From an optimization exercise on the open Yosys and OpenROAD flow, aimed at small area and a short achievable clock period; shortcuts taken in it are not production practice.
Only simulation tests tie the RTL to the original design; equivalence was not proved.
Not every run is shown, and edits may drop behaviour that the tests do not exercise.

==> flow/design.v, too long to show whole: its modules and the start of the top module <==
// module Horner: 1253 lines
module Horner(input clk,
              input rst,
              input [31:0] x,
              input [31:0] cn,
              output wire [31:0] z);
  // ...
==> flow/flow/run.sh <==
#!/bin/bash
set -euo pipefail
R=orfs/results/$FLOW_PLATFORM/Horner/base
bash standard.sh synth > synth.log 2>&1
cp $R/1_2_yosys.v $R/1_2_yosys.std.v
python3 flow/mapnet.py "$FLOW_DESIGN" $R/1_2_yosys.map.v > mapnet.log 2>&1
regs() { grep -o 'dfxtp_1 \\[^ ]*' "$1" | sort; }
if [[ "$(regs $R/1_2_yosys.std.v)" == "$(regs $R/1_2_yosys.map.v)" ]]; then
  echo "registers match: using the mapped netlist" >> mapnet.log
  cp $R/1_2_yosys.map.v $R/1_2_yosys.v
else
  echo "registers differ: using the standard netlist" >> mapnet.log
  python3 flow/fixinv.py $R/1_2_yosys.std.v $R/1_2_yosys.v > fixinv.log 2>&1
fi
rm -f $R/1_synth.odb $R/1_synth.sdc
# port buffers: plain buffers rather than the delay cells buffer_ports picks by default
export BUFFER_PORTS_ARGS="-buffer_cell sky130_fd_sc_hd__buf_1"
bash standard.sh finish > layout.log 2>&1
==> flow/flow/fixinv.py <==
#!/usr/bin/env python3
"""Remove the inverters that synthesis leaves between full adders.

A full adder is self-dual: FA(~a, ~b, ~c) = (~cout, ~sum).  Each full adder
may therefore be flipped (take complemented inputs, give complemented
outputs) without changing what the circuit computes.  This chooses flips
that minimise the inverters needed, removes the plain inverters and adds
back one inverter per signal that still needs its complement.

usage: fixinv.py IN.v OUT.v
"""
import re, sys, collections, os
NOXOR = os.environ.get("NOXOR") == "1"   # debugging: flip full adders only

INV = "sky130_fd_sc_hd__inv_1"
FA = re.compile(r"sky130_fd_sc_hd__fa_\d+$")
FA_IN, FA_OUT = ("A", "B", "CIN"), ("COUT", "SUM")
OUT_PINS = {"X", "Y", "Q", "Q_N", "SUM", "COUT", "HI", "LO"}

src = open(sys.argv[1]).read()
src = re.sub(r"\(\*.*?\*\)", "", src, flags=re.S)
m = re.search(r"\bmodule\b.*?\bendmodule\b", src, re.S)
body = m.group(0)

inst_re = re.compile(r"^\s*(sky130_fd_sc_hd__\w+)\s+(\S+)\s*\((.*?)\);\s*$", re.S | re.M)
pin_re = re.compile(r"\.(\w+)\(\s*([^()]*?)\s*\)")
cells = []
for im in inst_re.finditer(body):
    pins = [(p, n) for p, n in pin_re.findall(im.group(3))]
    cells.append({"type": im.group(1), "name": im.group(2), "pins": pins, "span": im.span()})

locked = set()
for am in re.finditer(r"^\s*assign\s+(.*?);", body, re.M | re.S):
    for tok in re.findall(r"\\\S+|[A-Za-z_][\w$]*(?:\s*\[\d+\])?", am.group(1)):
        locked.add(re.sub(r"\s+", "", tok))
for dm in re.finditer(r"^\s*(input|output|inout)\b(.*?);", body, re.M | re.S):
    for tok in re.findall(r"\\\S+|[A-Za-z_][\w$]*", dm.group(2)):
        locked.add(tok)
def base(n):
    return re.sub(r"\s*\[\d+\]$", "", n)
def is_locked(n):
    return n in locked or base(n) in locked

driver = {}
for c in cells:
    for p, n in c["pins"]:
        if p in OUT_PINS:
            driver[n] = (c, p)

# removable inverters: plain inverters whose nets are not locked
removable = set()
for c in cells:
    if c["type"] == INV:
        d = dict(c["pins"])
        if not is_locked(d["Y"]) and not is_locked(d["A"]):
            removable.add(c["name"])
inv_in = {}
for c in cells:
    if c["name"] in removable:
        d = dict(c["pins"])
        inv_in[d["Y"]] = d["A"]

def trace(n):
    p = 0
    while n in inv_in:
        n = inv_in[n]; p ^= 1
    return n, p

XO = re.compile(r"sky130_fd_sc_hd__x(n?)or2_(\d+)$")
fas = [c for c in cells if FA.match(c["type"]) or (XO.match(c["type"]) and not NOXOR)]
fa_idx = {c["name"]: i for i, c in enumerate(fas)}
flip = [0] * len(fas)
lockfa = [0] * len(fas)
root_fa = {}
for i, c in enumerate(fas):
    for p, n in c["pins"]:
        if p in FA_OUT or (p in ("X", "Y") and XO.match(c["type"])):
            root_fa[n] = i
            if is_locked(n):
                lockfa[i] = 1

# consumers: (cell index, pin index, root, parity, fa index or -1)
cons = []
by_root = collections.defaultdict(list)
fa_cons = collections.defaultdict(list)
for ci, c in enumerate(cells):
    if c["name"] in removable:
        continue
    for pi, (p, n) in enumerate(c["pins"]):
        if p in OUT_PINS or n == "" or n.startswith("1'"):
            continue
        r, par = trace(n)
        j = fa_idx.get(c["name"], -1) if (p in FA_IN and FA.match(c["type"])) else -1
        k = len(cons)
        cons.append((ci, pi, r, par, j))
        by_root[r].append(k)
        if j >= 0:
            fa_cons[j].append(k)

def need(k):
    ci, pi, r, par, j = cons[k]
    q = par
    if r in root_fa:
        q ^= flip[root_fa[r]]
    if j >= 0:
        q ^= flip[j]
    return q

def root_cost(r):
    return 1 if any(need(k) for k in by_root[r]) else 0

def fa_roots(i):
    rs = set(cons[k][2] for k in fa_cons[i])
    for p, n in fas[i]["pins"]:
        if p in FA_OUT or (p in ("X", "Y") and XO.match(fas[i]["type"])):
            rs.add(n)
    return rs

import random
random.seed(1)
before = sum(root_cost(r) for r in by_root)
order = [i for i in range(len(fas)) if not lockfa[i]]
cur = before
best = (cur, list(flip))
T = 1.0
for it in range(60000):
    i = random.choice(order)
    rs = fa_roots(i)
    old = sum(root_cost(r) for r in rs)
    flip[i] ^= 1
    new = sum(root_cost(r) for r in rs)
    d = new - old
    if d <= 0 or random.random() < pow(2.718, -d / T):
        cur += d
        if cur < best[0]:
            best = (cur, list(flip))
    else:
        flip[i] ^= 1
    T = max(0.05, T * 0.9999)
flip = best[1]
improved = True
passes = 0
while improved and passes < 50:
    improved = False; passes += 1
    for i in range(len(fas)):
        if lockfa[i]:
            continue
        rs = fa_roots(i)
        old = sum(root_cost(r) for r in rs)
        flip[i] ^= 1
        new = sum(root_cost(r) for r in rs)
        if new < old:
            improved = True
        else:
            flip[i] ^= 1
after = sum(root_cost(r) for r in by_root)

# rewrite
newpins = {ci: list(c["pins"]) for ci, c in enumerate(cells)}
invnet = {}
for k in range(len(cons)):
    ci, pi, r, par, j = cons[k]
    if need(k):
        if r not in invnet:
            invnet[r] = f"fixinv_{len(invnet)}"
        net = invnet[r]
    else:
        net = r
    p, _ = newpins[ci][pi]
    newpins[ci][pi] = (p, net)
# flipped full adders need no pin change: their outputs keep their nets,
# which now carry the complement, and consumers were resolved above.

out = []
pos = 0
for ci, c in enumerate(cells):
    s, e = c["span"]
    out.append(body[pos:s])
    pos = e
    if c["name"] in removable:
        continue
    pins = ",\n".join(f"    .{p}({n})" for p, n in newpins[ci])
    ty = c["type"]
    xm = XO.match(ty)
    if xm and c["name"] in fa_idx and flip[fa_idx[c["name"]]]:
        ty = f"sky130_fd_sc_hd__x{'' if xm.group(1) else 'n'}or2_{xm.group(2)}"
        opin = "X" if xm.group(1) else "Y"     # xor2 drives X, xnor2 drives Y
        pins = ",\n".join(f"    .{opin if p in ('X', 'Y') else p}({n})" for p, n in newpins[ci])
    out.append(f"  {ty} {c['name']} (\n{pins}\n  );\n")
rest = body[pos:]
extra = []
for r, n in invnet.items():
    extra.append(f"  wire {n};\n")
for r, n in invnet.items():
    extra.append(f"  {INV} {n}_cell (\n    .A({r}),\n    .Y({n})\n  );\n")
rest = rest.replace("endmodule", "".join(extra) + "endmodule", 1)
newbody = "".join(out) + rest
open(sys.argv[2], "w").write(src[:m.start()] + newbody + src[m.end():])
print(f"fixinv: {len(fas)} full adders/xors, {sum(flip)} flipped; "
      f"{len(removable)} inverters removed, {len(invnet)} added "
      f"(cost {before} -> {after}, {passes} passes)")
==> flow/standard.sh <==
#!/bin/bash
# synth_recipe.tcl (not shown) runs the flow's synth.tcl, then flattens the netlist and writes it again
# the make line also repeats each setting of config.mk as NAME=value (left out here)
make -C /OpenROAD-flow-scripts/flow DESIGN_CONFIG=/design/flow/config.mk WORK_HOME=/design/flow/orfs CLKGATE_MAP_FILE= SYNTH_SCRIPT=/design/flow/synth_recipe.tcl "${@:-finish}"
==> flow/config.mk <==
export PLATFORM = sky130hd
export DESIGN_NAME = Horner
export DESIGN_NICKNAME = Horner
export VERILOG_FILES = /design/flow/design.v
export SDC_FILE = /design/flow/constraint.sdc
export NUM_CORES = 4
export LEC_CHECK = 0
export CAP_MARGIN = 20
export CORE_MARGIN = 2
export CORE_UTILIZATION = 60
export PLACE_DENSITY = 0.7
export SETUP_SLACK_MARGIN = 2.5
export SLEW_MARGIN = 20
==> flow/constraint.sdc <==
create_clock -name core_clock -period 8.5 [get_ports {clk}]
set_input_delay 1.7000 -clock core_clock [delete_from_list [all_inputs] [get_ports {clk}]]
set_output_delay 1.7000 -clock core_clock [all_outputs]
set_load 0.01 [all_outputs]
Not shown: flow/flow/mapnet.py
==> run_1/met1.png <==
Supply wires on this layer in grey.
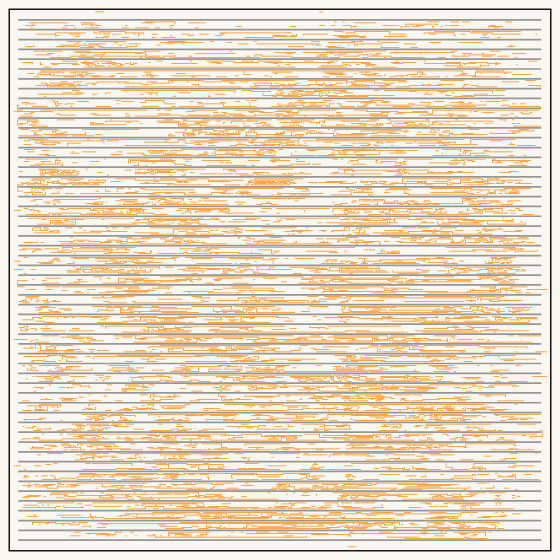
The wires run mostly horizontal. The layer carries 15700 um of wire. The layer holds 38% of the routed length. 1580 nets have wire on it. The longest straight run is 117 um.

==> run_1/met2.png <==
Cells faint in the background.
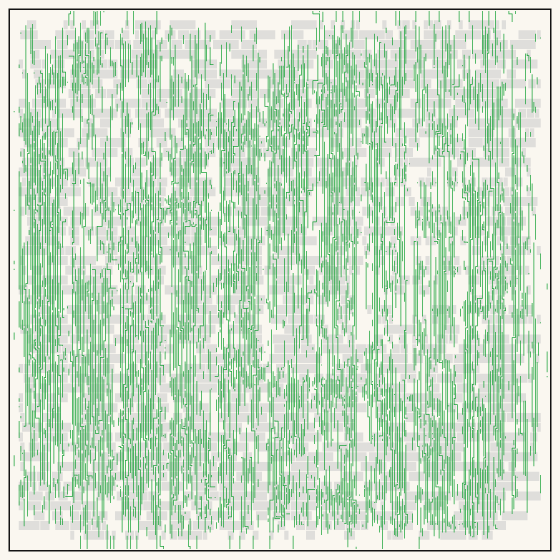
1504 nets have wire on it. The wires run mostly vertical. The layer holds 48% of the routed length. The longest straight run is 66.6 um. The layer carries 20.0 mm of wire.

==> run_1/met3.png <==
Cells faint in the background.
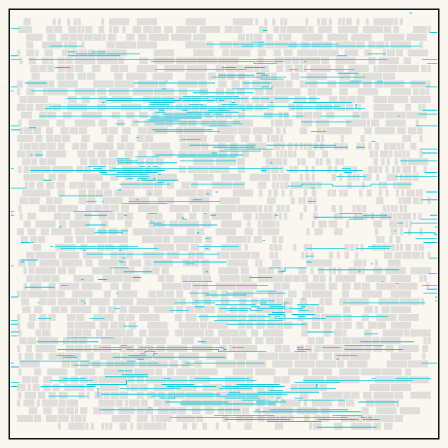
The layer holds 10% of the routed length. The layer carries 4370 um of wire. The longest straight run is 125 um. The wires run mostly horizontal. 232 nets have wire on it.

==> summary.txt, run 1 <==
root buffer cell=clkbuf_16; NumNets Final=1773; gr usage total=0.379; layout cells sized above 1=0.105; met3 wire length=4370 um; DRT iter0 DRCs=1233; Via density=6.34; clock skew=0.00738 ns; IO Count=98; startpoint class of the critical path=input pin; initial antenna violation count=0; clock-pin slew on the worst setup and hold paths=0.07 ns; Worst Path Max Fanout=20; DRT Wirelength=41800 um; endpoints failing setup=0; Hold Path Class=reg2reg; CTS tree=yes; Synth Net Count=1584; post-route cell area=0.0147 mm^2; vias in the first global route=11.3k; CTS sink cnt=49; Max Clock Freq=168 MHz; routability congestion estimate=0.963; Port Buf Inserts=97; die outline area=0.0224 mm^2; core area=0.0209 mm^2; crit path capture type=flip-flop; Final Hold Vio Count=0; Initial Utilization=0.609; Post-route DRC=0; post-DR wirelength/cell=24.2 um; unrepaired setup endpoints after global routing=true; DRT antenna net count=0; Ant. Diodes=0; commonest non-fill, non-tap cell in the layout=xnor2_1; post-synthesis cell count=1262; final global-route overflow total=0; clock insertion delay at the later pin of the skew report=0.29 ns; via count=10.9k; Hold Buf Count CTS=0; post-CTS setup buffers=3; DR top layer=met4; maximum clock insertion buffer count=2; Slew Limit Fails=0; maximum number of pins on one net before global-route repair=34; met2 wire len=20000 um; Worst R2R Setup Slack=2.66 ns; Final TNS setup=0 ns; CP required=8.69 ns; outcome=finished clean; Syn Area/Cell=10.1 um^2; DIE HEIGHT=150 um; Max-cap violations=0; Crit Path Class=in2reg; synthesized area=0.0127 mm^2; Area Growth Syn to Fin=15.9%; worst-margin pin slew=0.948 ns; drt pass-1 iters=7; metal1 wirelength=15700 um; max_slew headroom=0.362; YS warnings=1; CTS Buf Count=5; most frequent cells in the layout=xnor2_1, a22oi_1, fa_1; Final HPWL DP=32000 um
==> run 1: critical path, stage by stage <==
cell	delay [ns]
buf_2	0.29
xor2_4	0.26
nor2_4	0.49
buf_4	0.28
a22oi_1	0.10
xnor2_1	0.28
fa_1	0.50
fa_1	0.53
fa_1	0.47
fa_1	0.52
fa_1	0.41
ha_1	0.27
==> run 1: routing by layer <==
layer  up-vias  global-route usage
li1       4737                   -
met1      5409               0.485
met2       668               0.621
met3       130              0.0960
met4         0               0.148
met5         -                   0
==> run 1: final cells by class <==
type,instances,area [um^2]
Multi-Input combinational cell,1166,11900
Clock buffer,7,153
Clock inverter,1,5.00
Tap cell,275,344
Fill cell,1683,6140
Sequential cell,49,981
Inverter,44,165
Timing Repair Buffer,185,1160
==> run 1: per-stage QoR <==
step / worst slack, ns / std cells / hold WS, ns / utilization
after detailed placement: 1.65 / 1686 / 1.34 / 0.672
after global placement: 1.77 / 1686 / 1.32 / 0.672
after floorplan: 2.46 / 1262 / 0.974 / -
after global routing: 2.44 / 1727 / 1.28 / 0.706
after CTS: 2.47 / 1700 / 1.21 / 0.690
final: 2.55 / 1727 / 1.23 / 0.706
==> run 1 -> run 2 <==
--- a/flow/flow/run.sh
+++ b/flow/flow/run.sh
@@ -15,4 +15,4 @@
 rm -f $R/1_synth.odb $R/1_synth.sdc
 # port buffers: plain buffers rather than the delay cells buffer_ports picks by default
-export BUFFER_PORTS_ARGS="-buffer_cell sky130_fd_sc_hd__buf_1"
+export BUFFER_PORTS_ARGS="-buffer_cell sky130_fd_sc_hd__buf_2"
 bash standard.sh finish > layout.log 2>&1
--- a/flow/config.mk
+++ b/flow/config.mk
@@ -10,4 +10,4 @@
 export CORE_UTILIZATION = 60
 export PLACE_DENSITY = 0.7
-export SETUP_SLACK_MARGIN = 2.5
+export SETUP_SLACK_MARGIN = 3
 export SLEW_MARGIN = 20
==> run_2/met4.png <==
Scale bar: 50 um. Supply wires on this layer in grey.
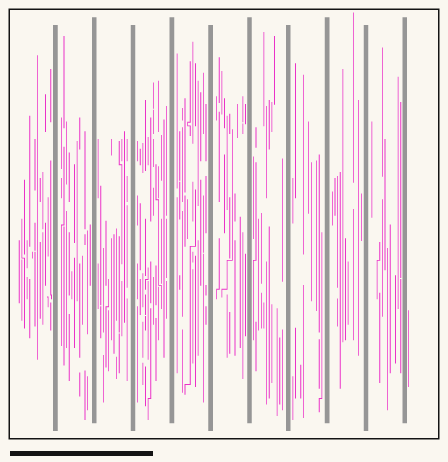
The wires run mostly vertical. The layer holds 10% of the routed length. The longest straight run is 106 um. 176 nets have wire on it. The layer carries 6000 um of wire.

==> run_2/met2.png <==
Cells faint in the background.
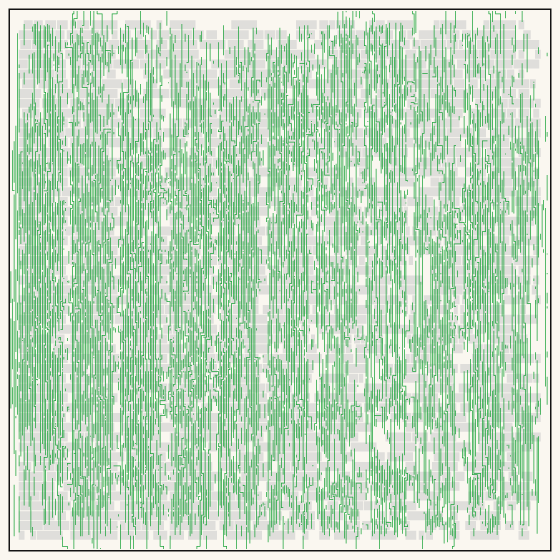
The layer carries 24.7 mm of wire. The longest straight run is 54.4 um. The wires run mostly vertical.

==> run_2/final_clocks.png <==
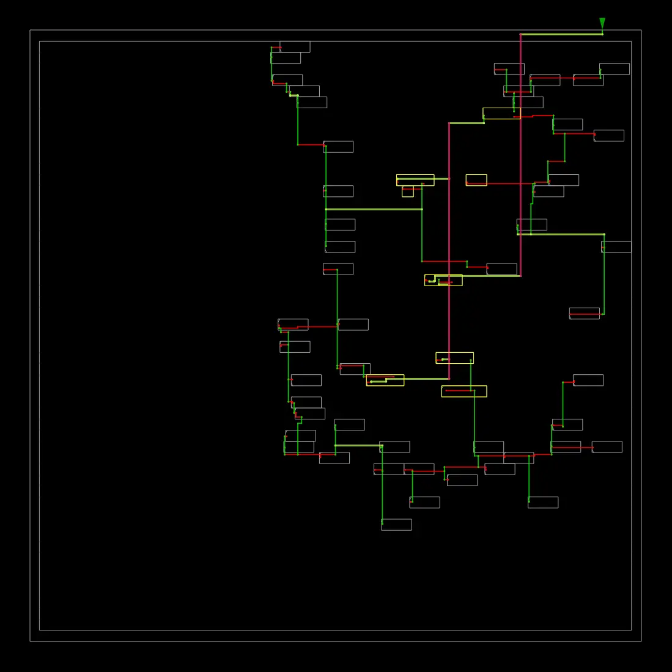
Seq cells: 49
clock skew: 0.00865 ns
clock insertion delay at the later pin of the skew report: 0.31 ns

==> run 2 against run 1 <==
  * Critical endpoint is now a22_0
  * Non-clock buffer count rose by 135
  * Still clean
  * Synthesized cell count unchanged
  * Worst hold slack worse by 0.15 ns
  * Setup slack better by 0.23 ns
  * Largest cell class unchanged
  * Highest routed layer is now met5
  * Register-to-register slack improved by 0.22 ns
==> summary.txt, run 2 <==
outcome=finished clean; root buffer cell=clkbuf_16; Worst R2R Setup Slack=2.88 ns (+0.22 ns); Synth Net Count=1584 (unchanged); initial antenna violation count=0 (unchanged); Buf/Inv on CP=1 (-1); pre-CTS WS=1.99 ns (+0.341 ns); Slew Limit Fails=0 (unchanged); Crit Path Class=in2reg; Via density=7.09 (+12%); maximum clock insertion buffer count=2 (unchanged); CP required=8.68 ns (about the same); Hold Path Class=reg2reg; die outline area=0.0224 mm^2 (unchanged); NumNets Final=1919 (+8.2%); footprint of the multi-input gates=0.0129 mm^2 (+8.1%); tap cells=275 (unchanged); IO Count=98 (unchanged); Final Hold Vio Count=0 (unchanged); Hold Buf Count CTS=0 (unchanged); commonest non-fill, non-tap cell in the layout=xnor2_1; via count=13.3k (+21%); Initial Utilization=0.609 (unchanged); CTS tree=yes; Final TNS setup=0 ns (unchanged); Non-clk invs=44 (unchanged); clk cell area share=0.0100 (-0.000693); Max Clock Freq=175 MHz (+4.1%); multi-input combinational cell count=1177 (+0.94%); drt pass-1 iters=7 (unchanged); clock buffers=6 (-1); core area=0.0209 mm^2 (unchanged); DRT iter0 DRCs=2005 (+63%); Port Buf Inserts=97 (unchanged); Ant. Diodes=1 (+1); final global-route overflow total=0 (unchanged); cell count after placement=1655 (-1.8%); synthesized area=0.0127 mm^2 (unchanged); Area Growth Syn to Fin=38.7%; Levels on crit path=10 (-2); most frequent cells in the layout=xnor2_1, a22oi_1, fa_1; most used cell, CP=fa_1; # fillers=1145 (-32%); Seq/total area=0.0556 (-0.0109); max_slew headroom=0.529 (+0.166); Max-cap violations=0 (unchanged); multi-input combinational area share=0.732 (-0.0781); vias in the first global route=13.4k (+19%); maximum number of pins on one net before global-route repair=35 (+2.9%); CP Cell Sequence=clkbuf_16 -> nor2b_4 -> a22oi_1 -> xnor2_1 -> fa_1 -> fa_1 -> fa_1 -> fa_1 -> fa_1 -> ha_1; gr usage total=0.491 (+0.112); clock-pin slew on the worst setup and hold paths=0.08 ns (about the same); Worst Path Max Fanout=12 (-40%); crit path capture type=flip-flop
==> run 2: cell types whose count changed in the layout (fill, tap and decap cells not counted), moves of 11 or more <==
| cell | previous run | this run |
|---|---|---|
| buf_4 | 75 | 165 |
| buf_1 | 92 | 0 |
| xor2_4 | 3 | 17 |
| nor2b_4 | 8 | 31 |
| buf_6 | 7 | 19 |
| xnor2_1 | 300 | 278 |
| fa_1 | 241 | 223 |
| buf_2 | 3 | 75 |
| fa_2 | 0 | 18 |
| a22oi_1 | 256 | 239 |
| buf_12 | 5 | 54 |
| a22oi_2 | 0 | 17 |
| xnor2_2 | 0 | 17 |
| nor2b_1 | 48 | 37 |
==> run 2: routing by layer <==
layer  global-route usage  share of wire  routed length, um  vias to the layer above
met2                0.749           0.42              24700                     1386
met4                0.340           0.10               6000                        2
met3                0.160           0.15               8820                      484
li1                     -              -                  -                     5060
met5                    0         0.0010                 60                        -
met1                0.589           0.32              18500                     6346
==> run 2: repair_timing <==
action,in CTS,in global routing
gates resized for setup,80,99
hold endpoints to repair,0,0
setup buffers,147,44
gates cloned,16,3
pin swaps,29,35
setup endpoints to repair,37,28
==> run 2 -> run 3 <==
--- a/flow/config.mk
+++ b/flow/config.mk
@@ -10,4 +10,4 @@
 export CORE_UTILIZATION = 60
 export PLACE_DENSITY = 0.7
-export SETUP_SLACK_MARGIN = 3
+export SETUP_SLACK_MARGIN = 2.2
 export SLEW_MARGIN = 20
==> run_3/met1.png <==
Supply wires on this layer in grey.
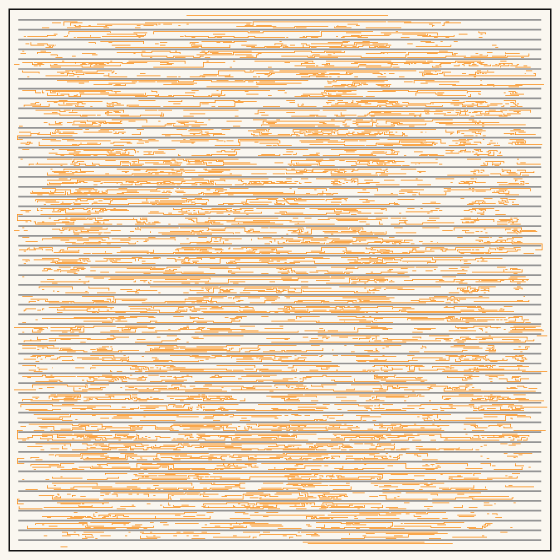
M1 GR Usage: 0.509
DRT Wirelength: 40900 um
via count: 10.8k

==> run_3/met3.png <==
Cells faint in the background.
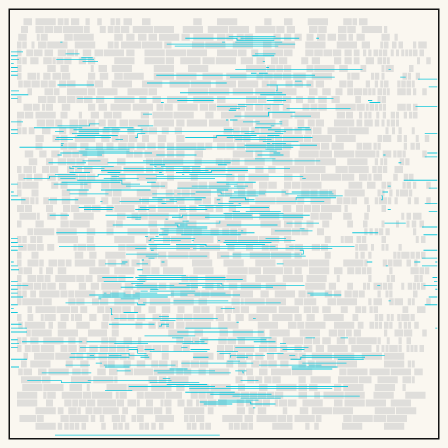
241 nets have wire on it. The wires run mostly horizontal. The layer holds 12% of the routed length. The layer carries 4850 um of wire. The longest straight run is 95.5 um.

==> run_3/final_clocks.png <==
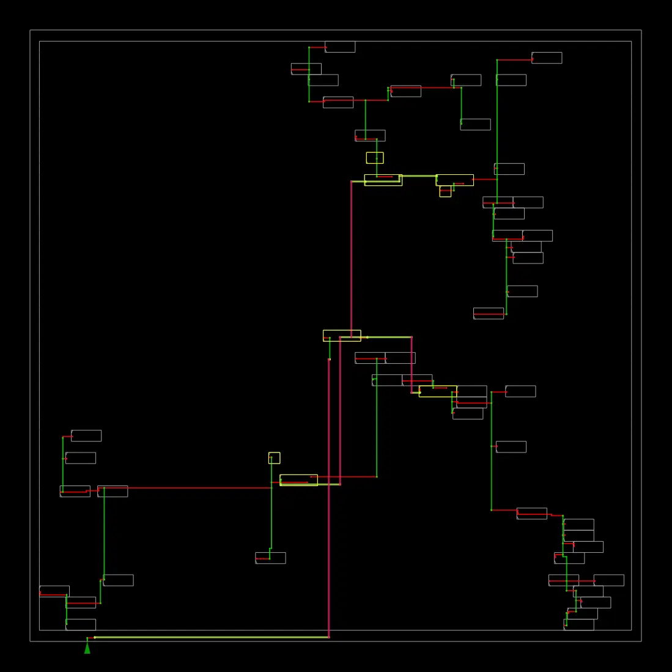
CTS Buf Count: 5
clock insertion delay at the later pin of the skew report: 0.32 ns
CTS sink cnt: 49
clock buffers: 5

==> run 3 against run 2 <==
  * Wire length shrank 30%
  * Register-to-register slack lost 0.37 ns
  * Via count shrank 18%
  * Sequential cell count is the same
  * Setup slack lost 0.43 ns
  * Count of clock-buffer cells in the layout shrank 1
  * Critical path type unchanged
==> summary.txt, run 3 <==
Buf/Inv on CP=2 (+1); routability congestion estimate=0.932; die outline area=0.0224 mm^2 (unchanged); outcome=finished clean; Synth Net Count=1584 (unchanged); H-Tree Depth=2; layout cells sized above 1=0.138; maximum number of pins on one net before global-route repair=34 (-2.9%); Worst Path Max Fanout=20 (+8); initial antenna violation count=0 (unchanged); # fillers=1733 (+51%); post-synthesis cell count=1262; Via density=6.39 (-9.8%); YS warnings=1; CP max-delay cell=nor2b_2; synthesized area=0.0127 mm^2 (unchanged); NumNets Final=1741 (-9.3%); root buffer cell=clkbuf_16; IO Count=98 (unchanged); delay-heaviest family, CP=adder cells; unrepaired setup endpoints after global routing=false; post-route setup slack=2.36 ns; gr usage total=0.380 (-0.110); Worst R2R Setup Slack=2.51 ns (-0.37 ns); Final TNS setup=0 ns (unchanged); most frequent cells in the layout=xnor2_1, a22oi_1, fa_1; worst-margin pin slew=1.01 ns; crit path DAT=6.34 ns; startpoint class of the critical path=input pin; CTS tree=yes; Hold Crit Depth=5; commonest non-fill, non-tap cell in the layout=xnor2_1; Port Buf Inserts=97 (unchanged); num rows=53; Worst R2R Path Depth=17; CP Cell Sequence=buf_2 -> nor2b_2 -> buf_4 -> a22oi_1 -> xnor2_1 -> fa_1 -> fa_1 -> fa_1 -> fa_1 -> fa_1 -> ha_1 -> ha_1; final global-route overflow total=0 (unchanged); pre-CTS WS=1.85 ns (-0.145 ns); Hold Buf Count CTS=0 (unchanged); first-pass GRT wire length=64200 um; vias in the first global route=11.4k (-15%); Initial Utilization=0.609 (unchanged); CP required=8.70 ns (+0.02 ns); clock-pin slew on the worst setup and hold paths=0.09 ns (about the same); max_slew headroom=0.326 (-0.202); Max-cap violations=0 (unchanged); Slew Limit Fails=0 (unchanged); most used cell, CP=fa_1; maximum clock insertion buffer count=2 (unchanged); core area=0.0209 mm^2 (unchanged); DIE HEIGHT=150 um; post-layout util=0.685; Die Wd=150 um; crit-path max cell delay=0.69 ns; drt pass-1 iters=7 (unchanged); DRT iter0 DRCs=1240 (-38%); clock skew=0.0154 ns (+0.00673 ns); endpoints failing setup=0; Hold Path Class=reg2reg; post-DR wirelength/cell=24.1 um; fin crit share=0.723; Final min period=6.14 ns; Final Hold Vio Count=0 (unchanged); Max Clock Freq=163 MHz (-6.9%); Levels on crit path=12 (+2); Crit Path Class=in2reg; Area Growth Syn to Fin=12.5%; Post-route DRC=0; DRT antenna net count=0; crit path capture type=flip-flop; Ant. Diodes=0 (-1); Final HPWL DP=31100 um; Syn Area/Cell=10.1 um^2
==> run 3: timing repair <==
item	in CTS	in global routing
resized for setup	2	10
setup buffers	0	0
endpoints found under the setup margin	7	13
==> run 3: metrics by stage <==
step	instance area [um^2]	cells	hold slack, ns
4_1_cts	14300	1695	1.09
2_1_floorplan	12800	1262	1.10
5_1_grt	14300	1695	1.16
3_5_place_dp	14100	1687	1.07
6_report	14300	1695	1.09
3_3_place_gp	14100	1687	1.06
==> run 3: area by class of cell <==
cell class	count	area (um^2)	share of cell area
Inverter	44	165	0.0115
Clock buffer	5	125	0.00874
Multi-Input combinational cell	1162	11700	0.820
Timing Repair Buffer	157	936	0.0654
Tap cell	275	344	0.0240
Clock inverter	3	26.3	0.00184
Sequential cell	49	981	0.0685
==> run 3: per-layer routing <==
layer  global-route usage  routed length (um)
met1                0.509               16300
met5                    0                   0
met2                0.602               18600
met3                0.110                4850
met4                0.117                1150
==> run 3 -> run 4 <==
--- a/flow/config.mk
+++ b/flow/config.mk
@@ -10,4 +10,4 @@
 export CORE_UTILIZATION = 60
 export PLACE_DENSITY = 0.7
-export SETUP_SLACK_MARGIN = 2.2
+export SETUP_SLACK_MARGIN = 2.7
 export SLEW_MARGIN = 20
==> run_4/final_clocks.png <==
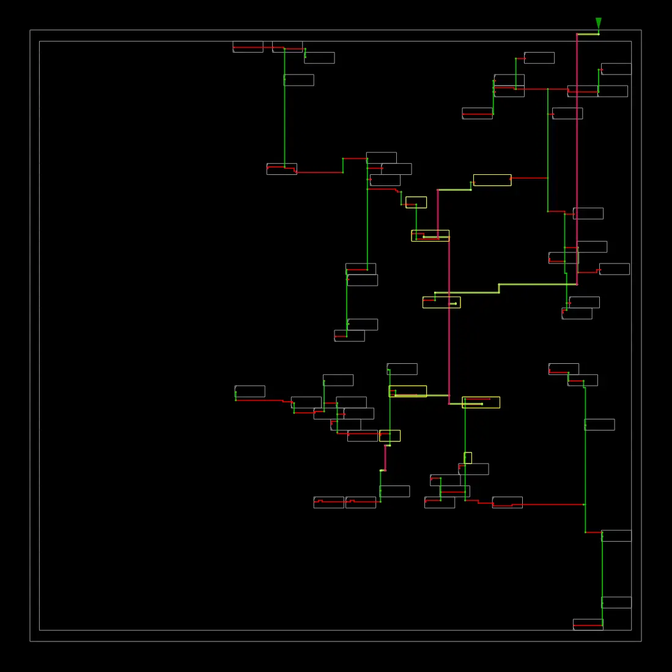
clock buffers: 7
clock insertion delay at the later pin of the skew report: 0.30 ns
clock skew: 0.00769 ns

==> run_4/met4.png <==
Scale bar: 50 um. Supply wires on this layer in grey.
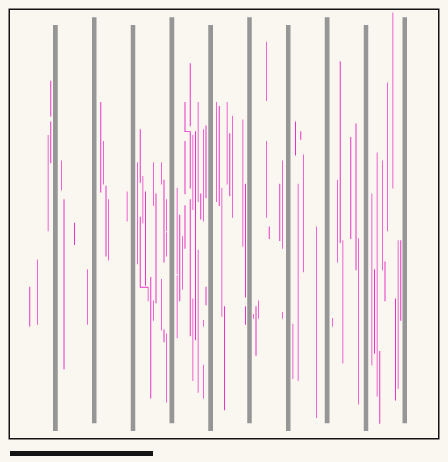
The longest straight run is 85.0 um. 72 nets have wire on it. The layer holds 5.6% of the routed length. The layer carries 2590 um of wire.

==> run_4/met1.png <==
Supply wires on this layer in grey.
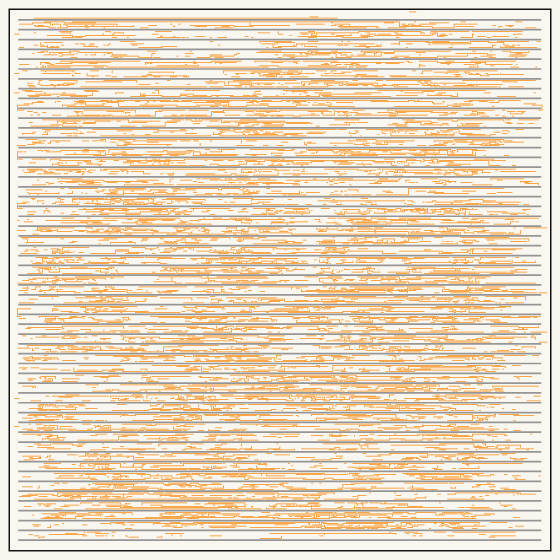
DRT Wirelength: 46200 um
via count: 11.6k
M1 GR Usage: 0.529

==> run 4 against run 3 <==
  * Register-to-register slack improved by 0.35 ns
  * Wire length rose by 13%
  * First-iteration DRC count rose by 5.8%
  * Die area did not move
  * Count of clock-buffer cells in the layout rose by 2
  * Cell count rose by 4.1%
  * Synthesized area did not move
  * Core utilization rose by 6.2 points
  * Sequential share of layout area fell by 0.56 points
  * Clock skew fell by 0.0077 ns
  * Non-clock buffer count rose by 60
==> summary.txt, run 4 <==
outcome=finished clean; Final HPWL DP=32000 um (+2.8%); Worst R2R Setup Slack=2.86 ns (+0.35 ns); gr usage total=0.414 (+0.0336); CTS resizes=39 (+37); num rows=53 (unchanged); maximum clock insertion buffer count=2 (unchanged); endpoints failing setup=0 (unchanged); post-CTS setup buffers=28 (+28); CP max-delay cell=fa_1; drt pass-1 iters=7 (unchanged); routability congestion estimate=0.966 (+3.6%); root buffer cell=clkbuf_16; clock-pin slew on the worst setup and hold paths=0.07 ns (-0.02 ns); die outline area=0.0224 mm^2 (unchanged); CTS Buf Count=5 (unchanged); DR top layer=met5; Hold Crit Depth=4 (-1); first-pass GRT wire length=68700 um (+7.0%); commonest non-fill, non-tap cell in the layout=xnor2_1; Via density=6.59 (+3.1%); unrepaired setup endpoints after global routing=true; cell count after placement=1675 (-0.71%); Worst R2R Path Depth=19 (+2); met3 wire length=5410 um (+11%); fin crit share=0.681 (-0.0421); synthesized area=0.0127 mm^2 (unchanged); Levels on crit path=12 (unchanged); Max Clock Freq=173 MHz (+6.2%); vias in the first global route=11.8k (+3.5%); Area Growth Syn to Fin=22.6%; H-Tree Depth=2 (unchanged); post-synthesis cell count=1262 (unchanged); Syn Area/Cell=10.1 um^2 (unchanged); delay-heaviest family, CP=adder cells; CP Cell Sequence=buf_2 -> xnor2_2 -> nor2_4 -> a22oi_1 -> xnor2_1 -> fa_1 -> fa_1 -> fa_1 -> fa_1 -> fa_1 -> fa_1 -> ha_1; most used cell, CP=fa_1; DRT iter0 DRCs=1312 (+5.8%); Die Wd=150 um (unchanged); CTS sink cnt=49 (unchanged); Max-cap violations=0 (unchanged); Slew Limit Fails=0 (unchanged); placed cell area=0.0142 mm^2 (+0.69%); crit-path max cell delay=0.52 ns (-0.17 ns); busiest grt layer=met2; CP required=8.69 ns (about the same); core area=0.0209 mm^2 (unchanged); startpoint class of the critical path=input pin; Port Buf Inserts=97 (unchanged); IO Count=98 (unchanged); NumNets Final=1810 (+4.0%); Hold Path Class=reg2reg; Initial Utilization=0.609 (unchanged); Synth Net Count=1584 (unchanged); Final Hold Vio Count=0 (unchanged); Final TNS setup=0 ns (unchanged); crit path DAT=5.98 ns (-0.36 ns); crit path capture type=flip-flop; Final min period=5.79 ns (-0.358 ns); met2 Usage GRT=0.657 (+0.0544); Hold Buf Count CTS=0 (unchanged); post-DR wirelength/cell=26.2 um (+8.6%); metal1 wirelength=16800 um (+3.2%); final global-route overflow total=0 (unchanged); met2 wire len=21300 um (+15%); CTS tree=yes; post-layout util=0.747 (+0.0615); Buf/Inv on CP=1 (-1); routing usage on met3=0.105 (-0.00488); layout cells sized above 1=0.205 (+0.0668); Worst Path Max Fanout=13 (-35%); most frequent cells in the layout=xnor2_1, a22oi_1, fa_1; worst-margin pin slew=1.07 ns (+0.0664 ns); Post-route DRC=0 (unchanged); DRT antenna net count=0 (unchanged); max_slew headroom=0.280 (-0.0468); Finished Layout Cells=1765 (+4.1%); DIE HEIGHT=150 um (unchanged); Crit Path Class=in2reg; initial antenna violation count=1 (+1); post-route cell area=0.0156 mm^2 (+9.0%); maximum number of pins on one net before global-route repair=34 (unchanged); YS warnings=1 (unchanged)
-- run 4: area by class of cell --
cell class / count / area (um^2)
Clock buffer: 7 / 153
Inverter: 44 / 165
Tap cell: 275 / 344
Fill cell: 1555 / 5290
Sequential cell: 49 / 981
Timing Repair Buffer: 217 / 1660
Antenna cell: 1 / 2.50
Multi-Input combinational cell: 1171 / 12300
Clock inverter: 1 / 5.00
-- run 4: through the flow --
stage | hold WS, ns | worst slack, ns
after floorplan | 0.869 | 2.70
after global placement | 0.950 | 1.87
after detailed placement | 1.02 | 1.77
after CTS | 1.09 | 2.68
after global routing | 1.11 | 2.63
final | 1.10 | 2.71
-- run 4: worst reg2reg max path, stage by stage (launching register included) --
cell     delay, ns
dfxtp_1       0.38
xor2_2        0.29
inv_1         0.06
o21ai_0       0.29
inv_1         0.07
o21ai_0       0.15
a21oi_1       0.07
o21ai_0       0.09
a21oi_1       0.08
xnor2_1       0.44
nor2b_4       0.36
a22oi_1       0.12
xnor2_1       0.23
fa_1          0.47
fa_1          0.41
fa_1          0.42
fa_1          0.40
fa_1          0.52
fa_1          0.41
ha_1          0.28
==> run 4 -> run 5 <==
--- a/flow/config.mk
+++ b/flow/config.mk
@@ -10,4 +10,4 @@
 export CORE_UTILIZATION = 60
 export PLACE_DENSITY = 0.7
-export SETUP_SLACK_MARGIN = 2.7
+export SETUP_SLACK_MARGIN = 2.5
 export SLEW_MARGIN = 20
==> run_5/met3.png <==
Cells faint in the background.
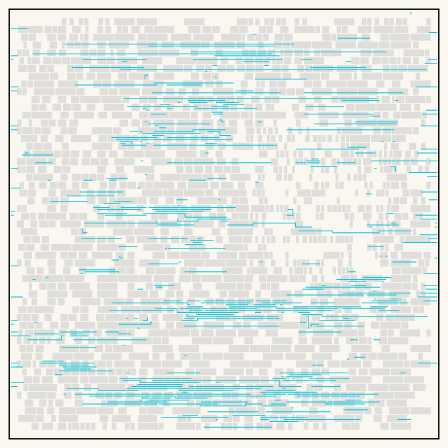
via count: 10.8k
routing usage on met3: 0.0771
DRT Wirelength: 42200 um

==> run_5/met4.png <==
Scale bar: 50 um. Supply wires on this layer in grey.
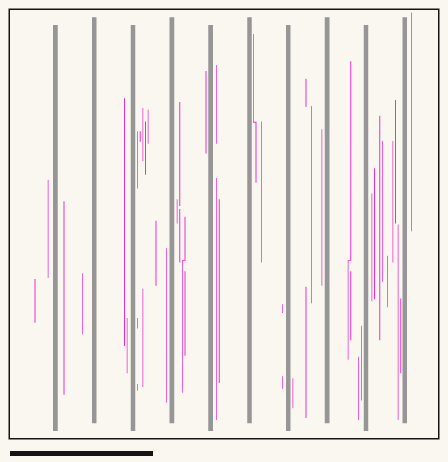
The layer carries 1740 um of wire. The layer holds 4.1% of the routed length. 40 nets have wire on it. The longest straight run is 86.4 um.

==> run_5/final_clocks.png <==
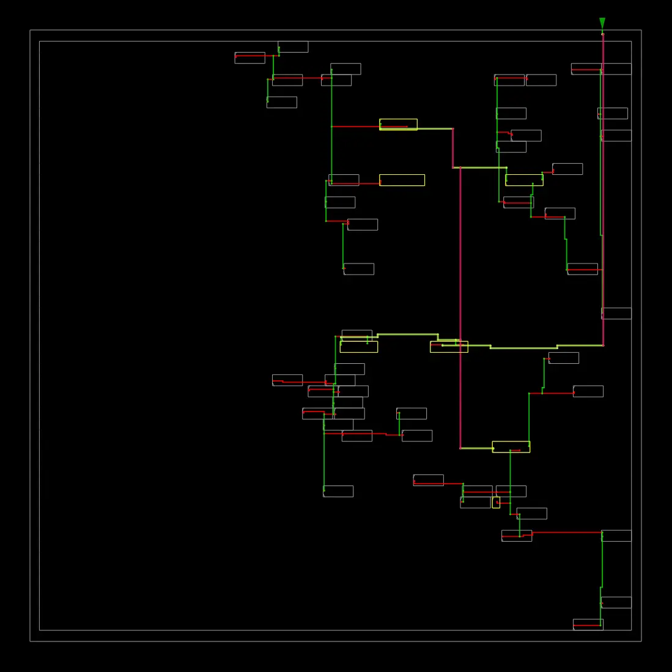
clock insertion delay at the later pin of the skew report: 0.31 ns
clock skew: 0.00957 ns

==> run 5 against run 4 <==
  * Maximum frequency shrank 1.4%
  * Register-to-register slack lost 0.15 ns
  * Synthesized area is the same
  * Critical path type unchanged
==> summary.txt, run 5 <==
crit-path max cell delay=0.54 ns (+0.02 ns); CP Cell Sequence=buf_2 -> nor2b_4 -> buf_4 -> a22oi_1 -> xnor2_1 -> fa_1 -> fa_1 -> fa_1 -> fa_1 -> fa_1 -> ha_1 -> ha_1; gr usage total=0.385 (-0.0294); CP max-delay cell=nor2b_4; cell count after placement=1683 (+0.48%); first-pass GRT wire length=64200 um (-6.6%); layout cells sized above 1=0.159 (-0.0457); Post-route DRC=0 (unchanged); drt pass-1 iters=8 (+1); crit path DAT=6.06 ns (+0.08 ns); die outline area=0.0224 mm^2 (unchanged); clock-pin slew on the worst setup and hold paths=0.07 ns (about the same); Final Hold Vio Count=0 (unchanged); Worst R2R Path Depth=17 (-2); core area=0.0209 mm^2 (unchanged); Final min period=5.87 ns (+0.0832 ns); Finished Layout Cells=1708 (-3.2%); DR top layer=met4; Syn Area/Cell=10.1 um^2 (unchanged); Area Growth Syn to Fin=15.6%; routability congestion estimate=0.975 (+0.94%); startpoint class of the critical path=input pin; YS warnings=1 (unchanged); most frequent cells in the layout=xnor2_1, a22oi_1, fa_1; metal1 wirelength=16300 um (-3.2%); Final HPWL DP=31600 um (-1.1%); Final TNS setup=0 ns (unchanged); Synth Net Count=1584 (unchanged); met2 wire len=20100 um (-5.9%); Initial Utilization=0.609 (unchanged); max_slew headroom=0.332 (+0.0525); fin crit share=0.690 (+0.00979); initial antenna violation count=0 (-1); post-DR wirelength/cell=24.7 um (-5.7%); M1 GR Usage=0.497 (-0.0313); root buffer cell=clkbuf_16; DRT antenna net count=0 (unchanged); met2 Usage GRT=0.631 (-0.0259); crit path capture type=flip-flop; Via density=6.33 (-3.8%); CTS tree=yes; busiest grt layer=met2; commonest non-fill, non-tap cell in the layout=xnor2_1; Max Clock Freq=170 MHz (-1.4%); NumNets Final=1755 (-3.0%); outcome=finished clean; Ant. Diodes=0 (-1); DIE HEIGHT=150 um (unchanged); most used cell, CP=fa_1; Hold Buf Count CTS=0 (unchanged); Crit Path Class=in2reg; Hold Crit Depth=5 (+1); Port Buf Inserts=97 (unchanged); post-route setup slack=2.63 ns (-0.0832 ns); Die Wd=150 um (unchanged); synthesized area=0.0127 mm^2 (unchanged); hold slack=1.31 ns (+0.210 ns); vias in the first global route=11.2k (-5.5%); Hold Path Class=reg2reg; post-layout util=0.704 (-0.0429); H-Tree Depth=2 (unchanged); endpoints failing setup=0 (unchanged); pre-CTS WS=1.80 ns (+0.0316 ns); post-synthesis cell count=1262 (unchanged); CTS Buf Count=5 (unchanged); unrepaired setup endpoints after global routing=true; Worst R2R Setup Slack=2.71 ns (-0.15 ns); met3 wire length=4030 um (-25%); DRT iter0 DRCs=1034 (-21%); IO Count=98 (unchanged); Slew Limit Fails=0 (unchanged); final global-route overflow total=0 (unchanged); maximum number of pins on one net before global-route repair=34 (unchanged); num rows=53 (unchanged); FF+latch area=981 um^2 (unchanged); maximum clock insertion buffer count=2 (unchanged); CTS sink cnt=49 (unchanged); # fillers=1738 (+12%); footprint of the multi-input gates=0.0120 mm^2 (-2.7%)
==> run 5: changes by cell type in the layout (fill, tap and decap cells not counted), moves of 7 or more <==
cell,previous run,this run
nor2b_1,42,49
xor2_4,12,3
buf_12,18,1
buf_4,99,63
==> run 5: through the flow <==
step | area [um^2]
final | 14700
after global routing | 14700
after CTS | 14400
after detailed placement | 14200
after global placement | 14100
after floorplan | 12900
==> run 5: final cells by class <==
cell class | count | area share
Clock inverter | 2 | 0.00238
Clock buffer | 5 | 0.00851
Multi-Input combinational cell | 1165 | 0.814
Timing Repair Buffer | 168 | 0.0739
Inverter | 44 | 0.0112
Sequential cell | 49 | 0.0667
Tap cell | 275 | 0.0234
==> run 5: timing repair <==
action                                 CTS  global route
setup endpoints to repair               29            21
pin swaps                                3             4
gates resized for setup                 23            30
gates cloned                             1             2
endpoints found under the hold margin    0             0
setup buffers                            1            14
==> run 5: worst max-delay path, delay by kind of cell <==
family                     cells  cell delay [ns]
adders and majority gates      7             2.74
buffers and inverters          2             0.71
AOI/OAI and AO/OA              1             0.12
xor gates and xnor gates       1             0.22
and+or+nand+nor                1             0.54
==> run 5 -> run 6 <==
--- a/flow/config.mk
+++ b/flow/config.mk
@@ -8,6 +8,6 @@
 export CAP_MARGIN = 20
 export CORE_MARGIN = 2
-export CORE_UTILIZATION = 60
-export PLACE_DENSITY = 0.7
+export CORE_UTILIZATION = 65
+export PLACE_DENSITY = 0.75
 export SETUP_SLACK_MARGIN = 2.5
 export SLEW_MARGIN = 20
==> run_6/met2.png <==
Cells faint in the background.
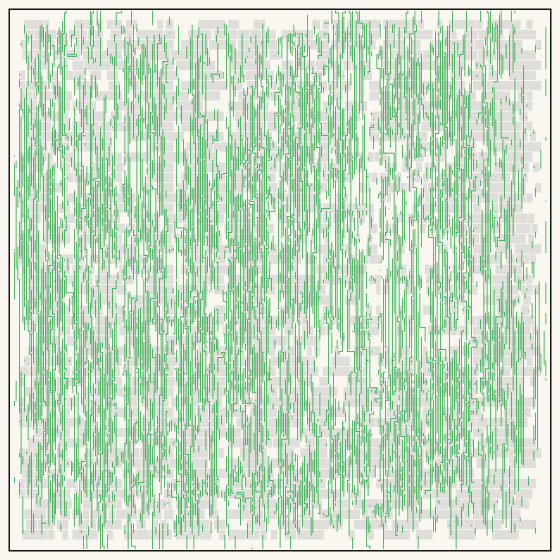
1520 nets have wire on it. The longest straight run is 56.9 um. The layer holds 46% of the routed length.

==> run_6/met4.png <==
Scale bar: 50 um. Supply wires on this layer in grey.
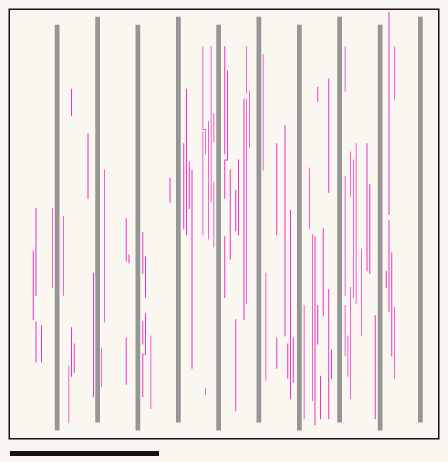
DRT Wirelength: 42800 um
via count: 11.2k

==> run_6/met1.png <==
Supply wires on this layer in grey.
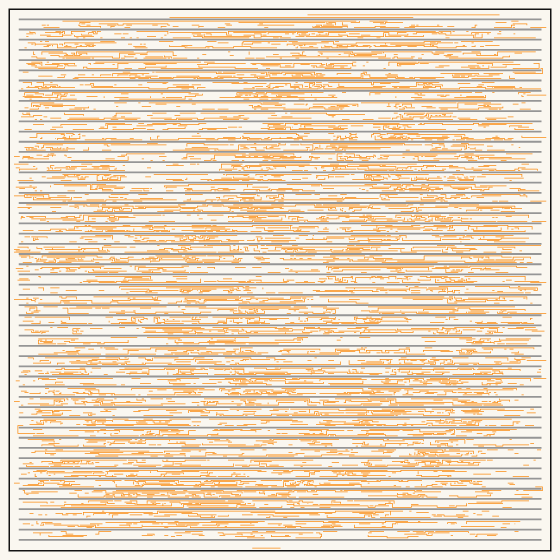
The layer holds 37% of the routed length. The layer carries 15900 um of wire. 1561 nets have wire on it. The wires run mostly horizontal.

==> run 6 against run 5 <==
  * Sequential cell count unchanged
  * Synthesized area unchanged
  * Register-to-register slack worse by 0.09 ns
  * Critical path depth up 1
  * Wire length up 1.5%
  * Cell count down 0.64%
  * Synthesized cell count unchanged
  * First-iteration DRC count up 23%
  * Maximum frequency down 1.6%
  * Setup slack worse by 0.095 ns
  * Via count up 3.9%
==> summary.txt, run 6 <==
FF+latch area=981 um^2 (unchanged); Final Hold Vio Count=0 (unchanged); layout cells sized above 1=0.157 (-0.00198); YS warnings=1 (unchanged); DIE HEIGHT=144 um (-3.8%); post-synthesis cell count=1262 (unchanged); Syn Area/Cell=10.1 um^2 (unchanged); crit-path max cell delay=0.52 ns (-0.02 ns); commonest non-fill, non-tap cell in the layout=xnor2_1; post-layout util=0.760 (+0.0556); initial antenna violation count=0 (unchanged); clock skew=0.00836 ns (-0.00121 ns); Slew Limit Fails=0 (unchanged); Via density=6.63 (+4.6%); post-CTS setup buffers=4 (+3); Hold Crit Depth=5 (unchanged); Max-cap violations=0; maximum number of pins on one net before global-route repair=36 (+5.9%); Final HPWL DP=31000 um (-1.9%); clock-pin slew on the worst setup and hold paths=0.07 ns (about the same); CTS sink cnt=49 (unchanged); gr usage total=0.418 (+0.0337); Post-route DRC=0 (unchanged); met2 Usage GRT=0.648 (+0.0169); DRT antenna net count=0 (unchanged); M1 GR Usage=0.545 (+0.0476); CP required=8.70 ns; first-pass GRT wire length=64700 um (+0.80%); Worst R2R Path Depth=17 (unchanged); Initial Utilization=0.658 (+0.0490); Crit Path Class=in2reg; Port Buf Inserts=97 (unchanged); most used cell, CP=fa_1; Hold Path Class=reg2reg; cell count after placement=1670 (-0.77%); Max Clock Freq=168 MHz (-1.6%); num rows=51 (-3.8%); core area=0.0193 mm^2 (-7.4%); hold slack=1.26 ns (-0.0525 ns); Synth Net Count=1584 (unchanged); endpoints failing setup=0 (unchanged); IO Count=98 (unchanged); crit path capture type=flip-flop; Hold Buf Count CTS=0 (unchanged); routing usage on met3=0.0936 (+0.0165); fin crit share=0.702 (+0.0112); clock insertion delay at the later pin of the skew report=0.31 ns (about the same); maximum clock insertion buffer count=2 (unchanged); pre-CTS WS=1.62 ns (-0.176 ns); die outline area=0.0207 mm^2 (-7.5%); post-route cell area=0.0147 mm^2 (-0.13%); CTS tree=yes; startpoint class of the critical path=input pin; # fillers=1404 (-19%); outcome=finished clean; drt pass-1 iters=6 (-2); Worst Path Max Fanout=17; Ant. Diodes=0 (unchanged); CP Cell Sequence=buf_2 -> xor2_4 -> nor2_4 -> buf_4 -> a22oi_1 -> xnor2_1 -> fa_1 -> fa_1 -> fa_1 -> fa_1 -> fa_1 -> fa_1 -> ha_1; Final min period=5.96 ns (+0.0948 ns); Worst R2R Setup Slack=2.62 ns (-0.09 ns); CTS resizes=23 (unchanged); max_slew headroom=0.351 (+0.0192); root buffer cell=clkbuf_16; footprint of the multi-input gates=0.0119 mm^2 (-0.17%); routability congestion estimate=0.989 (+1.4%); most frequent cells in the layout=xnor2_1, a22oi_1, fa_1; synthesized area=0.0127 mm^2 (unchanged); crit path DAT=6.16 ns (+0.10 ns); unrepaired setup endpoints after global routing=true; post-route setup slack=2.54 ns (-0.0948 ns); NumNets Final=1753 (-0.11%); worst-margin pin slew=0.971 ns; H-Tree Depth=2 (unchanged); final global-route overflow total=0 (unchanged); busiest grt layer=met2; DRT iter0 DRCs=1275 (+23%); Die Wd=144 um (-3.8%); Area Growth Syn to Fin=15.4%; Finished Layout Cells=1697 (-0.64%); Final TNS setup=0 ns (unchanged); vias in the first global route=11.6k (+3.9%); post-DR wirelength/cell=25.2 um (+2.2%); placed cell area=0.0141 mm^2 (-0.39%); CTS Buf Count=5 (unchanged); CP max-delay cell=fa_1
==> run 6: cell type report <==
| type | instances | share of cell area |
|---|---|---|
| clock inverters | 1 | 0.000341 |
| flip-flops and latches | 49 | 0.0668 |
| well taps | 265 | 0.0226 |
| clock buffers | 7 | 0.0104 |
| repair buffers | 166 | 0.0751 |
| multi-input cells | 1165 | 0.814 |
| inverters | 44 | 0.0112 |
==> run 6: critical path, delay by kind of cell <==
| kind | cells | cell delay, ns |
|---|---|---|
| buffers and inverters | 2 | 0.52 |
| AO/OA/AOI/OAI | 1 | 0.12 |
| XOR/XNOR | 2 | 0.48 |
| AND/OR/NAND/NOR | 1 | 0.36 |
| adder cells (fa/ha/maj) | 7 | 2.97 |
==> run 6: routing by layer <==
layer,share of wire,up-vias
li1,-,4709
met1,0.37,5501
met2,0.46,862
met3,0.11,173
met4,0.055,0
met5,0,-
==> run 6 -> run 7 <==
--- a/flow/config.mk
+++ b/flow/config.mk
@@ -8,6 +8,6 @@
 export CAP_MARGIN = 20
 export CORE_MARGIN = 2
-export CORE_UTILIZATION = 65
-export PLACE_DENSITY = 0.75
+export CORE_UTILIZATION = 70
+export PLACE_DENSITY = 0.8
 export SETUP_SLACK_MARGIN = 2.5
 export SLEW_MARGIN = 20
==> run_7/met2.png <==
Cells faint in the background.
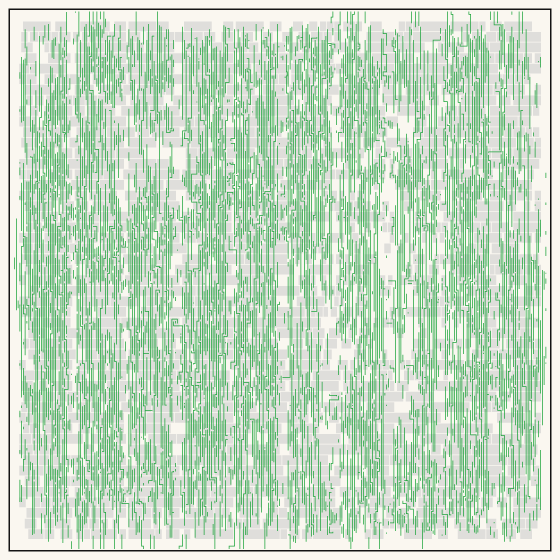
DRT Wirelength: 43000 um
met2 Usage GRT: 0.726
via count: 11.5k

==> run_7/final_clocks.png <==
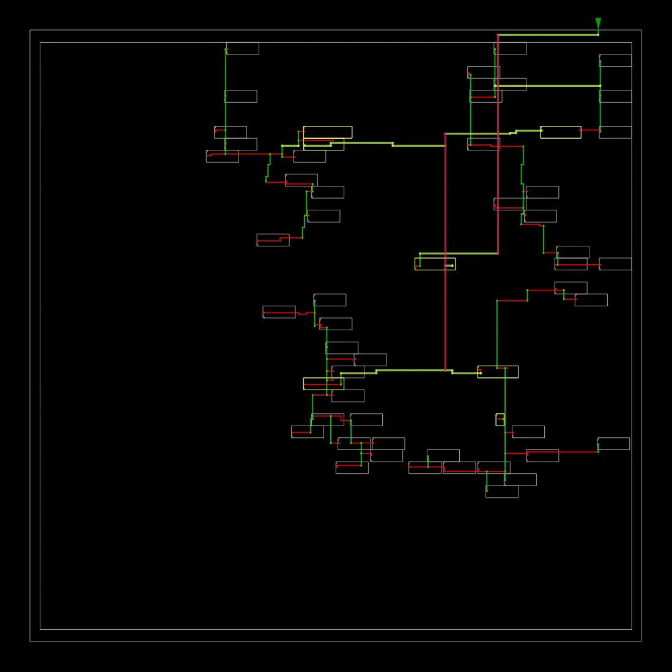
clock buffers: 5
clock skew: 0.00648 ns

==> run_7/met3.png <==
Cells faint in the background.
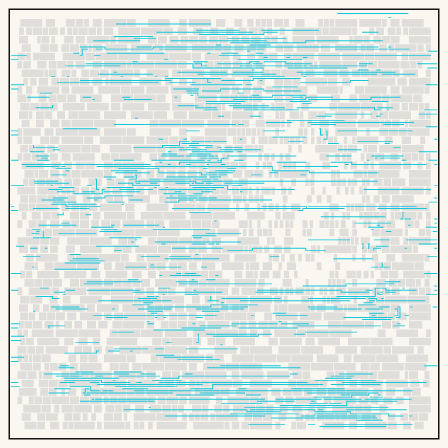
The layer carries 5600 um of wire. The longest straight run is 90.2 um. The layer holds 13% of the routed length. The wires run mostly horizontal.

==> run 7 against run 6 <==
  * Global-route usage increased by 2.9 points
  * Sequential cell count unchanged
  * Via count increased by 2.5%
  * Setup slack improved by 0.018 ns
  * Worst hold slack got worse by 0.18 ns
  * Non-clock buffer count unchanged
  * Still clean
  * Wire length increased by 0.48%
  * Core utilization increased by 5.4 points
==> summary.txt, run 7 <==
outcome=finished clean; Hold Path Class=reg2reg; Synth Net Count=1584 (unchanged); most used cell, CP=fa_1; CP required=8.68 ns (-0.02 ns); max_slew headroom=0.279 (-0.0727); gr usage total=0.448 (+0.0293); first-pass GRT wire length=66500 um (+2.8%); synthesized area=0.0127 mm^2 (unchanged); Die Wd=139 um (-3.5%); fin crit share=0.700 (-0.00209); DRT iter0 DRCs=1433 (+12%); YS warnings=1 (unchanged); Via density=6.95 (+4.8%); CP max-delay cell=xnor2_1; Final HPWL DP=30900 um (-0.31%); worst-margin pin slew=1.07 ns (+0.102 ns); DIE HEIGHT=139 um (-3.5%); Final min period=5.95 ns (-0.0177 ns); post-layout util=0.813 (+0.0537); H-Tree Depth=2 (unchanged); core area=0.0179 mm^2 (-7.4%); Initial Utilization=0.711 (+0.0527); vias in the first global route=12.1k (+3.8%); CTS Buf Count=5 (unchanged); Syn Area/Cell=10.1 um^2 (unchanged); CTS tree=yes; Port Buf Inserts=97 (unchanged); CP Cell Sequence=buf_2 -> xnor2_1 -> nor2_4 -> buf_4 -> a22oi_1 -> xnor2_1 -> fa_1 -> fa_1 -> fa_1 -> fa_1 -> fa_1 -> fa_1; delay-heaviest family, CP=adder cells; final global-route overflow total=0 (unchanged); cell count after placement=1639 (-1.9%); startpoint class of the critical path=input pin; commonest non-fill, non-tap cell in the layout=xnor2_1; post-synthesis cell count=1262 (unchanged); initial antenna violation count=0 (unchanged); maximum number of pins on one net before global-route repair=42 (+17%); crit path DAT=6.12 ns (-0.04 ns); unrepaired setup endpoints after global routing=false; Buf/Inv on CP=2 (unchanged); drt pass-1 iters=8 (+2); die outline area=0.0193 mm^2 (-6.9%); DRT antenna net count=0 (unchanged); num rows=49 (-3.9%); crit-path max cell delay=0.69 ns (+0.17 ns); Hold Crit Depth=4 (-1); Post-route DRC=0 (unchanged); NumNets Final=1752 (-0.057%); Worst R2R Setup Slack=2.75 ns (+0.13 ns); Max Clock Freq=168 MHz (+0.30%); Slew Limit Fails=0 (unchanged); Max-cap violations=0 (unchanged); Worst R2R Path Depth=18 (+1); Ant. Diodes=0 (unchanged); post-DR wirelength/cell=25.9 um (+2.8%); crit path capture type=flip-flop; most frequent cells in the layout=xnor2_1, a22oi_1, fa_1; CTS sink cnt=49 (unchanged); Final Hold Vio Count=0 (unchanged); routability congestion estimate=0.978 (-1.1%); endpoints failing setup=0 (unchanged); Crit Path Class=in2reg; post-route cell area=0.0146 mm^2 (-0.86%); Levels on crit path=12 (-1); Finished Layout Cells=1659 (-2.2%); Area Growth Syn to Fin=14.4%; root buffer cell=clkbuf_16; Final TNS setup=0 ns (unchanged); Worst Path Max Fanout=11 (-6); maximum clock insertion buffer count=2 (unchanged); clock-pin slew on the worst setup and hold paths=0.07 ns (about the same); layout cells sized above 1=0.154 (-0.00328); placed cell area=0.0141 mm^2 (about the same); clock insertion delay at the later pin of the skew report=0.31 ns (about the same); IO Count=98 (unchanged)
[run 7: layout make-up]
class                           instances  area, um^2
Fill cell                            1180        3340
Clock buffer                            5         125
Tap cell                              229         287
Sequential cell                        49         981
Inverter                               44         165
Multi-Input combinational cell       1164       11900
Clock inverter                          2        35.0
Timing Repair Buffer                  166        1090
[run 7: what timing repair did]
action,CTS,global route
setup endpoints to repair,32,22
buffers inserted,4,6
cloned,0,2
pin swaps,1,3
hold buffers,0,0
gates resized for setup,15,26
[run 7: through the flow]
| stage | setup slack, ns | hold slack (ns) |
|---|---|---|
| 6_report | 2.55 | 1.08 |
| 4_1_cts | 2.49 | 1.08 |
| 2_1_floorplan | 2.46 | 0.974 |
| 3_5_place_dp | 1.67 | 1.06 |
| 5_1_grt | 2.50 | 1.16 |
| 3_3_place_gp | 1.79 | 1.01 |
[run 7: metal layers]
metal	share of wire	GRT usage	wire, um
met5	0	0	0
met4	0.056	0.191	2410
met3	0.13	0.115	5600
met2	0.47	0.726	20100
met1	0.35	0.576	14900
==> run 7 -> run 8 <==
--- a/flow/flow/mapnet.py
+++ b/flow/flow/mapnet.py
@@ -16,4 +16,5 @@
 alias = {}            # rtl name -> net
 consts = {}           # rtl name -> constant value
+FAST_FA = float(__import__('os').environ.get('FAST_FA', '0.25'))   # split full adders with less model slack (ns)
 OWN_ADDER = True      # build the adder of the register bits here, in alternating polarity
 nets = set()
@@ -331,4 +332,83 @@
         cell("buf_1", [("A", n), ("X", f"z[{k}]")])
 
+
+DELAY = {"fa_1": {("SUM", "A"): 0.53, ("SUM", "B"): 0.51, ("SUM", "CIN"): 0.48,
+                  ("COUT", "A"): 0.43, ("COUT", "B"): 0.41, ("COUT", "CIN"): 0.40},
+         "ha_1": {("SUM", None): 0.27, ("COUT", None): 0.20},
+         "xor2_1": 0.20, "xnor2_1": 0.20, "a22oi_1": 0.20, "nand2_1": 0.10, "nor2_1": 0.13,
+         "nor2b_1": 0.20, "a21oi_1": 0.15, "o21ai_0": 0.17, "a21boi_0": 0.20, "inv_1": 0.06,
+         "buf_1": 0.15, "a21o_1": 0.22, "and2_1": 0.18, "or2_1": 0.22, "dfxtp_1": 0.0}
+OUTS = ("X", "Y", "Q", "SUM", "COUT")
+T_IN, T_Q = 1.9, 0.65
+
+def timing():
+    drv = {}; loads = {}
+    for ci, (ty, nm, pins) in enumerate(cells):
+        for p, n in pins:
+            if p in OUTS:
+                drv[n] = (ci, p)
+            else:
+                loads.setdefault(n, []).append((ci, p))
+    def d(ci, ip, op, n_out):
+        ty = cells[ci][0][len(P):]
+        t = DELAY.get(ty, 0.2)
+        if isinstance(t, dict):
+            t = t.get((op, ip), t.get((op, None), 0.5))
+        return t + 0.03 * max(0, len(loads.get(n_out, [])) - 1)
+    arr = {}
+    def a(n):
+        if n in arr:
+            return arr[n]
+        if n not in drv:
+            arr[n] = T_IN; return T_IN
+        ci, op = drv[n]
+        ty, nm, pins = cells[ci]
+        if ty.endswith("dfxtp_1"):
+            arr[n] = T_Q; return T_Q
+        t = max((a(m) + d(ci, p, op, n)) for p, m in pins if p not in OUTS and p != "CLK")
+        arr[n] = t; return t
+    import sys as _s
+    _s.setrecursionlimit(100000)
+    ends = [dict(pins)["D"] for ty, nm, pins in cells if ty.endswith("dfxtp_1")]
+    tmax = max(a(n) for n in ends)
+    req = {}
+    def r(n):
+        if n in req:
+            return req[n]
+        t = tmax if n in ends else 99.0
+        for ci, p in loads.get(n, []):
+            ty, nm, pins = cells[ci]
+            if ty.endswith("dfxtp_1"):
+                continue
+            for op, m in pins:
+                if op in OUTS:
+                    t = min(t, r(m) - d(ci, p, op, m))
+        req[n] = t; return t
+    return a, r, tmax
+
+if FAST_FA > 0:
+    a, r, tmax = timing()
+    newcells = []
+    nfast = 0
+    for ty, nm, pins in cells:
+        if ty.endswith("fa_1"):
+            pd = dict(pins)
+            slack = min(r(pd["SUM"]) - a(pd["SUM"]), r(pd["COUT"]) - a(pd["COUT"]))
+            if slack < FAST_FA:
+                ins = sorted([pd["A"], pd["B"], pd["CIN"]], key=a)
+                x1 = new("fx"); n1 = new("fn"); n2 = new("fn")
+                for n in (x1, n1, n2):
+                    nets.add(n)
+                newcells.append((P + "xor2_1", nm + "x1", [("A", ins[0]), ("B", ins[1]), ("X", x1)]))
+                newcells.append((P + "xor2_1", nm + "x2", [("A", x1), ("B", ins[2]), ("X", pd["SUM"])]))
+                newcells.append((P + "nand2_1", nm + "n1", [("A", ins[0]), ("B", ins[1]), ("Y", n1)]))
+                newcells.append((P + "nand2_1", nm + "n2", [("A", x1), ("B", ins[2]), ("Y", n2)]))
+                newcells.append((P + "nand2_1", nm + "n3", [("A", n1), ("B", n2), ("Y", pd["COUT"])]))
+                nfast += 1
+                continue
+        newcells.append((ty, nm, pins))
+    cells[:] = newcells
+    print(f"mapnet: model delay {tmax:.2f}, {nfast} full adders split")
+
 o = ["module Horner(clk, rst, x, cn, z);", "  input clk;", "  input rst;", "  input [31:0] x;",
      "  input [31:0] cn;", "  output [31:0] z;"]
--- a/flow/config.mk
+++ b/flow/config.mk
@@ -8,6 +8,6 @@
 export CAP_MARGIN = 20
 export CORE_MARGIN = 2
-export CORE_UTILIZATION = 70
-export PLACE_DENSITY = 0.8
+export CORE_UTILIZATION = 60
+export PLACE_DENSITY = 0.7
 export SETUP_SLACK_MARGIN = 2.5
 export SLEW_MARGIN = 20
==> run_8/met1.png <==
Supply wires on this layer in grey.
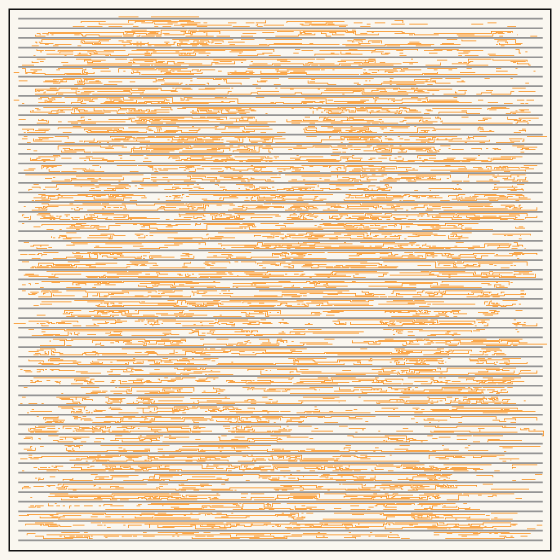
The longest straight run is 51.8 um. The layer holds 41% of the routed length. 1718 nets have wire on it.

==> run_8/final_clocks.png <==
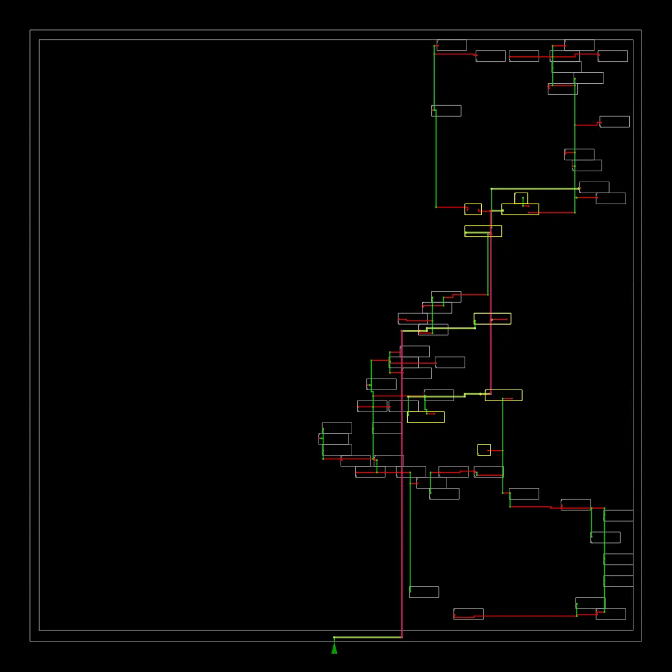
clock insertion delay at the later pin of the skew report: 0.30 ns
clock skew: 0.00747 ns

==> run_8/met3.png <==
Cells faint in the background.
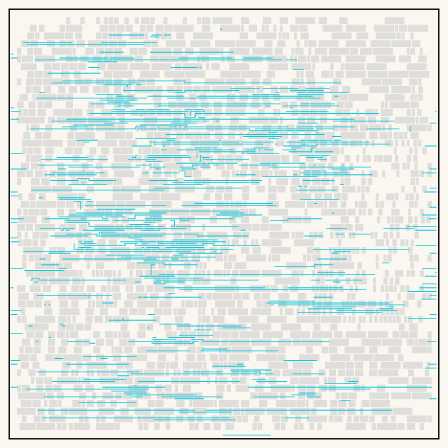
The layer holds 13% of the routed length. 247 nets have wire on it. The layer carries 5690 um of wire. The wires run mostly horizontal. The longest straight run is 102 um.

==> run 8 against run 7 <==
  * Wire length is 1.7% higher
  * Synthesized area is 3.3% higher
  * Synthesized cell count is 15% higher
  * Clock skew is 0.00098 ns higher
  * Still clean
  * Critical path depth stayed put
  * Core utilization is 13 points lower
  * Highest routed layer unchanged
  * Critical endpoint is now a29_1
  * Register-to-register slack worse by 0.04 ns
  * Cell area is 1.9% higher
==> summary.txt, run 8 <==
post-route cell area=0.0148 mm^2 (+1.9%); maximum number of pins on one net before global-route repair=36 (-14%); fin crit share=0.696 (-0.00336); initial antenna violation count=0 (unchanged); startpoint class of the critical path=input pin; post-layout util=0.684 (-0.129); CP required=8.68 ns (about the same); Port Buf Inserts=97 (unchanged); DIE HEIGHT=152 um (+9.5%); Final TNS setup=0 ns (unchanged); vias in the first global route=12.1k (+0.52%); max_slew headroom=0.234 (-0.0447); Synth Net Count=1728 (+9.1%); Worst Path Max Fanout=30 (+19); DRT Wirelength=43700 um (+1.7%); Die Wd=152 um (+9.5%); Syn Area/Cell=9.04 um^2 (-10%); gr usage total=0.379 (-0.0689); footprint of the multi-input gates=0.0123 mm^2 (+3.4%); num rows=54 (+10%); NumNets Final=1880 (+7.3%); root buffer cell=clkbuf_16; synthesized area=0.0131 mm^2 (+3.3%); maximum clock insertion buffer count=2 (unchanged); IO Count=98 (unchanged); Max-cap violations=0 (unchanged); CP max-delay cell=fa_1; post-route setup slack=2.58 ns (+0.0286 ns); Initial Utilization=0.606 (-0.105); Area Growth Syn to Fin=12.8%; Final min period=5.92 ns (-0.0286 ns); Crit Path Class=in2reg; die outline area=0.0231 mm^2 (+20%); DRT iter0 DRCs=1410 (-1.6%); Finished Layout Cells=1887 (+14%); endpoints failing setup=0 (unchanged); CTS Buf Count=5 (unchanged); final global-route overflow total=0 (unchanged); post-DR wirelength/cell=23.2 um (-11%); DRT antenna net count=0 (unchanged); core area=0.0217 mm^2 (+21%); unrepaired setup endpoints after global routing=true; Slew Limit Fails=0 (unchanged); Final HPWL DP=32900 um (+6.4%); Hold Crit Depth=5 (+1); first-pass GRT wire length=68700 um (+3.3%); Post-route DRC=0 (unchanged); CTS sink cnt=49 (unchanged); most frequent cells in the layout=xnor2_1, a22oi_1, nand2_1; CTS tree=yes; FF+latch area=981 um^2 (unchanged); most used cell, CP=fa_1; hold slack=1.14 ns (+0.0664 ns); Worst R2R Path Depth=16 (-2); commonest non-fill, non-tap cell in the layout=xnor2_1; placed cell area=0.0145 mm^2 (+2.8%); YS warnings=1 (unchanged); clock-pin slew on the worst setup and hold paths=0.08 ns (about the same); crit path DAT=6.10 ns (-0.02 ns); layout cells sized above 1=0.124 (-0.0294); worst-margin pin slew=1.15 ns (+0.0738 ns); Final Hold Vio Count=0 (unchanged); # fillers=1892 (+60%); CP Cell Sequence=buf_4 -> nor2b_2 -> buf_4 -> a22oi_1 -> xnor2_1 -> fa_1 -> fa_1 -> fa_1 -> fa_1 -> fa_1 -> fa_1 -> ha_1; Max Clock Freq=169 MHz (+0.48%); Via density=6.30 (-9.4%); post-synthesis cell count=1454 (+15%); pre-CTS WS=1.87 ns (+0.203 ns); H-Tree Depth=2 (unchanged); Ant. Diodes=0 (unchanged); crit-path max cell delay=0.57 ns (-0.12 ns); cell count after placement=1876 (+14%); Worst R2R Setup Slack=2.71 ns (-0.04 ns); drt pass-1 iters=7 (-1); Hold Path Class=reg2reg; via count=11.9k (+3.1%); outcome=finished clean; crit path capture type=flip-flop; routability congestion estimate=0.945 (-3.3%)
run 8: worst max-delay path: cells and delay by family:
family          cells  cell delay, ns
buf+inv             2            0.60
simple gates        1            0.15
compound gates      1            0.17
xor+xnor            1            0.28
fa+ha+maj           7            3.13
run 8: final cells by class:
type	instances	area share
tap	280	0.0236
clock buffer	5	0.00844
multi-input combinational	1355	0.828
timing repair buffer	151	0.0612
clock inverter	3	0.00194
inverter	44	0.0111
sequential	49	0.0661
run 8: metal layers:
metal  track usage  part of all wire
met1         0.546              0.41
met2         0.560              0.42
met3        0.0938              0.13
met4         0.126             0.035
met5             0                 0
run 8: what timing repair did:
| item | in CTS | in global routing |
|---|---|---|
| hold buffers | 0 | 0 |
| setup endpoints to repair | 25 | 22 |
| gates cloned | 0 | 1 |
| setup buffers | 0 | 2 |
| pin swaps | 0 | 2 |
| gates resized for setup | 12 | 21 |
==> run 8 -> run 9 <==
--- a/flow/config.mk
+++ b/flow/config.mk
@@ -10,4 +10,4 @@
 export CORE_UTILIZATION = 60
 export PLACE_DENSITY = 0.7
-export SETUP_SLACK_MARGIN = 2.5
+export SETUP_SLACK_MARGIN = 3
 export SLEW_MARGIN = 20
==> run_9/met1.png <==
Supply wires on this layer in grey.
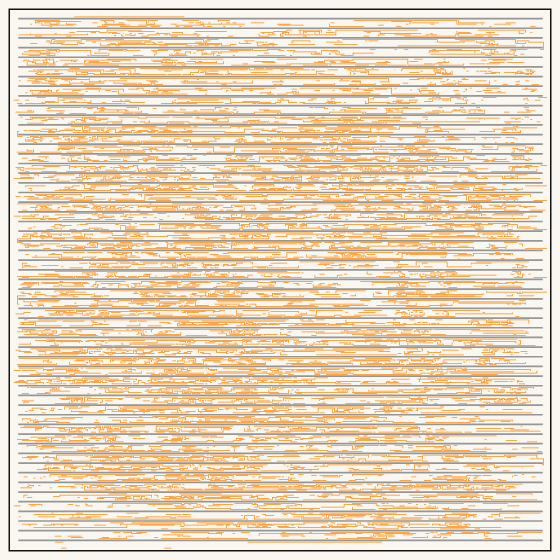
M1 GR Usage: 0.562
via count: 13.4k

==> run_9/met3.png <==
Cells faint in the background.
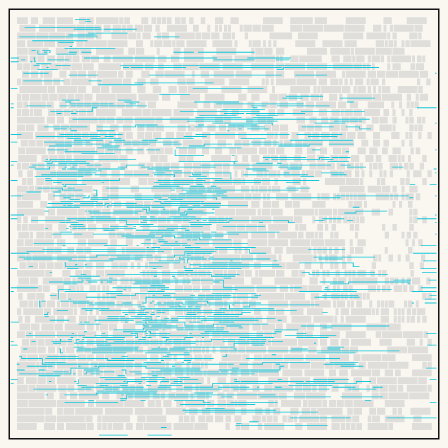
The longest straight run is 115 um. The layer holds 14% of the routed length. The wires run mostly horizontal. 386 nets have wire on it. The layer carries 7580 um of wire.

==> run_9/met2.png <==
Cells faint in the background.
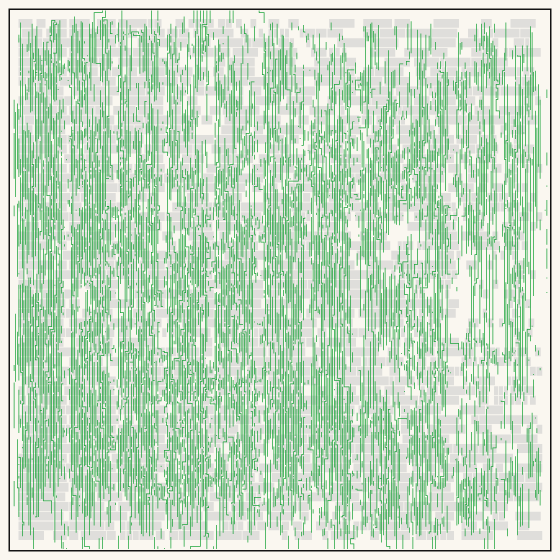
1780 nets have wire on it. The wires run mostly vertical. The layer holds 43% of the routed length. The layer carries 23.1 mm of wire. The longest straight run is 54.4 um.

==> run 9 against run 8 <==
  * Clock skew up 0.0057 ns
  * Global-route usage up 4.1 points
  * Die area unchanged
  * Cell area up 16%
  * Maximum frequency up 3.4%
  * Cell count up 7.3%
  * Via count up 13%
  * Count of clock-buffer cells in the layout unchanged
  * Largest cell class unchanged
  * Still clean on timing, DRC and antenna
  * Synthesized area unchanged
==> summary.txt, run 9 <==
Hold Buf Count CTS=0 (unchanged); Final HPWL DP=32600 um (-1.0%); DRT Wirelength=54100 um (+24%); Syn Area/Cell=9.04 um^2 (unchanged); max_slew headroom=0.568 (+0.334); CTS sink cnt=49 (unchanged); Worst Path Max Fanout=12 (-60%); IO Count=98 (unchanged); NumNets Final=2018 (+7.3%); met2 wire len=23100 um (+25%); gr usage total=0.419 (+0.0407); DR top layer=met4; metal1 wirelength=19500 um (+8.1%); crit-path max cell delay=0.57 ns (about the same); DRT antenna net count=0 (unchanged); delay-heaviest family, CP=adder cells; layout cells sized above 1=0.235 (+0.111); pre-CTS WS=1.95 ns (+0.0792 ns); clock-pin slew on the worst setup and hold paths=0.08 ns (about the same); post-DR wirelength/cell=26.7 um (+15%); die outline area=0.0231 mm^2 (unchanged); Crit Path Class=in2reg; maximum number of pins on one net before global-route repair=36 (unchanged); drt pass-1 iters=9 (+2); root buffer cell=clkbuf_16; CTS resizes=47 (+35); met2 Usage GRT=0.619 (+0.0581); Via density=6.63 (+5.3%); met3 wire length=7580 um (+33%); Slew Limit Fails=0 (unchanged); core area=0.0217 mm^2 (unchanged); Buf/Inv on CP=2 (unchanged); num rows=54 (unchanged); busiest grt layer=met2; post-CTS setup buffers=80 (+80); first-pass GRT wire length=75700 um (+10%); Ant. Diodes=0 (unchanged); routability congestion estimate=0.988 (+4.5%); CTS Buf Count=5 (unchanged); initial antenna violation count=1 (+1); Final min period=5.73 ns (-0.192 ns); outcome=finished clean; endpoints failing setup=0 (unchanged); Port Buf Inserts=97 (unchanged); DRT iter0 DRCs=2016 (+43%); Levels on crit path=12 (unchanged); # fillers=1467 (-22%); Final Hold Vio Count=0 (unchanged); unrepaired setup endpoints after global routing=true; Post-route DRC=0 (unchanged); post-route setup slack=2.77 ns (+0.192 ns); crit path capture type=flip-flop; CP max-delay cell=fa_1; Synth Net Count=1728 (unchanged); fin crit share=0.674 (-0.0226); commonest non-fill, non-tap cell in the layout=xnor2_1; vias in the first global route=12.8k (+5.9%); Worst R2R Setup Slack=3.08 ns (+0.37 ns); Worst R2R Path Depth=14 (-2); CP required=8.65 ns (-0.03 ns); post-synthesis cell count=1454 (unchanged); DIE HEIGHT=152 um (unchanged); most used cell, CP=fa_1; clock skew=0.0132 ns (+0.00572 ns); clock insertion delay at the later pin of the skew report=0.31 ns (about the same); CTS tree=yes; Area Growth Syn to Fin=30.9%; most frequent cells in the layout=xnor2_1, a22oi_1, nand2_1; Die Wd=152 um (unchanged); Final TNS setup=0 ns (unchanged); Initial Utilization=0.606 (unchanged); H-Tree Depth=2 (unchanged); worst-margin pin slew=0.643 ns (-0.503 ns); Hold Crit Depth=6 (+1); crit path DAT=5.87 ns (-0.23 ns); startpoint class of the critical path=input pin; YS warnings=1 (unchanged); maximum clock insertion buffer count=2 (unchanged); final global-route overflow total=0 (unchanged); CP Cell Sequence=buf_16 -> clkbuf_16 -> nor2b_4 -> a22oi_1 -> xnor2_1 -> xor2_1 -> xor2_1 -> fa_1 -> fa_1 -> fa_1 -> ha_1 -> fa_1; Max-cap violations=0 (unchanged); routing usage on met3=0.131 (+0.0376); Max Clock Freq=175 MHz (+3.4%); Hold Path Class=reg2reg; synthesized area=0.0131 mm^2 (unchanged)
[run 9: area by class of cell]
cell class / count / area (um^2) / area share
sequential: 49 / 981 / 0.0570
inverter: 44 / 165 / 0.00960
tap: 280 / 350 / 0.0204
timing repair buffer: 275 / 2420 / 0.141
multi-input combinational: 1369 / 13100 / 0.763
clock inverter: 3 / 28.8 / 0.00167
clock buffer: 5 / 125 / 0.00727
[run 9: tightest hold or removal path, cell delays in order (launching register included)]
cell and delay (ns):
dfxtp_1 0.31, nor2b_4 0.13, buf_12 0.14, buf_6 0.19, nand2_1 0.10, xnor2_1 0.15
fa_1 0.18
[run 9: through the flow]
stage          area (um^2)   util  hold WS (ns)  instances
4_1_cts              16000  0.738          1.27       1956
3_5_place_dp         14600  0.675          1.19       1856
6_report             17200  0.794          1.23       2025
2_1_floorplan        13600      -         0.869       1454
5_1_grt              17200  0.794          1.28       2025
3_3_place_gp         14600  0.675          1.14       1856
==> run 9 -> run 10 <==
--- a/flow/flow/mapnet.py
+++ b/flow/flow/mapnet.py
@@ -16,5 +16,6 @@
 alias = {}            # rtl name -> net
 consts = {}           # rtl name -> constant value
-FAST_FA = float(__import__('os').environ.get('FAST_FA', '0.25'))   # split full adders with less model slack (ns)
+FAST_FA = float(__import__('os').environ.get('FAST_FA', '0'))   # split full adders with less model slack (ns)
+SPLIT_ONE = True      # two gets its own b1 ^ b0 gate
 OWN_ADDER = True      # build the adder of the register bits here, in alternating polarity
 nets = set()
@@ -285,5 +286,10 @@
             t = new("tw")
             cell("xnor2_1", [("A", b2), ("B", b1), ("Y", t)])
-            cell("nor2_1", [("A", net(f"one{i}")), ("B", t), ("Y", name)])
+            if SPLIT_ONE:                  # own copy of b1 ^ b0, off the heavily loaded one
+                u = new("to")
+                cell("xor2_1", [("A", b1), ("B", f"x[{2*i-1}]"), ("X", u)])
+            else:
+                u = net(f"one{i}")
+            cell("nor2_1", [("A", u), ("B", t), ("Y", name)])
         continue
     m = re.match(r"neg(\d+)$", name)
--- a/flow/config.mk
+++ b/flow/config.mk
@@ -6,8 +6,8 @@
 export NUM_CORES = 4
 export LEC_CHECK = 0
-export CAP_MARGIN = 20
+export CAP_MARGIN = 5
 export CORE_MARGIN = 2
 export CORE_UTILIZATION = 60
 export PLACE_DENSITY = 0.7
-export SETUP_SLACK_MARGIN = 3
-export SLEW_MARGIN = 20
+export SETUP_SLACK_MARGIN = 2.5
+export SLEW_MARGIN = 5
==> run_10/met2.png <==
Cells faint in the background.
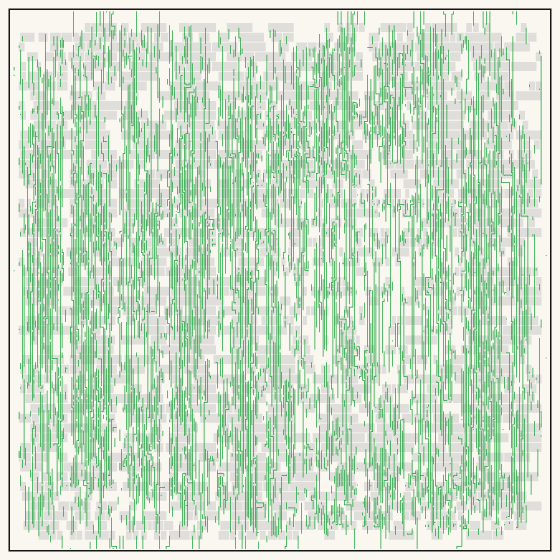
DRT Wirelength: 42600 um
via count: 11.0k

==> run_10/met1.png <==
Supply wires on this layer in grey.
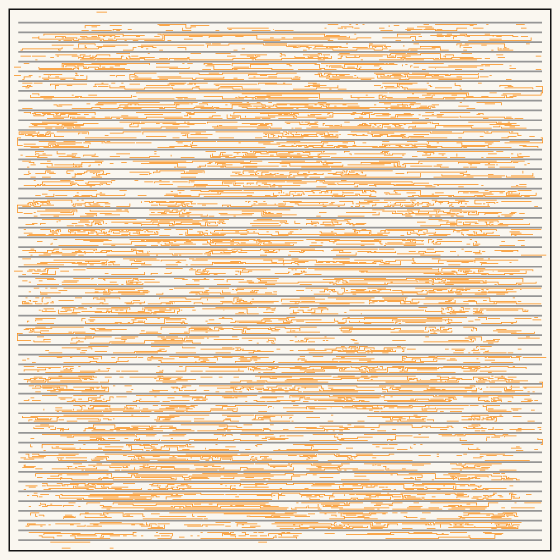
M1 GR Usage: 0.506

==> run_10/met3.png <==
Cells faint in the background.
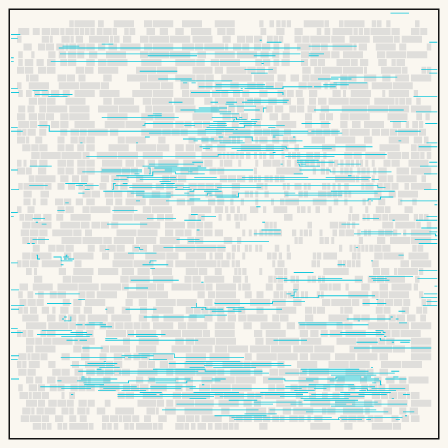
The layer carries 4710 um of wire. The layer holds 11% of the routed length. The longest straight run is 92.2 um. The wires run mostly horizontal.

==> run 10 against run 9 <==
  * Synthesized cell count shrank 12%
  * Die area down 2.1%
  * Clock skew shrank 0.0088 ns
  * Global-route usage fell by 3.8 points
  * Setup slack lost 0.14 ns
  * Sequential share of layout area grew 0.96 points
  * Core utilization down 9.3 points
  * Critical path type unchanged
  * Largest cell class unchanged
==> summary.txt, run 10 <==
num rows=53 (-1.9%); CTS Buf Count=5 (unchanged); routability congestion estimate=0.950 (-3.8%); CTS resizes=15 (-68%); core area=0.0210 mm^2 (-3.1%); NumNets Final=1770 (-12%); post-synthesis cell count=1277 (-12%); Initial Utilization=0.612 (+0.00548); synthesized area=0.0129 mm^2 (-2.2%); Final TNS setup=0 ns (unchanged); met2 Usage GRT=0.601 (-0.0177); startpoint class of the critical path=input pin; Crit Path Class=in2reg; Final min period=5.87 ns (+0.143 ns); die outline area=0.0226 mm^2 (-2.1%); # fillers=1676 (+14%); Synth Net Count=1599 (-7.5%); crit-path max cell delay=0.51 ns (-0.06 ns); root buffer cell=clkbuf_16; Levels on crit path=13 (+1); YS warnings=1 (unchanged); footprint of the multi-input gates=0.0120 mm^2 (-9.0%); FF+latch area=981 um^2 (unchanged); endpoints failing setup=0 (unchanged); Die Wd=150 um (-1.1%); met2 wire len=19600 um (-15%); initial antenna violation count=0 (-1); IO Count=98 (unchanged); clock insertion delay at the later pin of the skew report=0.30 ns (about the same); routing usage on met3=0.105 (-0.0269); vias in the first global route=11.3k (-12%); met3 wire length=4710 um (-38%); Hold Crit Depth=5 (-1); Via density=6.39 (-3.6%); Final Hold Vio Count=0 (unchanged); Worst R2R Path Depth=19 (+5); first-pass GRT wire length=65000 um (-14%); clock skew=0.00441 ns (-0.00877 ns); post-DR wirelength/cell=24.7 um (-7.5%); Post-route DRC=0 (unchanged); Worst R2R Setup Slack=2.74 ns (-0.34 ns); DRT iter0 DRCs=999 (-50%); DIE HEIGHT=150 um (-1.1%); layout cells sized above 1=0.147 (-0.0880); Ant. Diodes=0 (unchanged); Worst Path Max Fanout=16 (+4); Max-cap violations=0 (unchanged); metal1 wirelength=16700 um (-15%); gr usage total=0.381 (-0.0384); worst-margin pin slew=1.16 ns (+0.512 ns); Port Buf Inserts=97 (unchanged); Slew Limit Fails=0 (unchanged); post-CTS setup buffers=4 (-95%); CP max-delay cell=fa_1; CP Cell Sequence=buf_2 -> xor2_1 -> nor2_4 -> buf_4 -> a22oi_1 -> xnor2_1 -> fa_1 -> fa_1 -> fa_1 -> fa_1 -> fa_1 -> ha_1 -> fa_1; Hold Path Class=reg2reg; Final HPWL DP=31000 um (-4.7%); fin crit share=0.690 (+0.0168); hold slack=1.11 ns (-0.122 ns); clock-pin slew on the worst setup and hold paths=0.07 ns (about the same); maximum clock insertion buffer count=2 (unchanged); Buf/Inv on CP=2 (unchanged); DRT antenna net count=0 (unchanged); Area Growth Syn to Fin=14.6%; busiest grt layer=met2; DR top layer=met5; final global-route overflow total=0 (unchanged); crit path DAT=6.05 ns (+0.18 ns); Hold Buf Count CTS=0 (unchanged); Max Clock Freq=170 MHz (-2.4%); H-Tree Depth=2 (unchanged); commonest non-fill, non-tap cell in the layout=xnor2_1; most used cell, CP=fa_1; unrepaired setup endpoints after global routing=true; CP required=8.68 ns (+0.03 ns); most frequent cells in the layout=xnor2_1, a22oi_1, fa_1; maximum number of pins on one net before global-route repair=36 (unchanged); max_slew headroom=0.226 (-0.342); drt pass-1 iters=6 (-3); delay-heaviest family, CP=adder cells; Syn Area/Cell=10.1 um^2 (+11%); outcome=finished clean; CTS sink cnt=49 (unchanged); crit path capture type=flip-flop; CTS tree=yes
[run 10: layout make-up]
cell class | count | area share
clock inverters | 1 | 0.00204
flip-flops and latches | 49 | 0.0666
inverters | 44 | 0.0112
well taps | 275 | 0.0233
repair buffers | 170 | 0.0762
clock buffers | 7 | 0.00968
multi-input cells | 1178 | 0.811
[run 10: per-stage QoR]
stage          std cells  instance area (um^2)   util  setup slack, ns
2_1_floorplan       1277                 13000      -             2.50
3_3_place_gp        1698                 14200  0.677             1.89
3_5_place_dp        1698                 14200  0.677             1.82
4_1_cts             1710                 14500  0.690             2.45
5_1_grt             1724                 14700  0.701             2.47
6_report            1724                 14700  0.701             2.63
[run 10: worst register-to-register path: stages (launching register included)]
cell	delay [ns]
dfxtp_1	0.35
xor2_1	0.31
nand2_1	0.13
nor2_1	0.22
inv_1	0.06
o21ai_0	0.16
inv_1	0.07
o21ai_0	0.14
a21oi_1	0.09
xnor2_1	0.29
nor2b_2	0.48
a22oi_1	0.18
xnor2_1	0.20
fa_1	0.55
fa_1	0.40
fa_1	0.44
fa_1	0.40
fa_1	0.51
fa_1	0.41
ha_1	0.28
==> run 10 -> run 11 <==
--- a/flow/config.mk
+++ b/flow/config.mk
@@ -6,8 +6,9 @@
 export NUM_CORES = 4
 export LEC_CHECK = 0
-export CAP_MARGIN = 5
+export CAP_MARGIN = 20
 export CORE_MARGIN = 2
 export CORE_UTILIZATION = 60
 export PLACE_DENSITY = 0.7
 export SETUP_SLACK_MARGIN = 2.5
-export SLEW_MARGIN = 5
+export SLEW_MARGIN = 20
+export TNS_END_PERCENT = 20
==> run_11/final_clocks.png <==
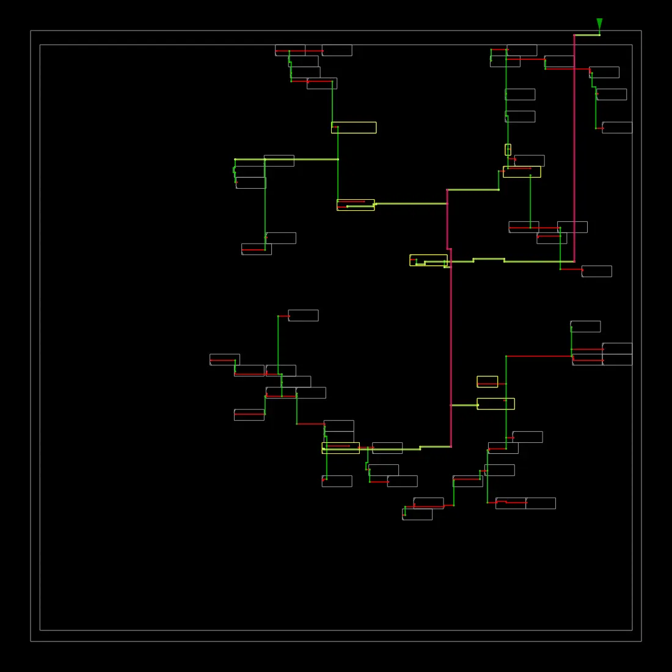
clock buffers: 7
clock skew: 0.00450 ns

==> run_11/met2.png <==
Cells faint in the background.
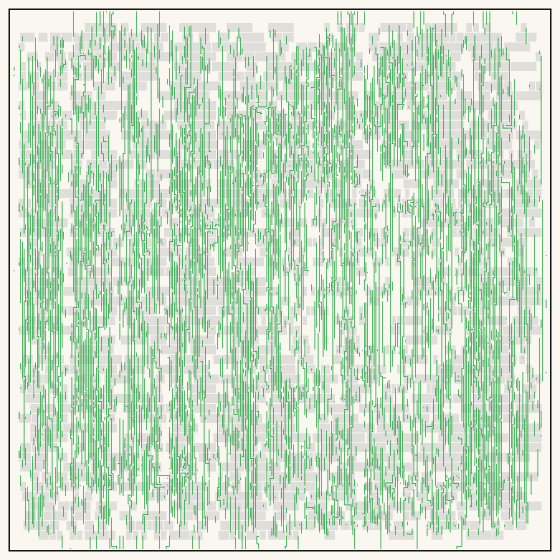
The layer holds 47% of the routed length. 1488 nets have wire on it. The wires run mostly vertical. The layer carries 19800 um of wire.

==> run_11/met4.png <==
Scale bar: 50 um. Supply wires on this layer in grey.
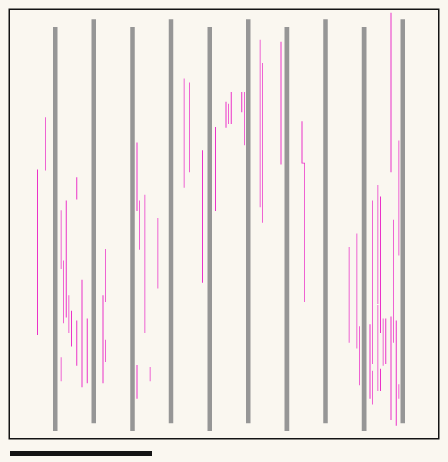
via count: 11.1k
DRT Wirelength: 42600 um

==> run 11 against run 10 <==
  * Non-clock buffer count unchanged
  * Clock skew about the same
  * Via count increased by 0.50%
  * Maximum frequency about the same
  * Die area unchanged
  * Cell area unchanged
  * Setup slack got worse by 0.00069 ns
  * Cell count unchanged
  * Largest cell class unchanged
==> summary.txt, run 11 <==
delay-heaviest family, CP=adder cells; num rows=53 (unchanged); Hold Buf Count CTS=0 (unchanged); met2 wire len=19800 um (+0.80%); DRT iter0 DRCs=1103 (+10%); clock insertion delay at the later pin of the skew report=0.30 ns (about the same); max_slew headroom=0.232 (+0.00593); CTS tree=yes; Port Buf Inserts=97 (unchanged); Ant. Diodes=0 (unchanged); gr usage total=0.381 (about the same); routing usage on met3=0.104 (-0.000303); Via density=6.42 (+0.50%); Levels on crit path=11 (-2); CTS sink cnt=49 (unchanged); crit path DAT=6.06 ns (about the same); root buffer cell=clkbuf_16; Final TNS setup=0 ns (unchanged); vias in the first global route=11.3k (-0.12%); Worst R2R Path Depth=19 (unchanged); post-route cell area=0.0147 mm^2 (unchanged); final global-route overflow total=0 (unchanged); DIE HEIGHT=150 um (unchanged); Buf/Inv on CP=1 (-1); Synth Net Count=1599 (unchanged); crit-path max cell delay=0.92 ns (+0.41 ns); Final min period=5.87 ns (+0.000690 ns); worst-margin pin slew=1.15 ns (-0.00886 ns); maximum number of pins on one net before global-route repair=36 (unchanged); die outline area=0.0226 mm^2 (unchanged); Die Wd=150 um (unchanged); initial antenna violation count=0 (unchanged); IO Count=98 (unchanged); most frequent cells in the layout=xnor2_1, a22oi_1, fa_1; Syn Area/Cell=10.1 um^2 (unchanged); layout cells sized above 1=0.147 (unchanged); Crit Path Class=in2reg; busiest grt layer=met2; outcome=finished clean; met3 wire length=4830 um (+2.6%); Worst Path Max Fanout=26 (+10); Worst R2R Setup Slack=2.72 ns (-0.02 ns); CP required=8.69 ns (about the same); DR top layer=met4; startpoint class of the critical path=input pin; Final Hold Vio Count=0 (unchanged); H-Tree Depth=2 (unchanged); crit path capture type=flip-flop; NumNets Final=1770 (unchanged); met2 Usage GRT=0.602 (+0.000909); Initial Utilization=0.612 (unchanged); FF+latch area=981 um^2 (unchanged); CP Cell Sequence=buf_6 -> nor2b_2 -> a22oi_1 -> xnor2_1 -> fa_1 -> fa_1 -> fa_1 -> fa_1 -> fa_1 -> ha_1 -> ha_1; drt pass-1 iters=6 (unchanged); commonest non-fill, non-tap cell in the layout=xnor2_1; CTS resizes=13 (-2); Area Growth Syn to Fin=14.6% (unchanged); YS warnings=1 (unchanged); Max-cap violations=0 (unchanged); core area=0.0210 mm^2 (unchanged); clock-pin slew on the worst setup and hold paths=0.07 ns (about the same); fin crit share=0.691 (about the same); M1 GR Usage=0.506 (about the same); Hold Crit Depth=5 (unchanged); metal1 wirelength=16500 um (-1.0%); Hold Path Class=reg2reg; cell count after placement=1698 (unchanged); post-DR wirelength/cell=24.7 um (-0.11%); unrepaired setup endpoints after global routing=true; Final HPWL DP=31000 um (unchanged); Slew Limit Fails=0 (unchanged); CTS Buf Count=5 (unchanged); Max Clock Freq=170 MHz (about the same); routability congestion estimate=0.950 (unchanged); most used cell, CP=fa_1; Finished Layout Cells=1724 (unchanged); CP max-delay cell=nor2b_2; placed cell area=0.0142 mm^2 (unchanged); post-CTS setup buffers=4 (unchanged); maximum clock insertion buffer count=2 (unchanged); Post-route DRC=0 (unchanged); DRT antenna net count=0 (unchanged); # fillers=1676 (unchanged); first-pass GRT wire length=65000 um (about the same); endpoints failing setup=0 (unchanged); synthesized area=0.0129 mm^2 (unchanged); post-synthesis cell count=1277 (unchanged); footprint of the multi-input gates=0.0120 mm^2 (unchanged)
## run 11: final cells by class
type / instances / share of cell area
clock inverter: 1 / 0.00204
sequential: 49 / 0.0666
multi-input combinational: 1178 / 0.811
inverter: 44 / 0.0112
timing repair buffer: 170 / 0.0762
tap: 275 / 0.0233
clock buffer: 7 / 0.00968
## run 11: worst register-to-register path: cells and delay by family, from the launching register on
| family | cells | cell delay (ns) |
|---|---|---|
| flops | 1 | 0.35 |
| xor+xnor | 3 | 0.90 |
| buf+inv | 2 | 0.13 |
| simple gates | 3 | 0.83 |
| fa+ha+maj | 7 | 2.91 |
| compound gates | 4 | 0.56 |
## run 11: per-stage QoR
step | hold WS (ns) | utilization | setup WS [ns]
after global placement | 1.18 | 0.677 | 1.89
after detailed placement | 1.21 | 0.677 | 1.82
after CTS | 1.23 | 0.690 | 2.45
after global routing | 1.16 | 0.701 | 2.47
final | 1.10 | 0.701 | 2.63
after floorplan | 0.974 | - | 2.50
==> run 11 -> run 12 <==
--- a/flow/config.mk
+++ b/flow/config.mk
@@ -12,3 +12,2 @@
 export SETUP_SLACK_MARGIN = 2.5
 export SLEW_MARGIN = 20
-export TNS_END_PERCENT = 20
==> run_12/met4.png <==
Scale bar: 50 um. Supply wires on this layer in grey.
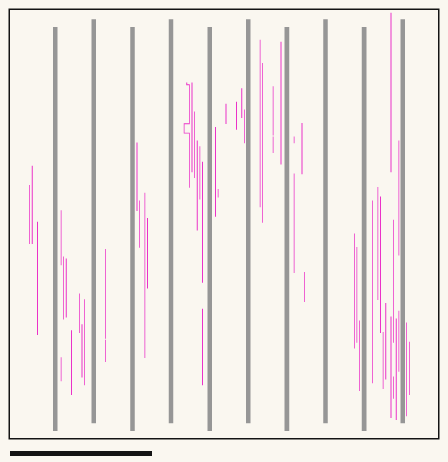
The layer carries 1520 um of wire. 47 nets have wire on it. The layer holds 3.6% of the routed length. The wires run mostly vertical. The longest straight run is 63.9 um.

==> run_12/final_clocks.png <==
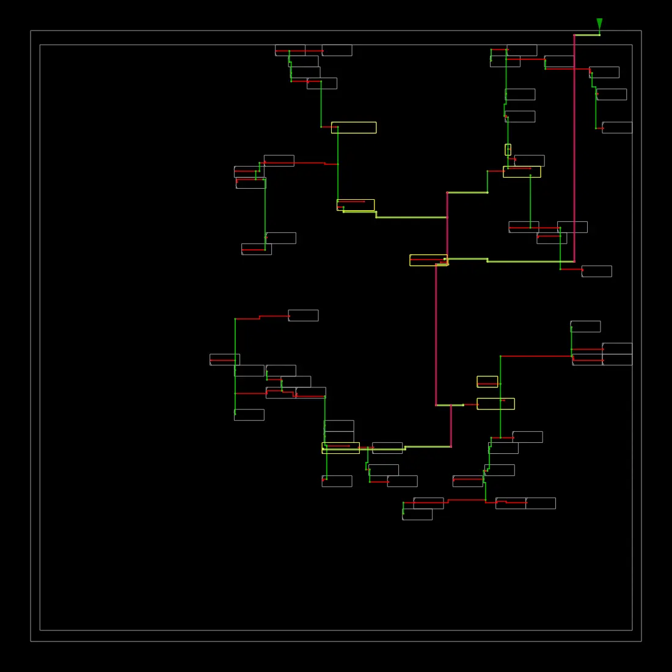
clock skew: 0.00441 ns

==> run 12 against run 11 <==
  * Still clean
  * Wire length up 0.11%
  * Cell count unchanged
  * Cell area unchanged
  * Critical path type unchanged
==> summary.txt, run 12 <==
Final HPWL DP=31000 um (unchanged); fin crit share=0.690 (about the same); CP max-delay cell=fa_1; post-DR wirelength/cell=24.7 um (+0.11%); multi-input combinational cell count=1178 (unchanged); most frequent cells in the layout=xnor2_1, a22oi_1, fa_1; most used cell, CP=fa_1; DRT antenna net count=0 (unchanged); Area Growth Syn to Fin=14.6% (unchanged); Worst Path Max Fanout=16 (-38%); clock insertion delay at the later pin of the skew report=0.30 ns (about the same); gr usage total=0.381 (about the same); max_slew headroom=0.226 (-0.00593); drt pass-1 iters=6 (unchanged); clock-pin slew on the worst setup and hold paths=0.07 ns (about the same); worst-margin pin slew=1.16 ns (+0.00886 ns); Ant. Diodes=0 (unchanged); largest cell class by area=multi-input combinational cells; Final min period=5.87 ns (-0.000690 ns); commonest non-fill, non-tap cell in the layout=xnor2_1; crit path DAT=6.05 ns (about the same); Worst R2R Path Depth=19 (unchanged); Levels on crit path=13 (+2); Final TNS setup=0 ns (unchanged); delay-heaviest family, CP=adder cells; synthesized area=0.0129 mm^2 (unchanged); Hold Buf Count CTS=0 (unchanged); maximum clock insertion buffer count=2 (unchanged); Synth Net Count=1599 (unchanged); vias in the first global route=11.3k (+0.12%); tap cells=275 (unchanged); multi-input combinational area share=0.811 (unchanged); via count=11.0k (-0.50%); layout cells sized above 1=0.147 (unchanged); clock buffers=7 (unchanged); IO Count=98 (unchanged); pre-CTS WS=1.82 ns (unchanged); endpoints failing setup=0 (unchanged); Seq/total area=0.0666 (unchanged); Max Clock Freq=170 MHz (about the same); final global-route overflow total=0 (unchanged); FF+latch area=981 um^2 (unchanged); # fillers=1676 (unchanged); footprint of the multi-input gates=0.0120 mm^2 (unchanged); YS warnings=1 (unchanged); crit-path max cell delay=0.51 ns (-0.41 ns); H-Tree Depth=2 (unchanged); routability congestion estimate=0.950 (unchanged); Via density=6.39 (-0.50%); Hold Path Class=reg2reg; Final Hold Vio Count=0 (unchanged); Syn Area/Cell=10.1 um^2 (unchanged); clk cell area share=0.0117 (unchanged); initial antenna violation count=0 (unchanged); post-layout util=0.701 (unchanged); die outline area=0.0226 mm^2 (unchanged); post-route setup slack=2.63 ns (+0.000690 ns); Non-clk invs=44 (unchanged); outcome=finished clean; startpoint class of the critical path=input pin; Worst R2R Setup Slack=2.74 ns (+0.02 ns); Die Wd=150 um (unchanged); Hold Crit Depth=5 (unchanged); CP Cell Sequence=buf_2 -> xor2_1 -> nor2_4 -> buf_4 -> a22oi_1 -> xnor2_1 -> fa_1 -> fa_1 -> fa_1 -> fa_1 -> fa_1 -> ha_1 -> fa_1; core area=0.0210 mm^2 (unchanged); CP required=8.68 ns (about the same); DRT iter0 DRCs=999 (-9.4%); Post-route DRC=0 (unchanged); CTS tree=yes; Seq cells=49 (unchanged); DRT Wirelength=42600 um (+0.11%); unrepaired setup endpoints after global routing=true; placed cell area=0.0142 mm^2 (unchanged); CTS sink cnt=49 (unchanged); Non-CTS buffers=170 (unchanged); Max-cap violations=0 (unchanged); first-pass GRT wire length=65000 um (about the same); Buf/Inv on CP=2 (+1); crit path capture type=flip-flop; post-route cell area=0.0147 mm^2 (unchanged); buffering overhead=0.0762 (unchanged); DIE HEIGHT=150 um (unchanged); NumNets Final=1770 (unchanged); CTS Buf Count=5 (unchanged); Slew Limit Fails=0 (unchanged); root buffer cell=clkbuf_16; Port Buf Inserts=97 (unchanged); maximum number of pins on one net before global-route repair=36 (unchanged); post-synthesis cell count=1277 (unchanged); Crit Path Class=in2reg; Initial Utilization=0.612 (unchanged); num rows=53 (unchanged)
[run 12: cell counts in the layout (fill, tap and decap cells not counted)]
Identical to the previous run, type by type.
[run 12: layer usage]
metal / wire length (um) / global-route usage
met1: 16700 / 0.506
met4: 1520 / 0.137
met5: 74 / 0.00455
met2: 19600 / 0.601
met3: 4710 / 0.105
[run 12: stage by stage]
stage	cells	hold WS, ns
after global routing	1724	1.16
after CTS	1710	1.23
after floorplan	1277	0.974
final	1724	1.11
after global placement	1698	1.18
after detailed placement	1698	1.21
[run 12: worst min-delay path: cells and delay by family (launching register included)]
family        cells  cell delay (ns)
flops             1             0.31
xor+xnor          1             0.13
fa+ha+maj         1             0.16
buf+inv           1             0.19
simple gates      2             0.29
[run 12: repair_timing]
action / in CTS / in global routing
endpoints found under the setup margin: 29 / 18
pin swaps: 1 / 0
gates resized for setup: 15 / 20
setup buffers: 4 / 13
hold endpoints to repair: 0 / 0
cloned: 0 / 1
==> run 12 -> run 13 <==
--- a/flow/flow/mapnet.py
+++ b/flow/flow/mapnet.py
@@ -17,4 +17,5 @@
 consts = {}           # rtl name -> constant value
 FAST_FA = float(__import__('os').environ.get('FAST_FA', '0'))   # split full adders with less model slack (ns)
+CLONE_MIN = int(__import__('os').environ.get('CLONE_MIN', '20'))   # clone digit/multiplicand drivers with this many loads (0: never)
 SPLIT_ONE = True      # two gets its own b1 ^ b0 gate
 OWN_ADDER = True      # build the adder of the register bits here, in alternating polarity
@@ -141,4 +142,5 @@
         regs.append((m.group(1), m.group(2)))
 
+MC = "am" if "am" in defs else "acc"
 done = set()
 CPA_NAMES = re.compile(r"(p\d+|g\d+|G\d+_\d+|P\d+_\d+|acc\[\d+\])$")
@@ -270,4 +272,13 @@
     m = re.match(r"one(\d+)$", name)
     if m:
+        i = int(m.group(1))
+        if "rst" in e:                     # reset on the Booth digits: one = ~rst & (b1 ^ b0)
+            if i == 0:
+                cell("nor2b_1", [("A", "rst"), ("B_N", "x[0]"), ("Y", name)])
+            else:
+                t = new("on")
+                cell("xnor2_1", [("A", f"x[{2*i}]"), ("B", f"x[{2*i-1}]"), ("Y", t)])
+                cell("nor2_1", [("A", "rst"), ("B", t), ("Y", name)])
+            continue
         v = parse(e)
         if isinstance(v, str):
@@ -279,5 +290,14 @@
     if m:
         i = int(m.group(1))
-        if i == 0:                         # b2 & ~b1
+        if "rst" in e:                     # two = ~rst & ...
+            if i == 0:                     # ~rst & x1 & ~x0
+                cell("nor3b_1", [("A", "rst"), ("B", "x[0]"), ("C_N", "x[1]"), ("Y", name)])
+            else:
+                b2, b1, b0 = f"x[{2*i+1}]", f"x[{2*i}]", f"x[{2*i-1}]"
+                t = new("tw"); u = new("to")
+                cell("xnor2_1", [("A", b2), ("B", b1), ("Y", t)])
+                cell("xor2_1", [("A", b1), ("B", b0), ("X", u)])
+                cell("nor3_1", [("A", "rst"), ("B", u), ("C", t), ("Y", name)])
+        elif i == 0:                       # b2 & ~b1
             v = parse(e)
             cell("nor2b_1", [("A", net(v[2][1])), ("B_N", net(v[1])), ("Y", name)])
@@ -307,8 +327,8 @@
         y = new("sel")
         if j == 0:
-            cell("nand2_1", [("A", net(f"one{i}")), ("B", net("am[0]")), ("Y", y)])
+            cell("nand2_1", [("A", net(f"one{i}")), ("B", net(f"{MC}[0]")), ("Y", y)])
         else:
-            cell("a22oi_1", [("A1", net(f"one{i}")), ("A2", net(f"am[{j}]")),
-                             ("B1", net(f"two{i}")), ("B2", net(f"am[{j-1}]")), ("Y", y)])
+            cell("a22oi_1", [("A1", net(f"one{i}")), ("A2", net(f"{MC}[{j}]")),
+                             ("B1", net(f"two{i}")), ("B2", net(f"{MC}[{j-1}]")), ("Y", y)])
         cell("xnor2_1", [("A", y), ("B", net(f"neg{i}")), ("Y", name)])
         continue
@@ -339,4 +359,37 @@
 
 
+# --- cloning of heavily loaded Booth digit and multiplicand drivers ------------
+# one/two/neg of a Booth row and each gated multiplicand bit drive up to 32
+# selectors; a driver with at least CLONE_MIN loads gets a copy of itself that
+# takes the upper half of them (the selectors of the higher columns).
+def clone_drivers():
+    drv = {}; loads = {}
+    for ci, (ty, nm, pins) in enumerate(cells):
+        for pi, (p, n) in enumerate(pins):
+            if p in ("X", "Y", "Q", "SUM", "COUT"):
+                drv[n] = ci
+            else:
+                loads.setdefault(n, []).append((ci, pi))
+    added = 0
+    for n in list(loads):
+        if not re.match(r"(one|two|neg)\d+$|am_\d+$", n) or n not in drv:
+            continue
+        ls = loads[n]
+        if len(ls) < CLONE_MIN:
+            continue
+        ty, nm, pins = cells[drv[n]]
+        n2 = n + "_c"
+        nets.add(n2)
+        cells.append((ty, nm + "_c", [(p, n2 if m == n else m) for p, m in pins]))
+        for ci, pi in ls[len(ls) // 2:]:
+            t2, nm2, pins2 = cells[ci]
+            pins2 = list(pins2); pins2[pi] = (pins2[pi][0], n2)
+            cells[ci] = (t2, nm2, pins2)
+        added += 1
+    print(f"mapnet: {added} drivers cloned")
+
+if CLONE_MIN:
+    clone_drivers()
+
 DELAY = {"fa_1": {("SUM", "A"): 0.53, ("SUM", "B"): 0.51, ("SUM", "CIN"): 0.48,
                   ("COUT", "A"): 0.43, ("COUT", "B"): 0.41, ("COUT", "CIN"): 0.40},
==> run_13/met3.png <==
Cells faint in the background.
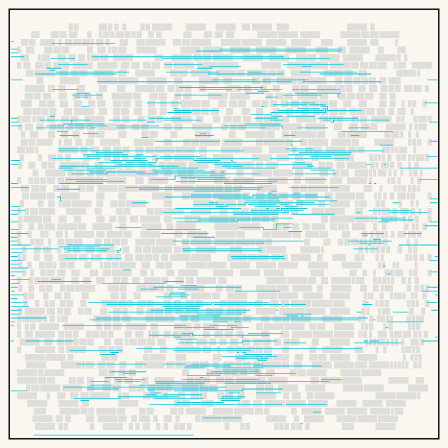
The layer holds 13% of the routed length. The wires run mostly horizontal. The longest straight run is 95.9 um. 272 nets have wire on it.

==> run_13/met2.png <==
Cells faint in the background.
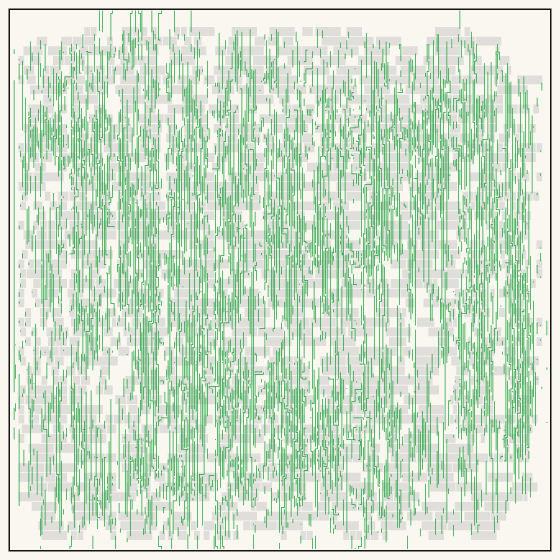
The layer holds 43% of the routed length. 1514 nets have wire on it. The wires run mostly vertical. The longest straight run is 87.4 um.

==> run_13/final_clocks.png <==
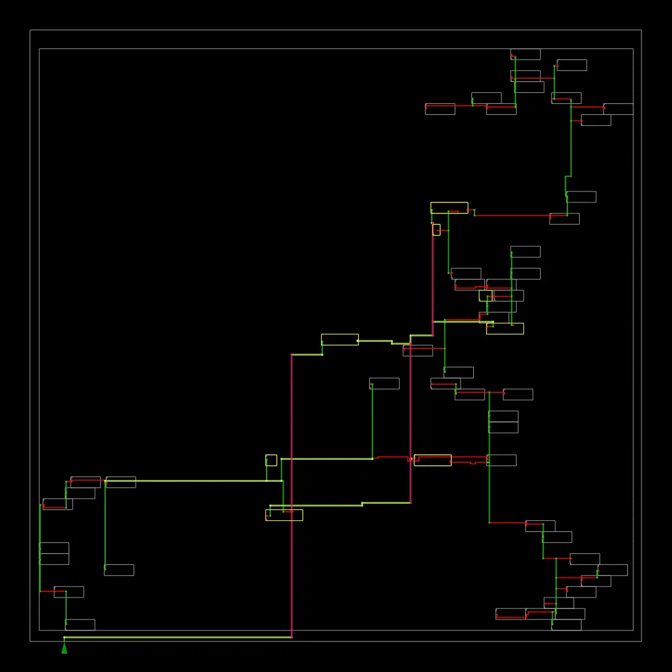
clock insertion delay at the later pin of the skew report: 0.32 ns

==> run 13 against run 12 <==
  * Register-to-register slack got worse by 0.06 ns
  * Cell area is 0.18% lower
  * Wire length is 3.3% lower
  * Still clean on timing, DRC and antenna
  * Via count is 1.6% higher
  * Sequential share of layout area hardly changed
  * Setup slack worse by 0.047 ns
  * Highest routed layer is now met4
  * First-iteration DRC count is 34% higher
==> summary.txt, run 13 <==
outcome=finished clean; CP max-delay cell=nor2_2; FF+latch area=981 um^2 (unchanged); Hold Crit Depth=5 (unchanged); clock-pin slew on the worst setup and hold paths=0.09 ns (+0.02 ns); CP required=8.69 ns (about the same); DRT iter0 DRCs=1343 (+34%); met2 Usage GRT=0.553 (-0.0477); commonest non-fill, non-tap cell in the layout=xnor2_1; most used cell, CP=fa_1; layout cells sized above 1=0.143 (-0.00443); Crit Path Class=in2reg; fin crit share=0.696 (+0.00551); initial antenna violation count=2 (+2); metal1 wirelength=17300 um (+4.0%); CTS tree=yes; unrepaired setup endpoints after global routing=true; CP Cell Sequence=buf_4 -> xor2_1 -> nor2_2 -> a22oi_1 -> xnor2_1 -> fa_1 -> fa_1 -> fa_1 -> fa_1 -> ha_1 -> fa_1 -> fa_1; endpoints failing setup=0 (unchanged); via count=11.2k (+1.6%); met3 wire length=5310 um (+13%); maximum number of pins on one net before global-route repair=35 (-2.8%); H-Tree Depth=2 (unchanged); DR top layer=met4; crit-path max cell delay=0.54 ns (+0.03 ns); die outline area=0.0230 mm^2 (+1.5%); crit path capture type=flip-flop; Worst R2R Setup Slack=2.68 ns (-0.06 ns); post-route setup slack=2.58 ns (-0.0469 ns); delay-heaviest family, CP=adder cells; Worst R2R Path Depth=17 (-2); pre-CTS WS=1.72 ns (-0.0954 ns); Final min period=5.92 ns (+0.0469 ns); footprint of the multi-input gates=0.0121 mm^2 (+1.4%); routing usage on met3=0.0952 (-0.00934); busiest grt layer=met1; synthesized area=0.0131 mm^2 (+1.6%); first-pass GRT wire length=64200 um (-1.2%); DRT antenna net count=0 (unchanged); Hold Path Class=reg2reg; most frequent cells in the layout=xnor2_1, a22oi_1, fa_1; Max Clock Freq=169 MHz (-0.79%); final global-route overflow total=0 (unchanged); gr usage total=0.372 (-0.00880); post-synthesis cell count=1308 (+2.4%); Max-cap violations=0 (unchanged); CTS Buf Count=5 (unchanged); drt pass-1 iters=8 (+2); Final TNS setup=0 ns (unchanged); vias in the first global route=11.1k (-2.3%); M1 GR Usage=0.554 (+0.0484); Final Hold Vio Count=0 (unchanged); NumNets Final=1787 (+0.96%); Ant. Diodes=0 (unchanged); CTS sink cnt=49 (unchanged); crit path DAT=6.10 ns (+0.05 ns); startpoint class of the critical path=input pin; met2 wire len=17800 um (-9.6%); Area Growth Syn to Fin=12.6%; Die Wd=152 um (+0.77%); IO Count=98 (unchanged); Final HPWL DP=32500 um (+4.6%); DIE HEIGHT=152 um (+0.77%); core area=0.0212 mm^2 (+0.95%); Syn Area/Cell=9.98 um^2 (-0.82%); YS warnings=1 (unchanged); max_slew headroom=0.245 (+0.0186); Slew Limit Fails=0 (unchanged); Hold Buf Count CTS=0 (unchanged); Via density=6.43 (+0.60%); Worst Path Max Fanout=25 (+9); maximum clock insertion buffer count=2 (unchanged); DRT Wirelength=41200 um (-3.3%); num rows=53 (unchanged); Post-route DRC=0 (unchanged); Synth Net Count=1630 (+1.9%); Initial Utilization=0.615 (+0.00388); Buf/Inv on CP=1 (-1); # fillers=1760 (+5.0%); clock skew=0.0198 ns (+0.0154 ns); post-CTS setup buffers=0 (-4); root buffer cell=clkbuf_16; Port Buf Inserts=97 (unchanged); post-DR wirelength/cell=23.7 um (-4.3%)
run 13: timing repair:
item / CTS / global route
resized for setup: 13 / 40
endpoints found under the setup margin: 29 / 20
cloned: 0 / 0
run 13: stage by stage:
| step | std cells | util | hold slack (ns) | area, um^2 |
|---|---|---|---|---|
| global route | 1741 | 0.693 | 1.10 | 14700 |
| global placement | 1732 | 0.676 | 1.03 | 14300 |
| CTS | 1740 | 0.685 | 1.07 | 14500 |
| detailed placement | 1732 | 0.676 | 1.05 | 14300 |
| floorplan | 1308 | - | 0.945 | 13100 |
| finish | 1741 | 0.693 | 1.09 | 14700 |
run 13: layout make-up:
type                       count  area share
clock inverter                 3     0.00145
clock buffer                   5     0.00850
timing repair buffer         157      0.0652
sequential                    49      0.0667
multi-input combinational   1208       0.824
tap                          275      0.0234
inverter                      44      0.0112

==> layout pictures side by side <==
The metal 1 layer.
Supply wires on this layer in grey.
(a)
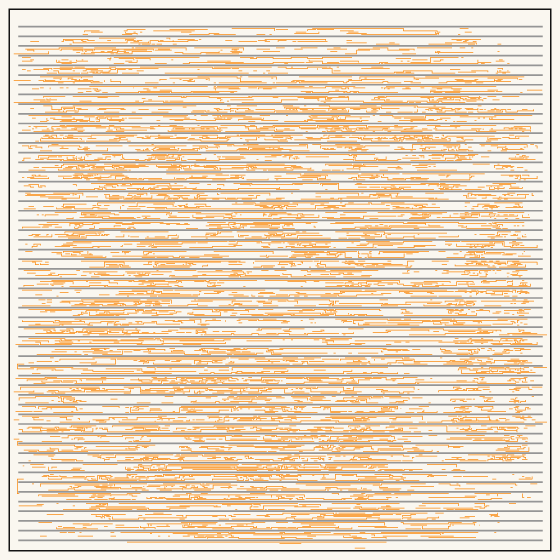
(b)
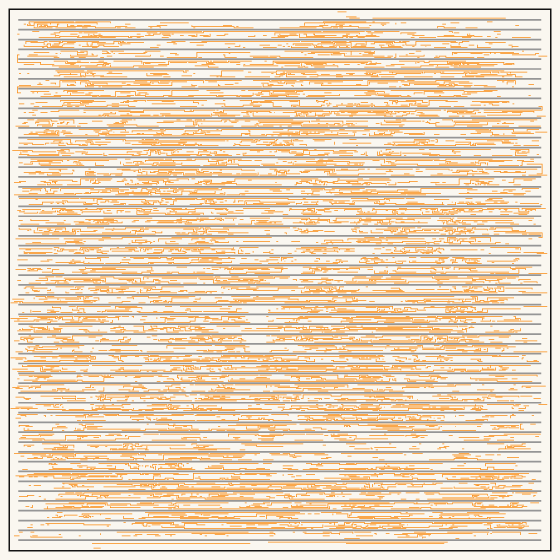
(c)
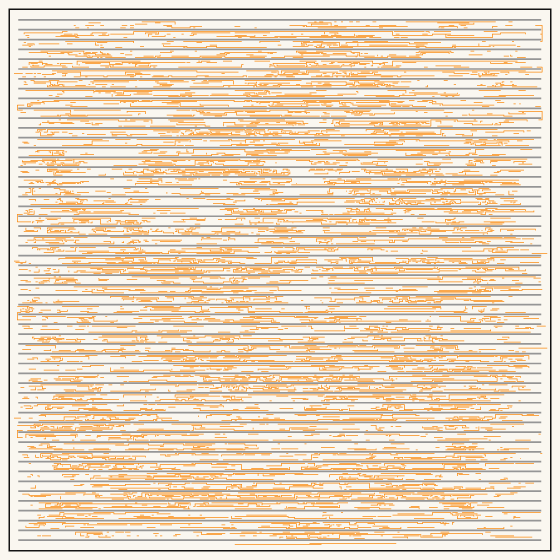
(c) is run 5.
(b) is run 2.
(a) is run 13.

Key to (a):
1598 nets have wire on it. The longest straight run is 72.7 um. The wires run mostly horizontal.


==> gallery <==
Signal wires on met4.
Scale bar: 50 um. Supply wires on this layer in grey.
shot_01.png
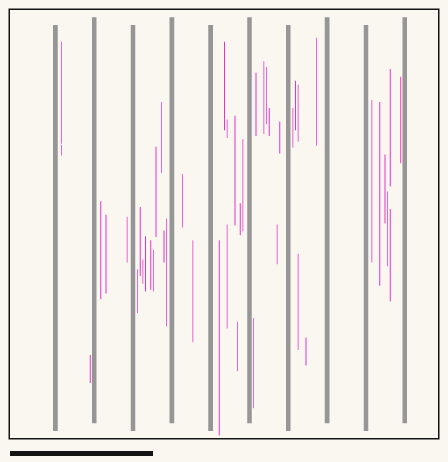
shot_02.png
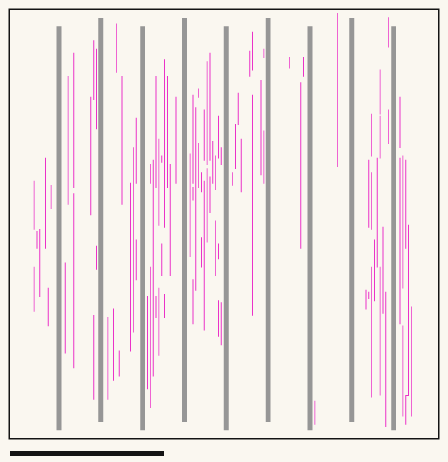
shot_03.png
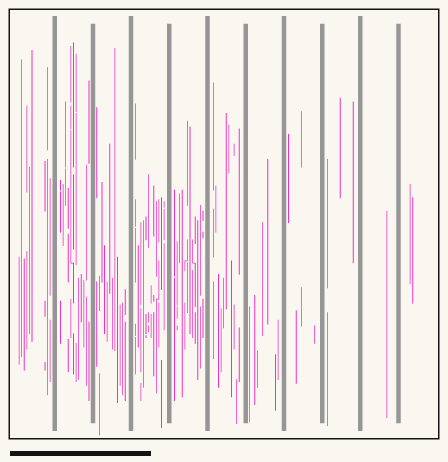
shot_04.png
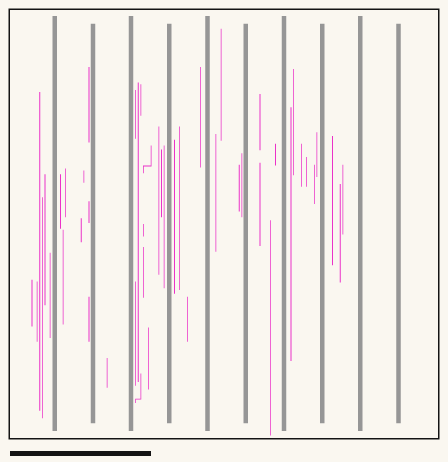
shot_05.png
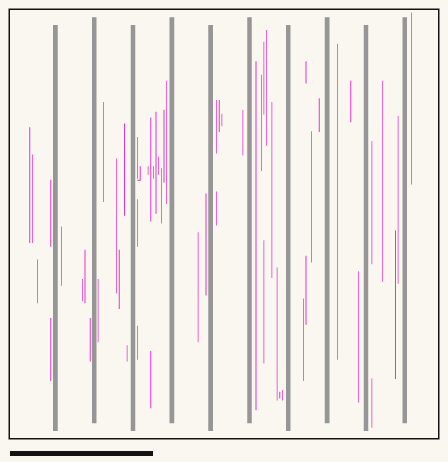
shot_05.png: run 1
shot_02.png: run 7
shot_01.png: run 3
shot_03.png: run 9
shot_04.png: run 8
Of these, smallest die: shot_02.png

Key to shot_01.png:
The wires run mostly vertical. The longest straight run is 68.0 um.

[port drivers added, routing unchanged]
How much do the figures lean on ideal ports? The routed layouts below were timed once more, with nothing changed but the port constraints. Step 1: set_driving_cell puts a clkbuf_16 on clk and a buf_2 on each other input, an assumption about the parent block. Step 2 also shifts input and output timing later by t, the mid clock arrival at the registers, as if the neighbouring blocks saw the same clock. Three values: ideal ports, drivers, drivers and shift; two values: the first two.
run | t, ns | setup WS [ns] | worst hold slack (ns) | latest minus earliest clock arrival (ns) | pins driven straight from the clock port
run 1 | 0.335 | 2.550 / 2.573 / 2.239 | 1.229 / 1.229 / 1.229 | 0.008 / 0.007 | 1
run 2 | 0.344 | 2.783 / 2.648 / 2.305 | 1.082 / 1.082 / 1.082 | 0.009 / 0.009 | 1
run 3 | 0.354 | 2.356 / 2.377 / 2.022 | 1.091 / 1.091 / 1.091 | 0.016 / 0.015 | 1
run 4 | 0.339 | 2.714 / 2.732 / 2.393 | 1.101 / 1.101 / 1.101 | 0.007 / 0.008 | 1
run 5 | 0.349 | 2.631 / 2.653 / 2.304 | 1.312 / 1.312 / 1.312 | 0.010 / 0.009 | 1
run 6 | 0.350 | 2.536 / 2.558 / 2.207 | 1.259 / 1.259 / 1.259 | 0.009 / 0.009 | 1
run 7 | 0.341 | 2.554 / 2.573 / 2.232 | 1.076 / 1.076 / 1.076 | 0.007 / 0.006 | 1
run 8 | 0.335 | 2.582 / 2.590 / 2.255 | 1.142 / 1.142 / 1.142 | 0.007 / 0.008 | 1
run 9 | 0.343 | 2.774 / 2.685 / 2.342 | 1.232 / 1.232 / 1.232 | 0.013 / 0.013 | 1
run 10 | 0.344 | 2.631 / 2.643 / 2.299 | 1.110 / 1.110 / 1.110 | 0.004 / 0.005 | 1
run 11 | 0.343 | 2.631 / 2.639 / 2.296 | 1.104 / 1.104 / 1.104 | 0.005 / 0.005 | 1
run 12 | 0.344 | 2.631 / 2.643 / 2.299 | 1.110 / 1.110 / 1.110 | 0.004 / 0.005 | 1
run 13 | 0.352 | 2.585 / 2.605 / 2.253 | 1.085 / 1.085 / 1.085 | 0.020 / 0.020 | 1
After both steps every run listed still meets setup and hold. For run 2, which loses most, drivers alone change the setup slack by -0.135 ns; drivers and shift together by -0.478 ns.
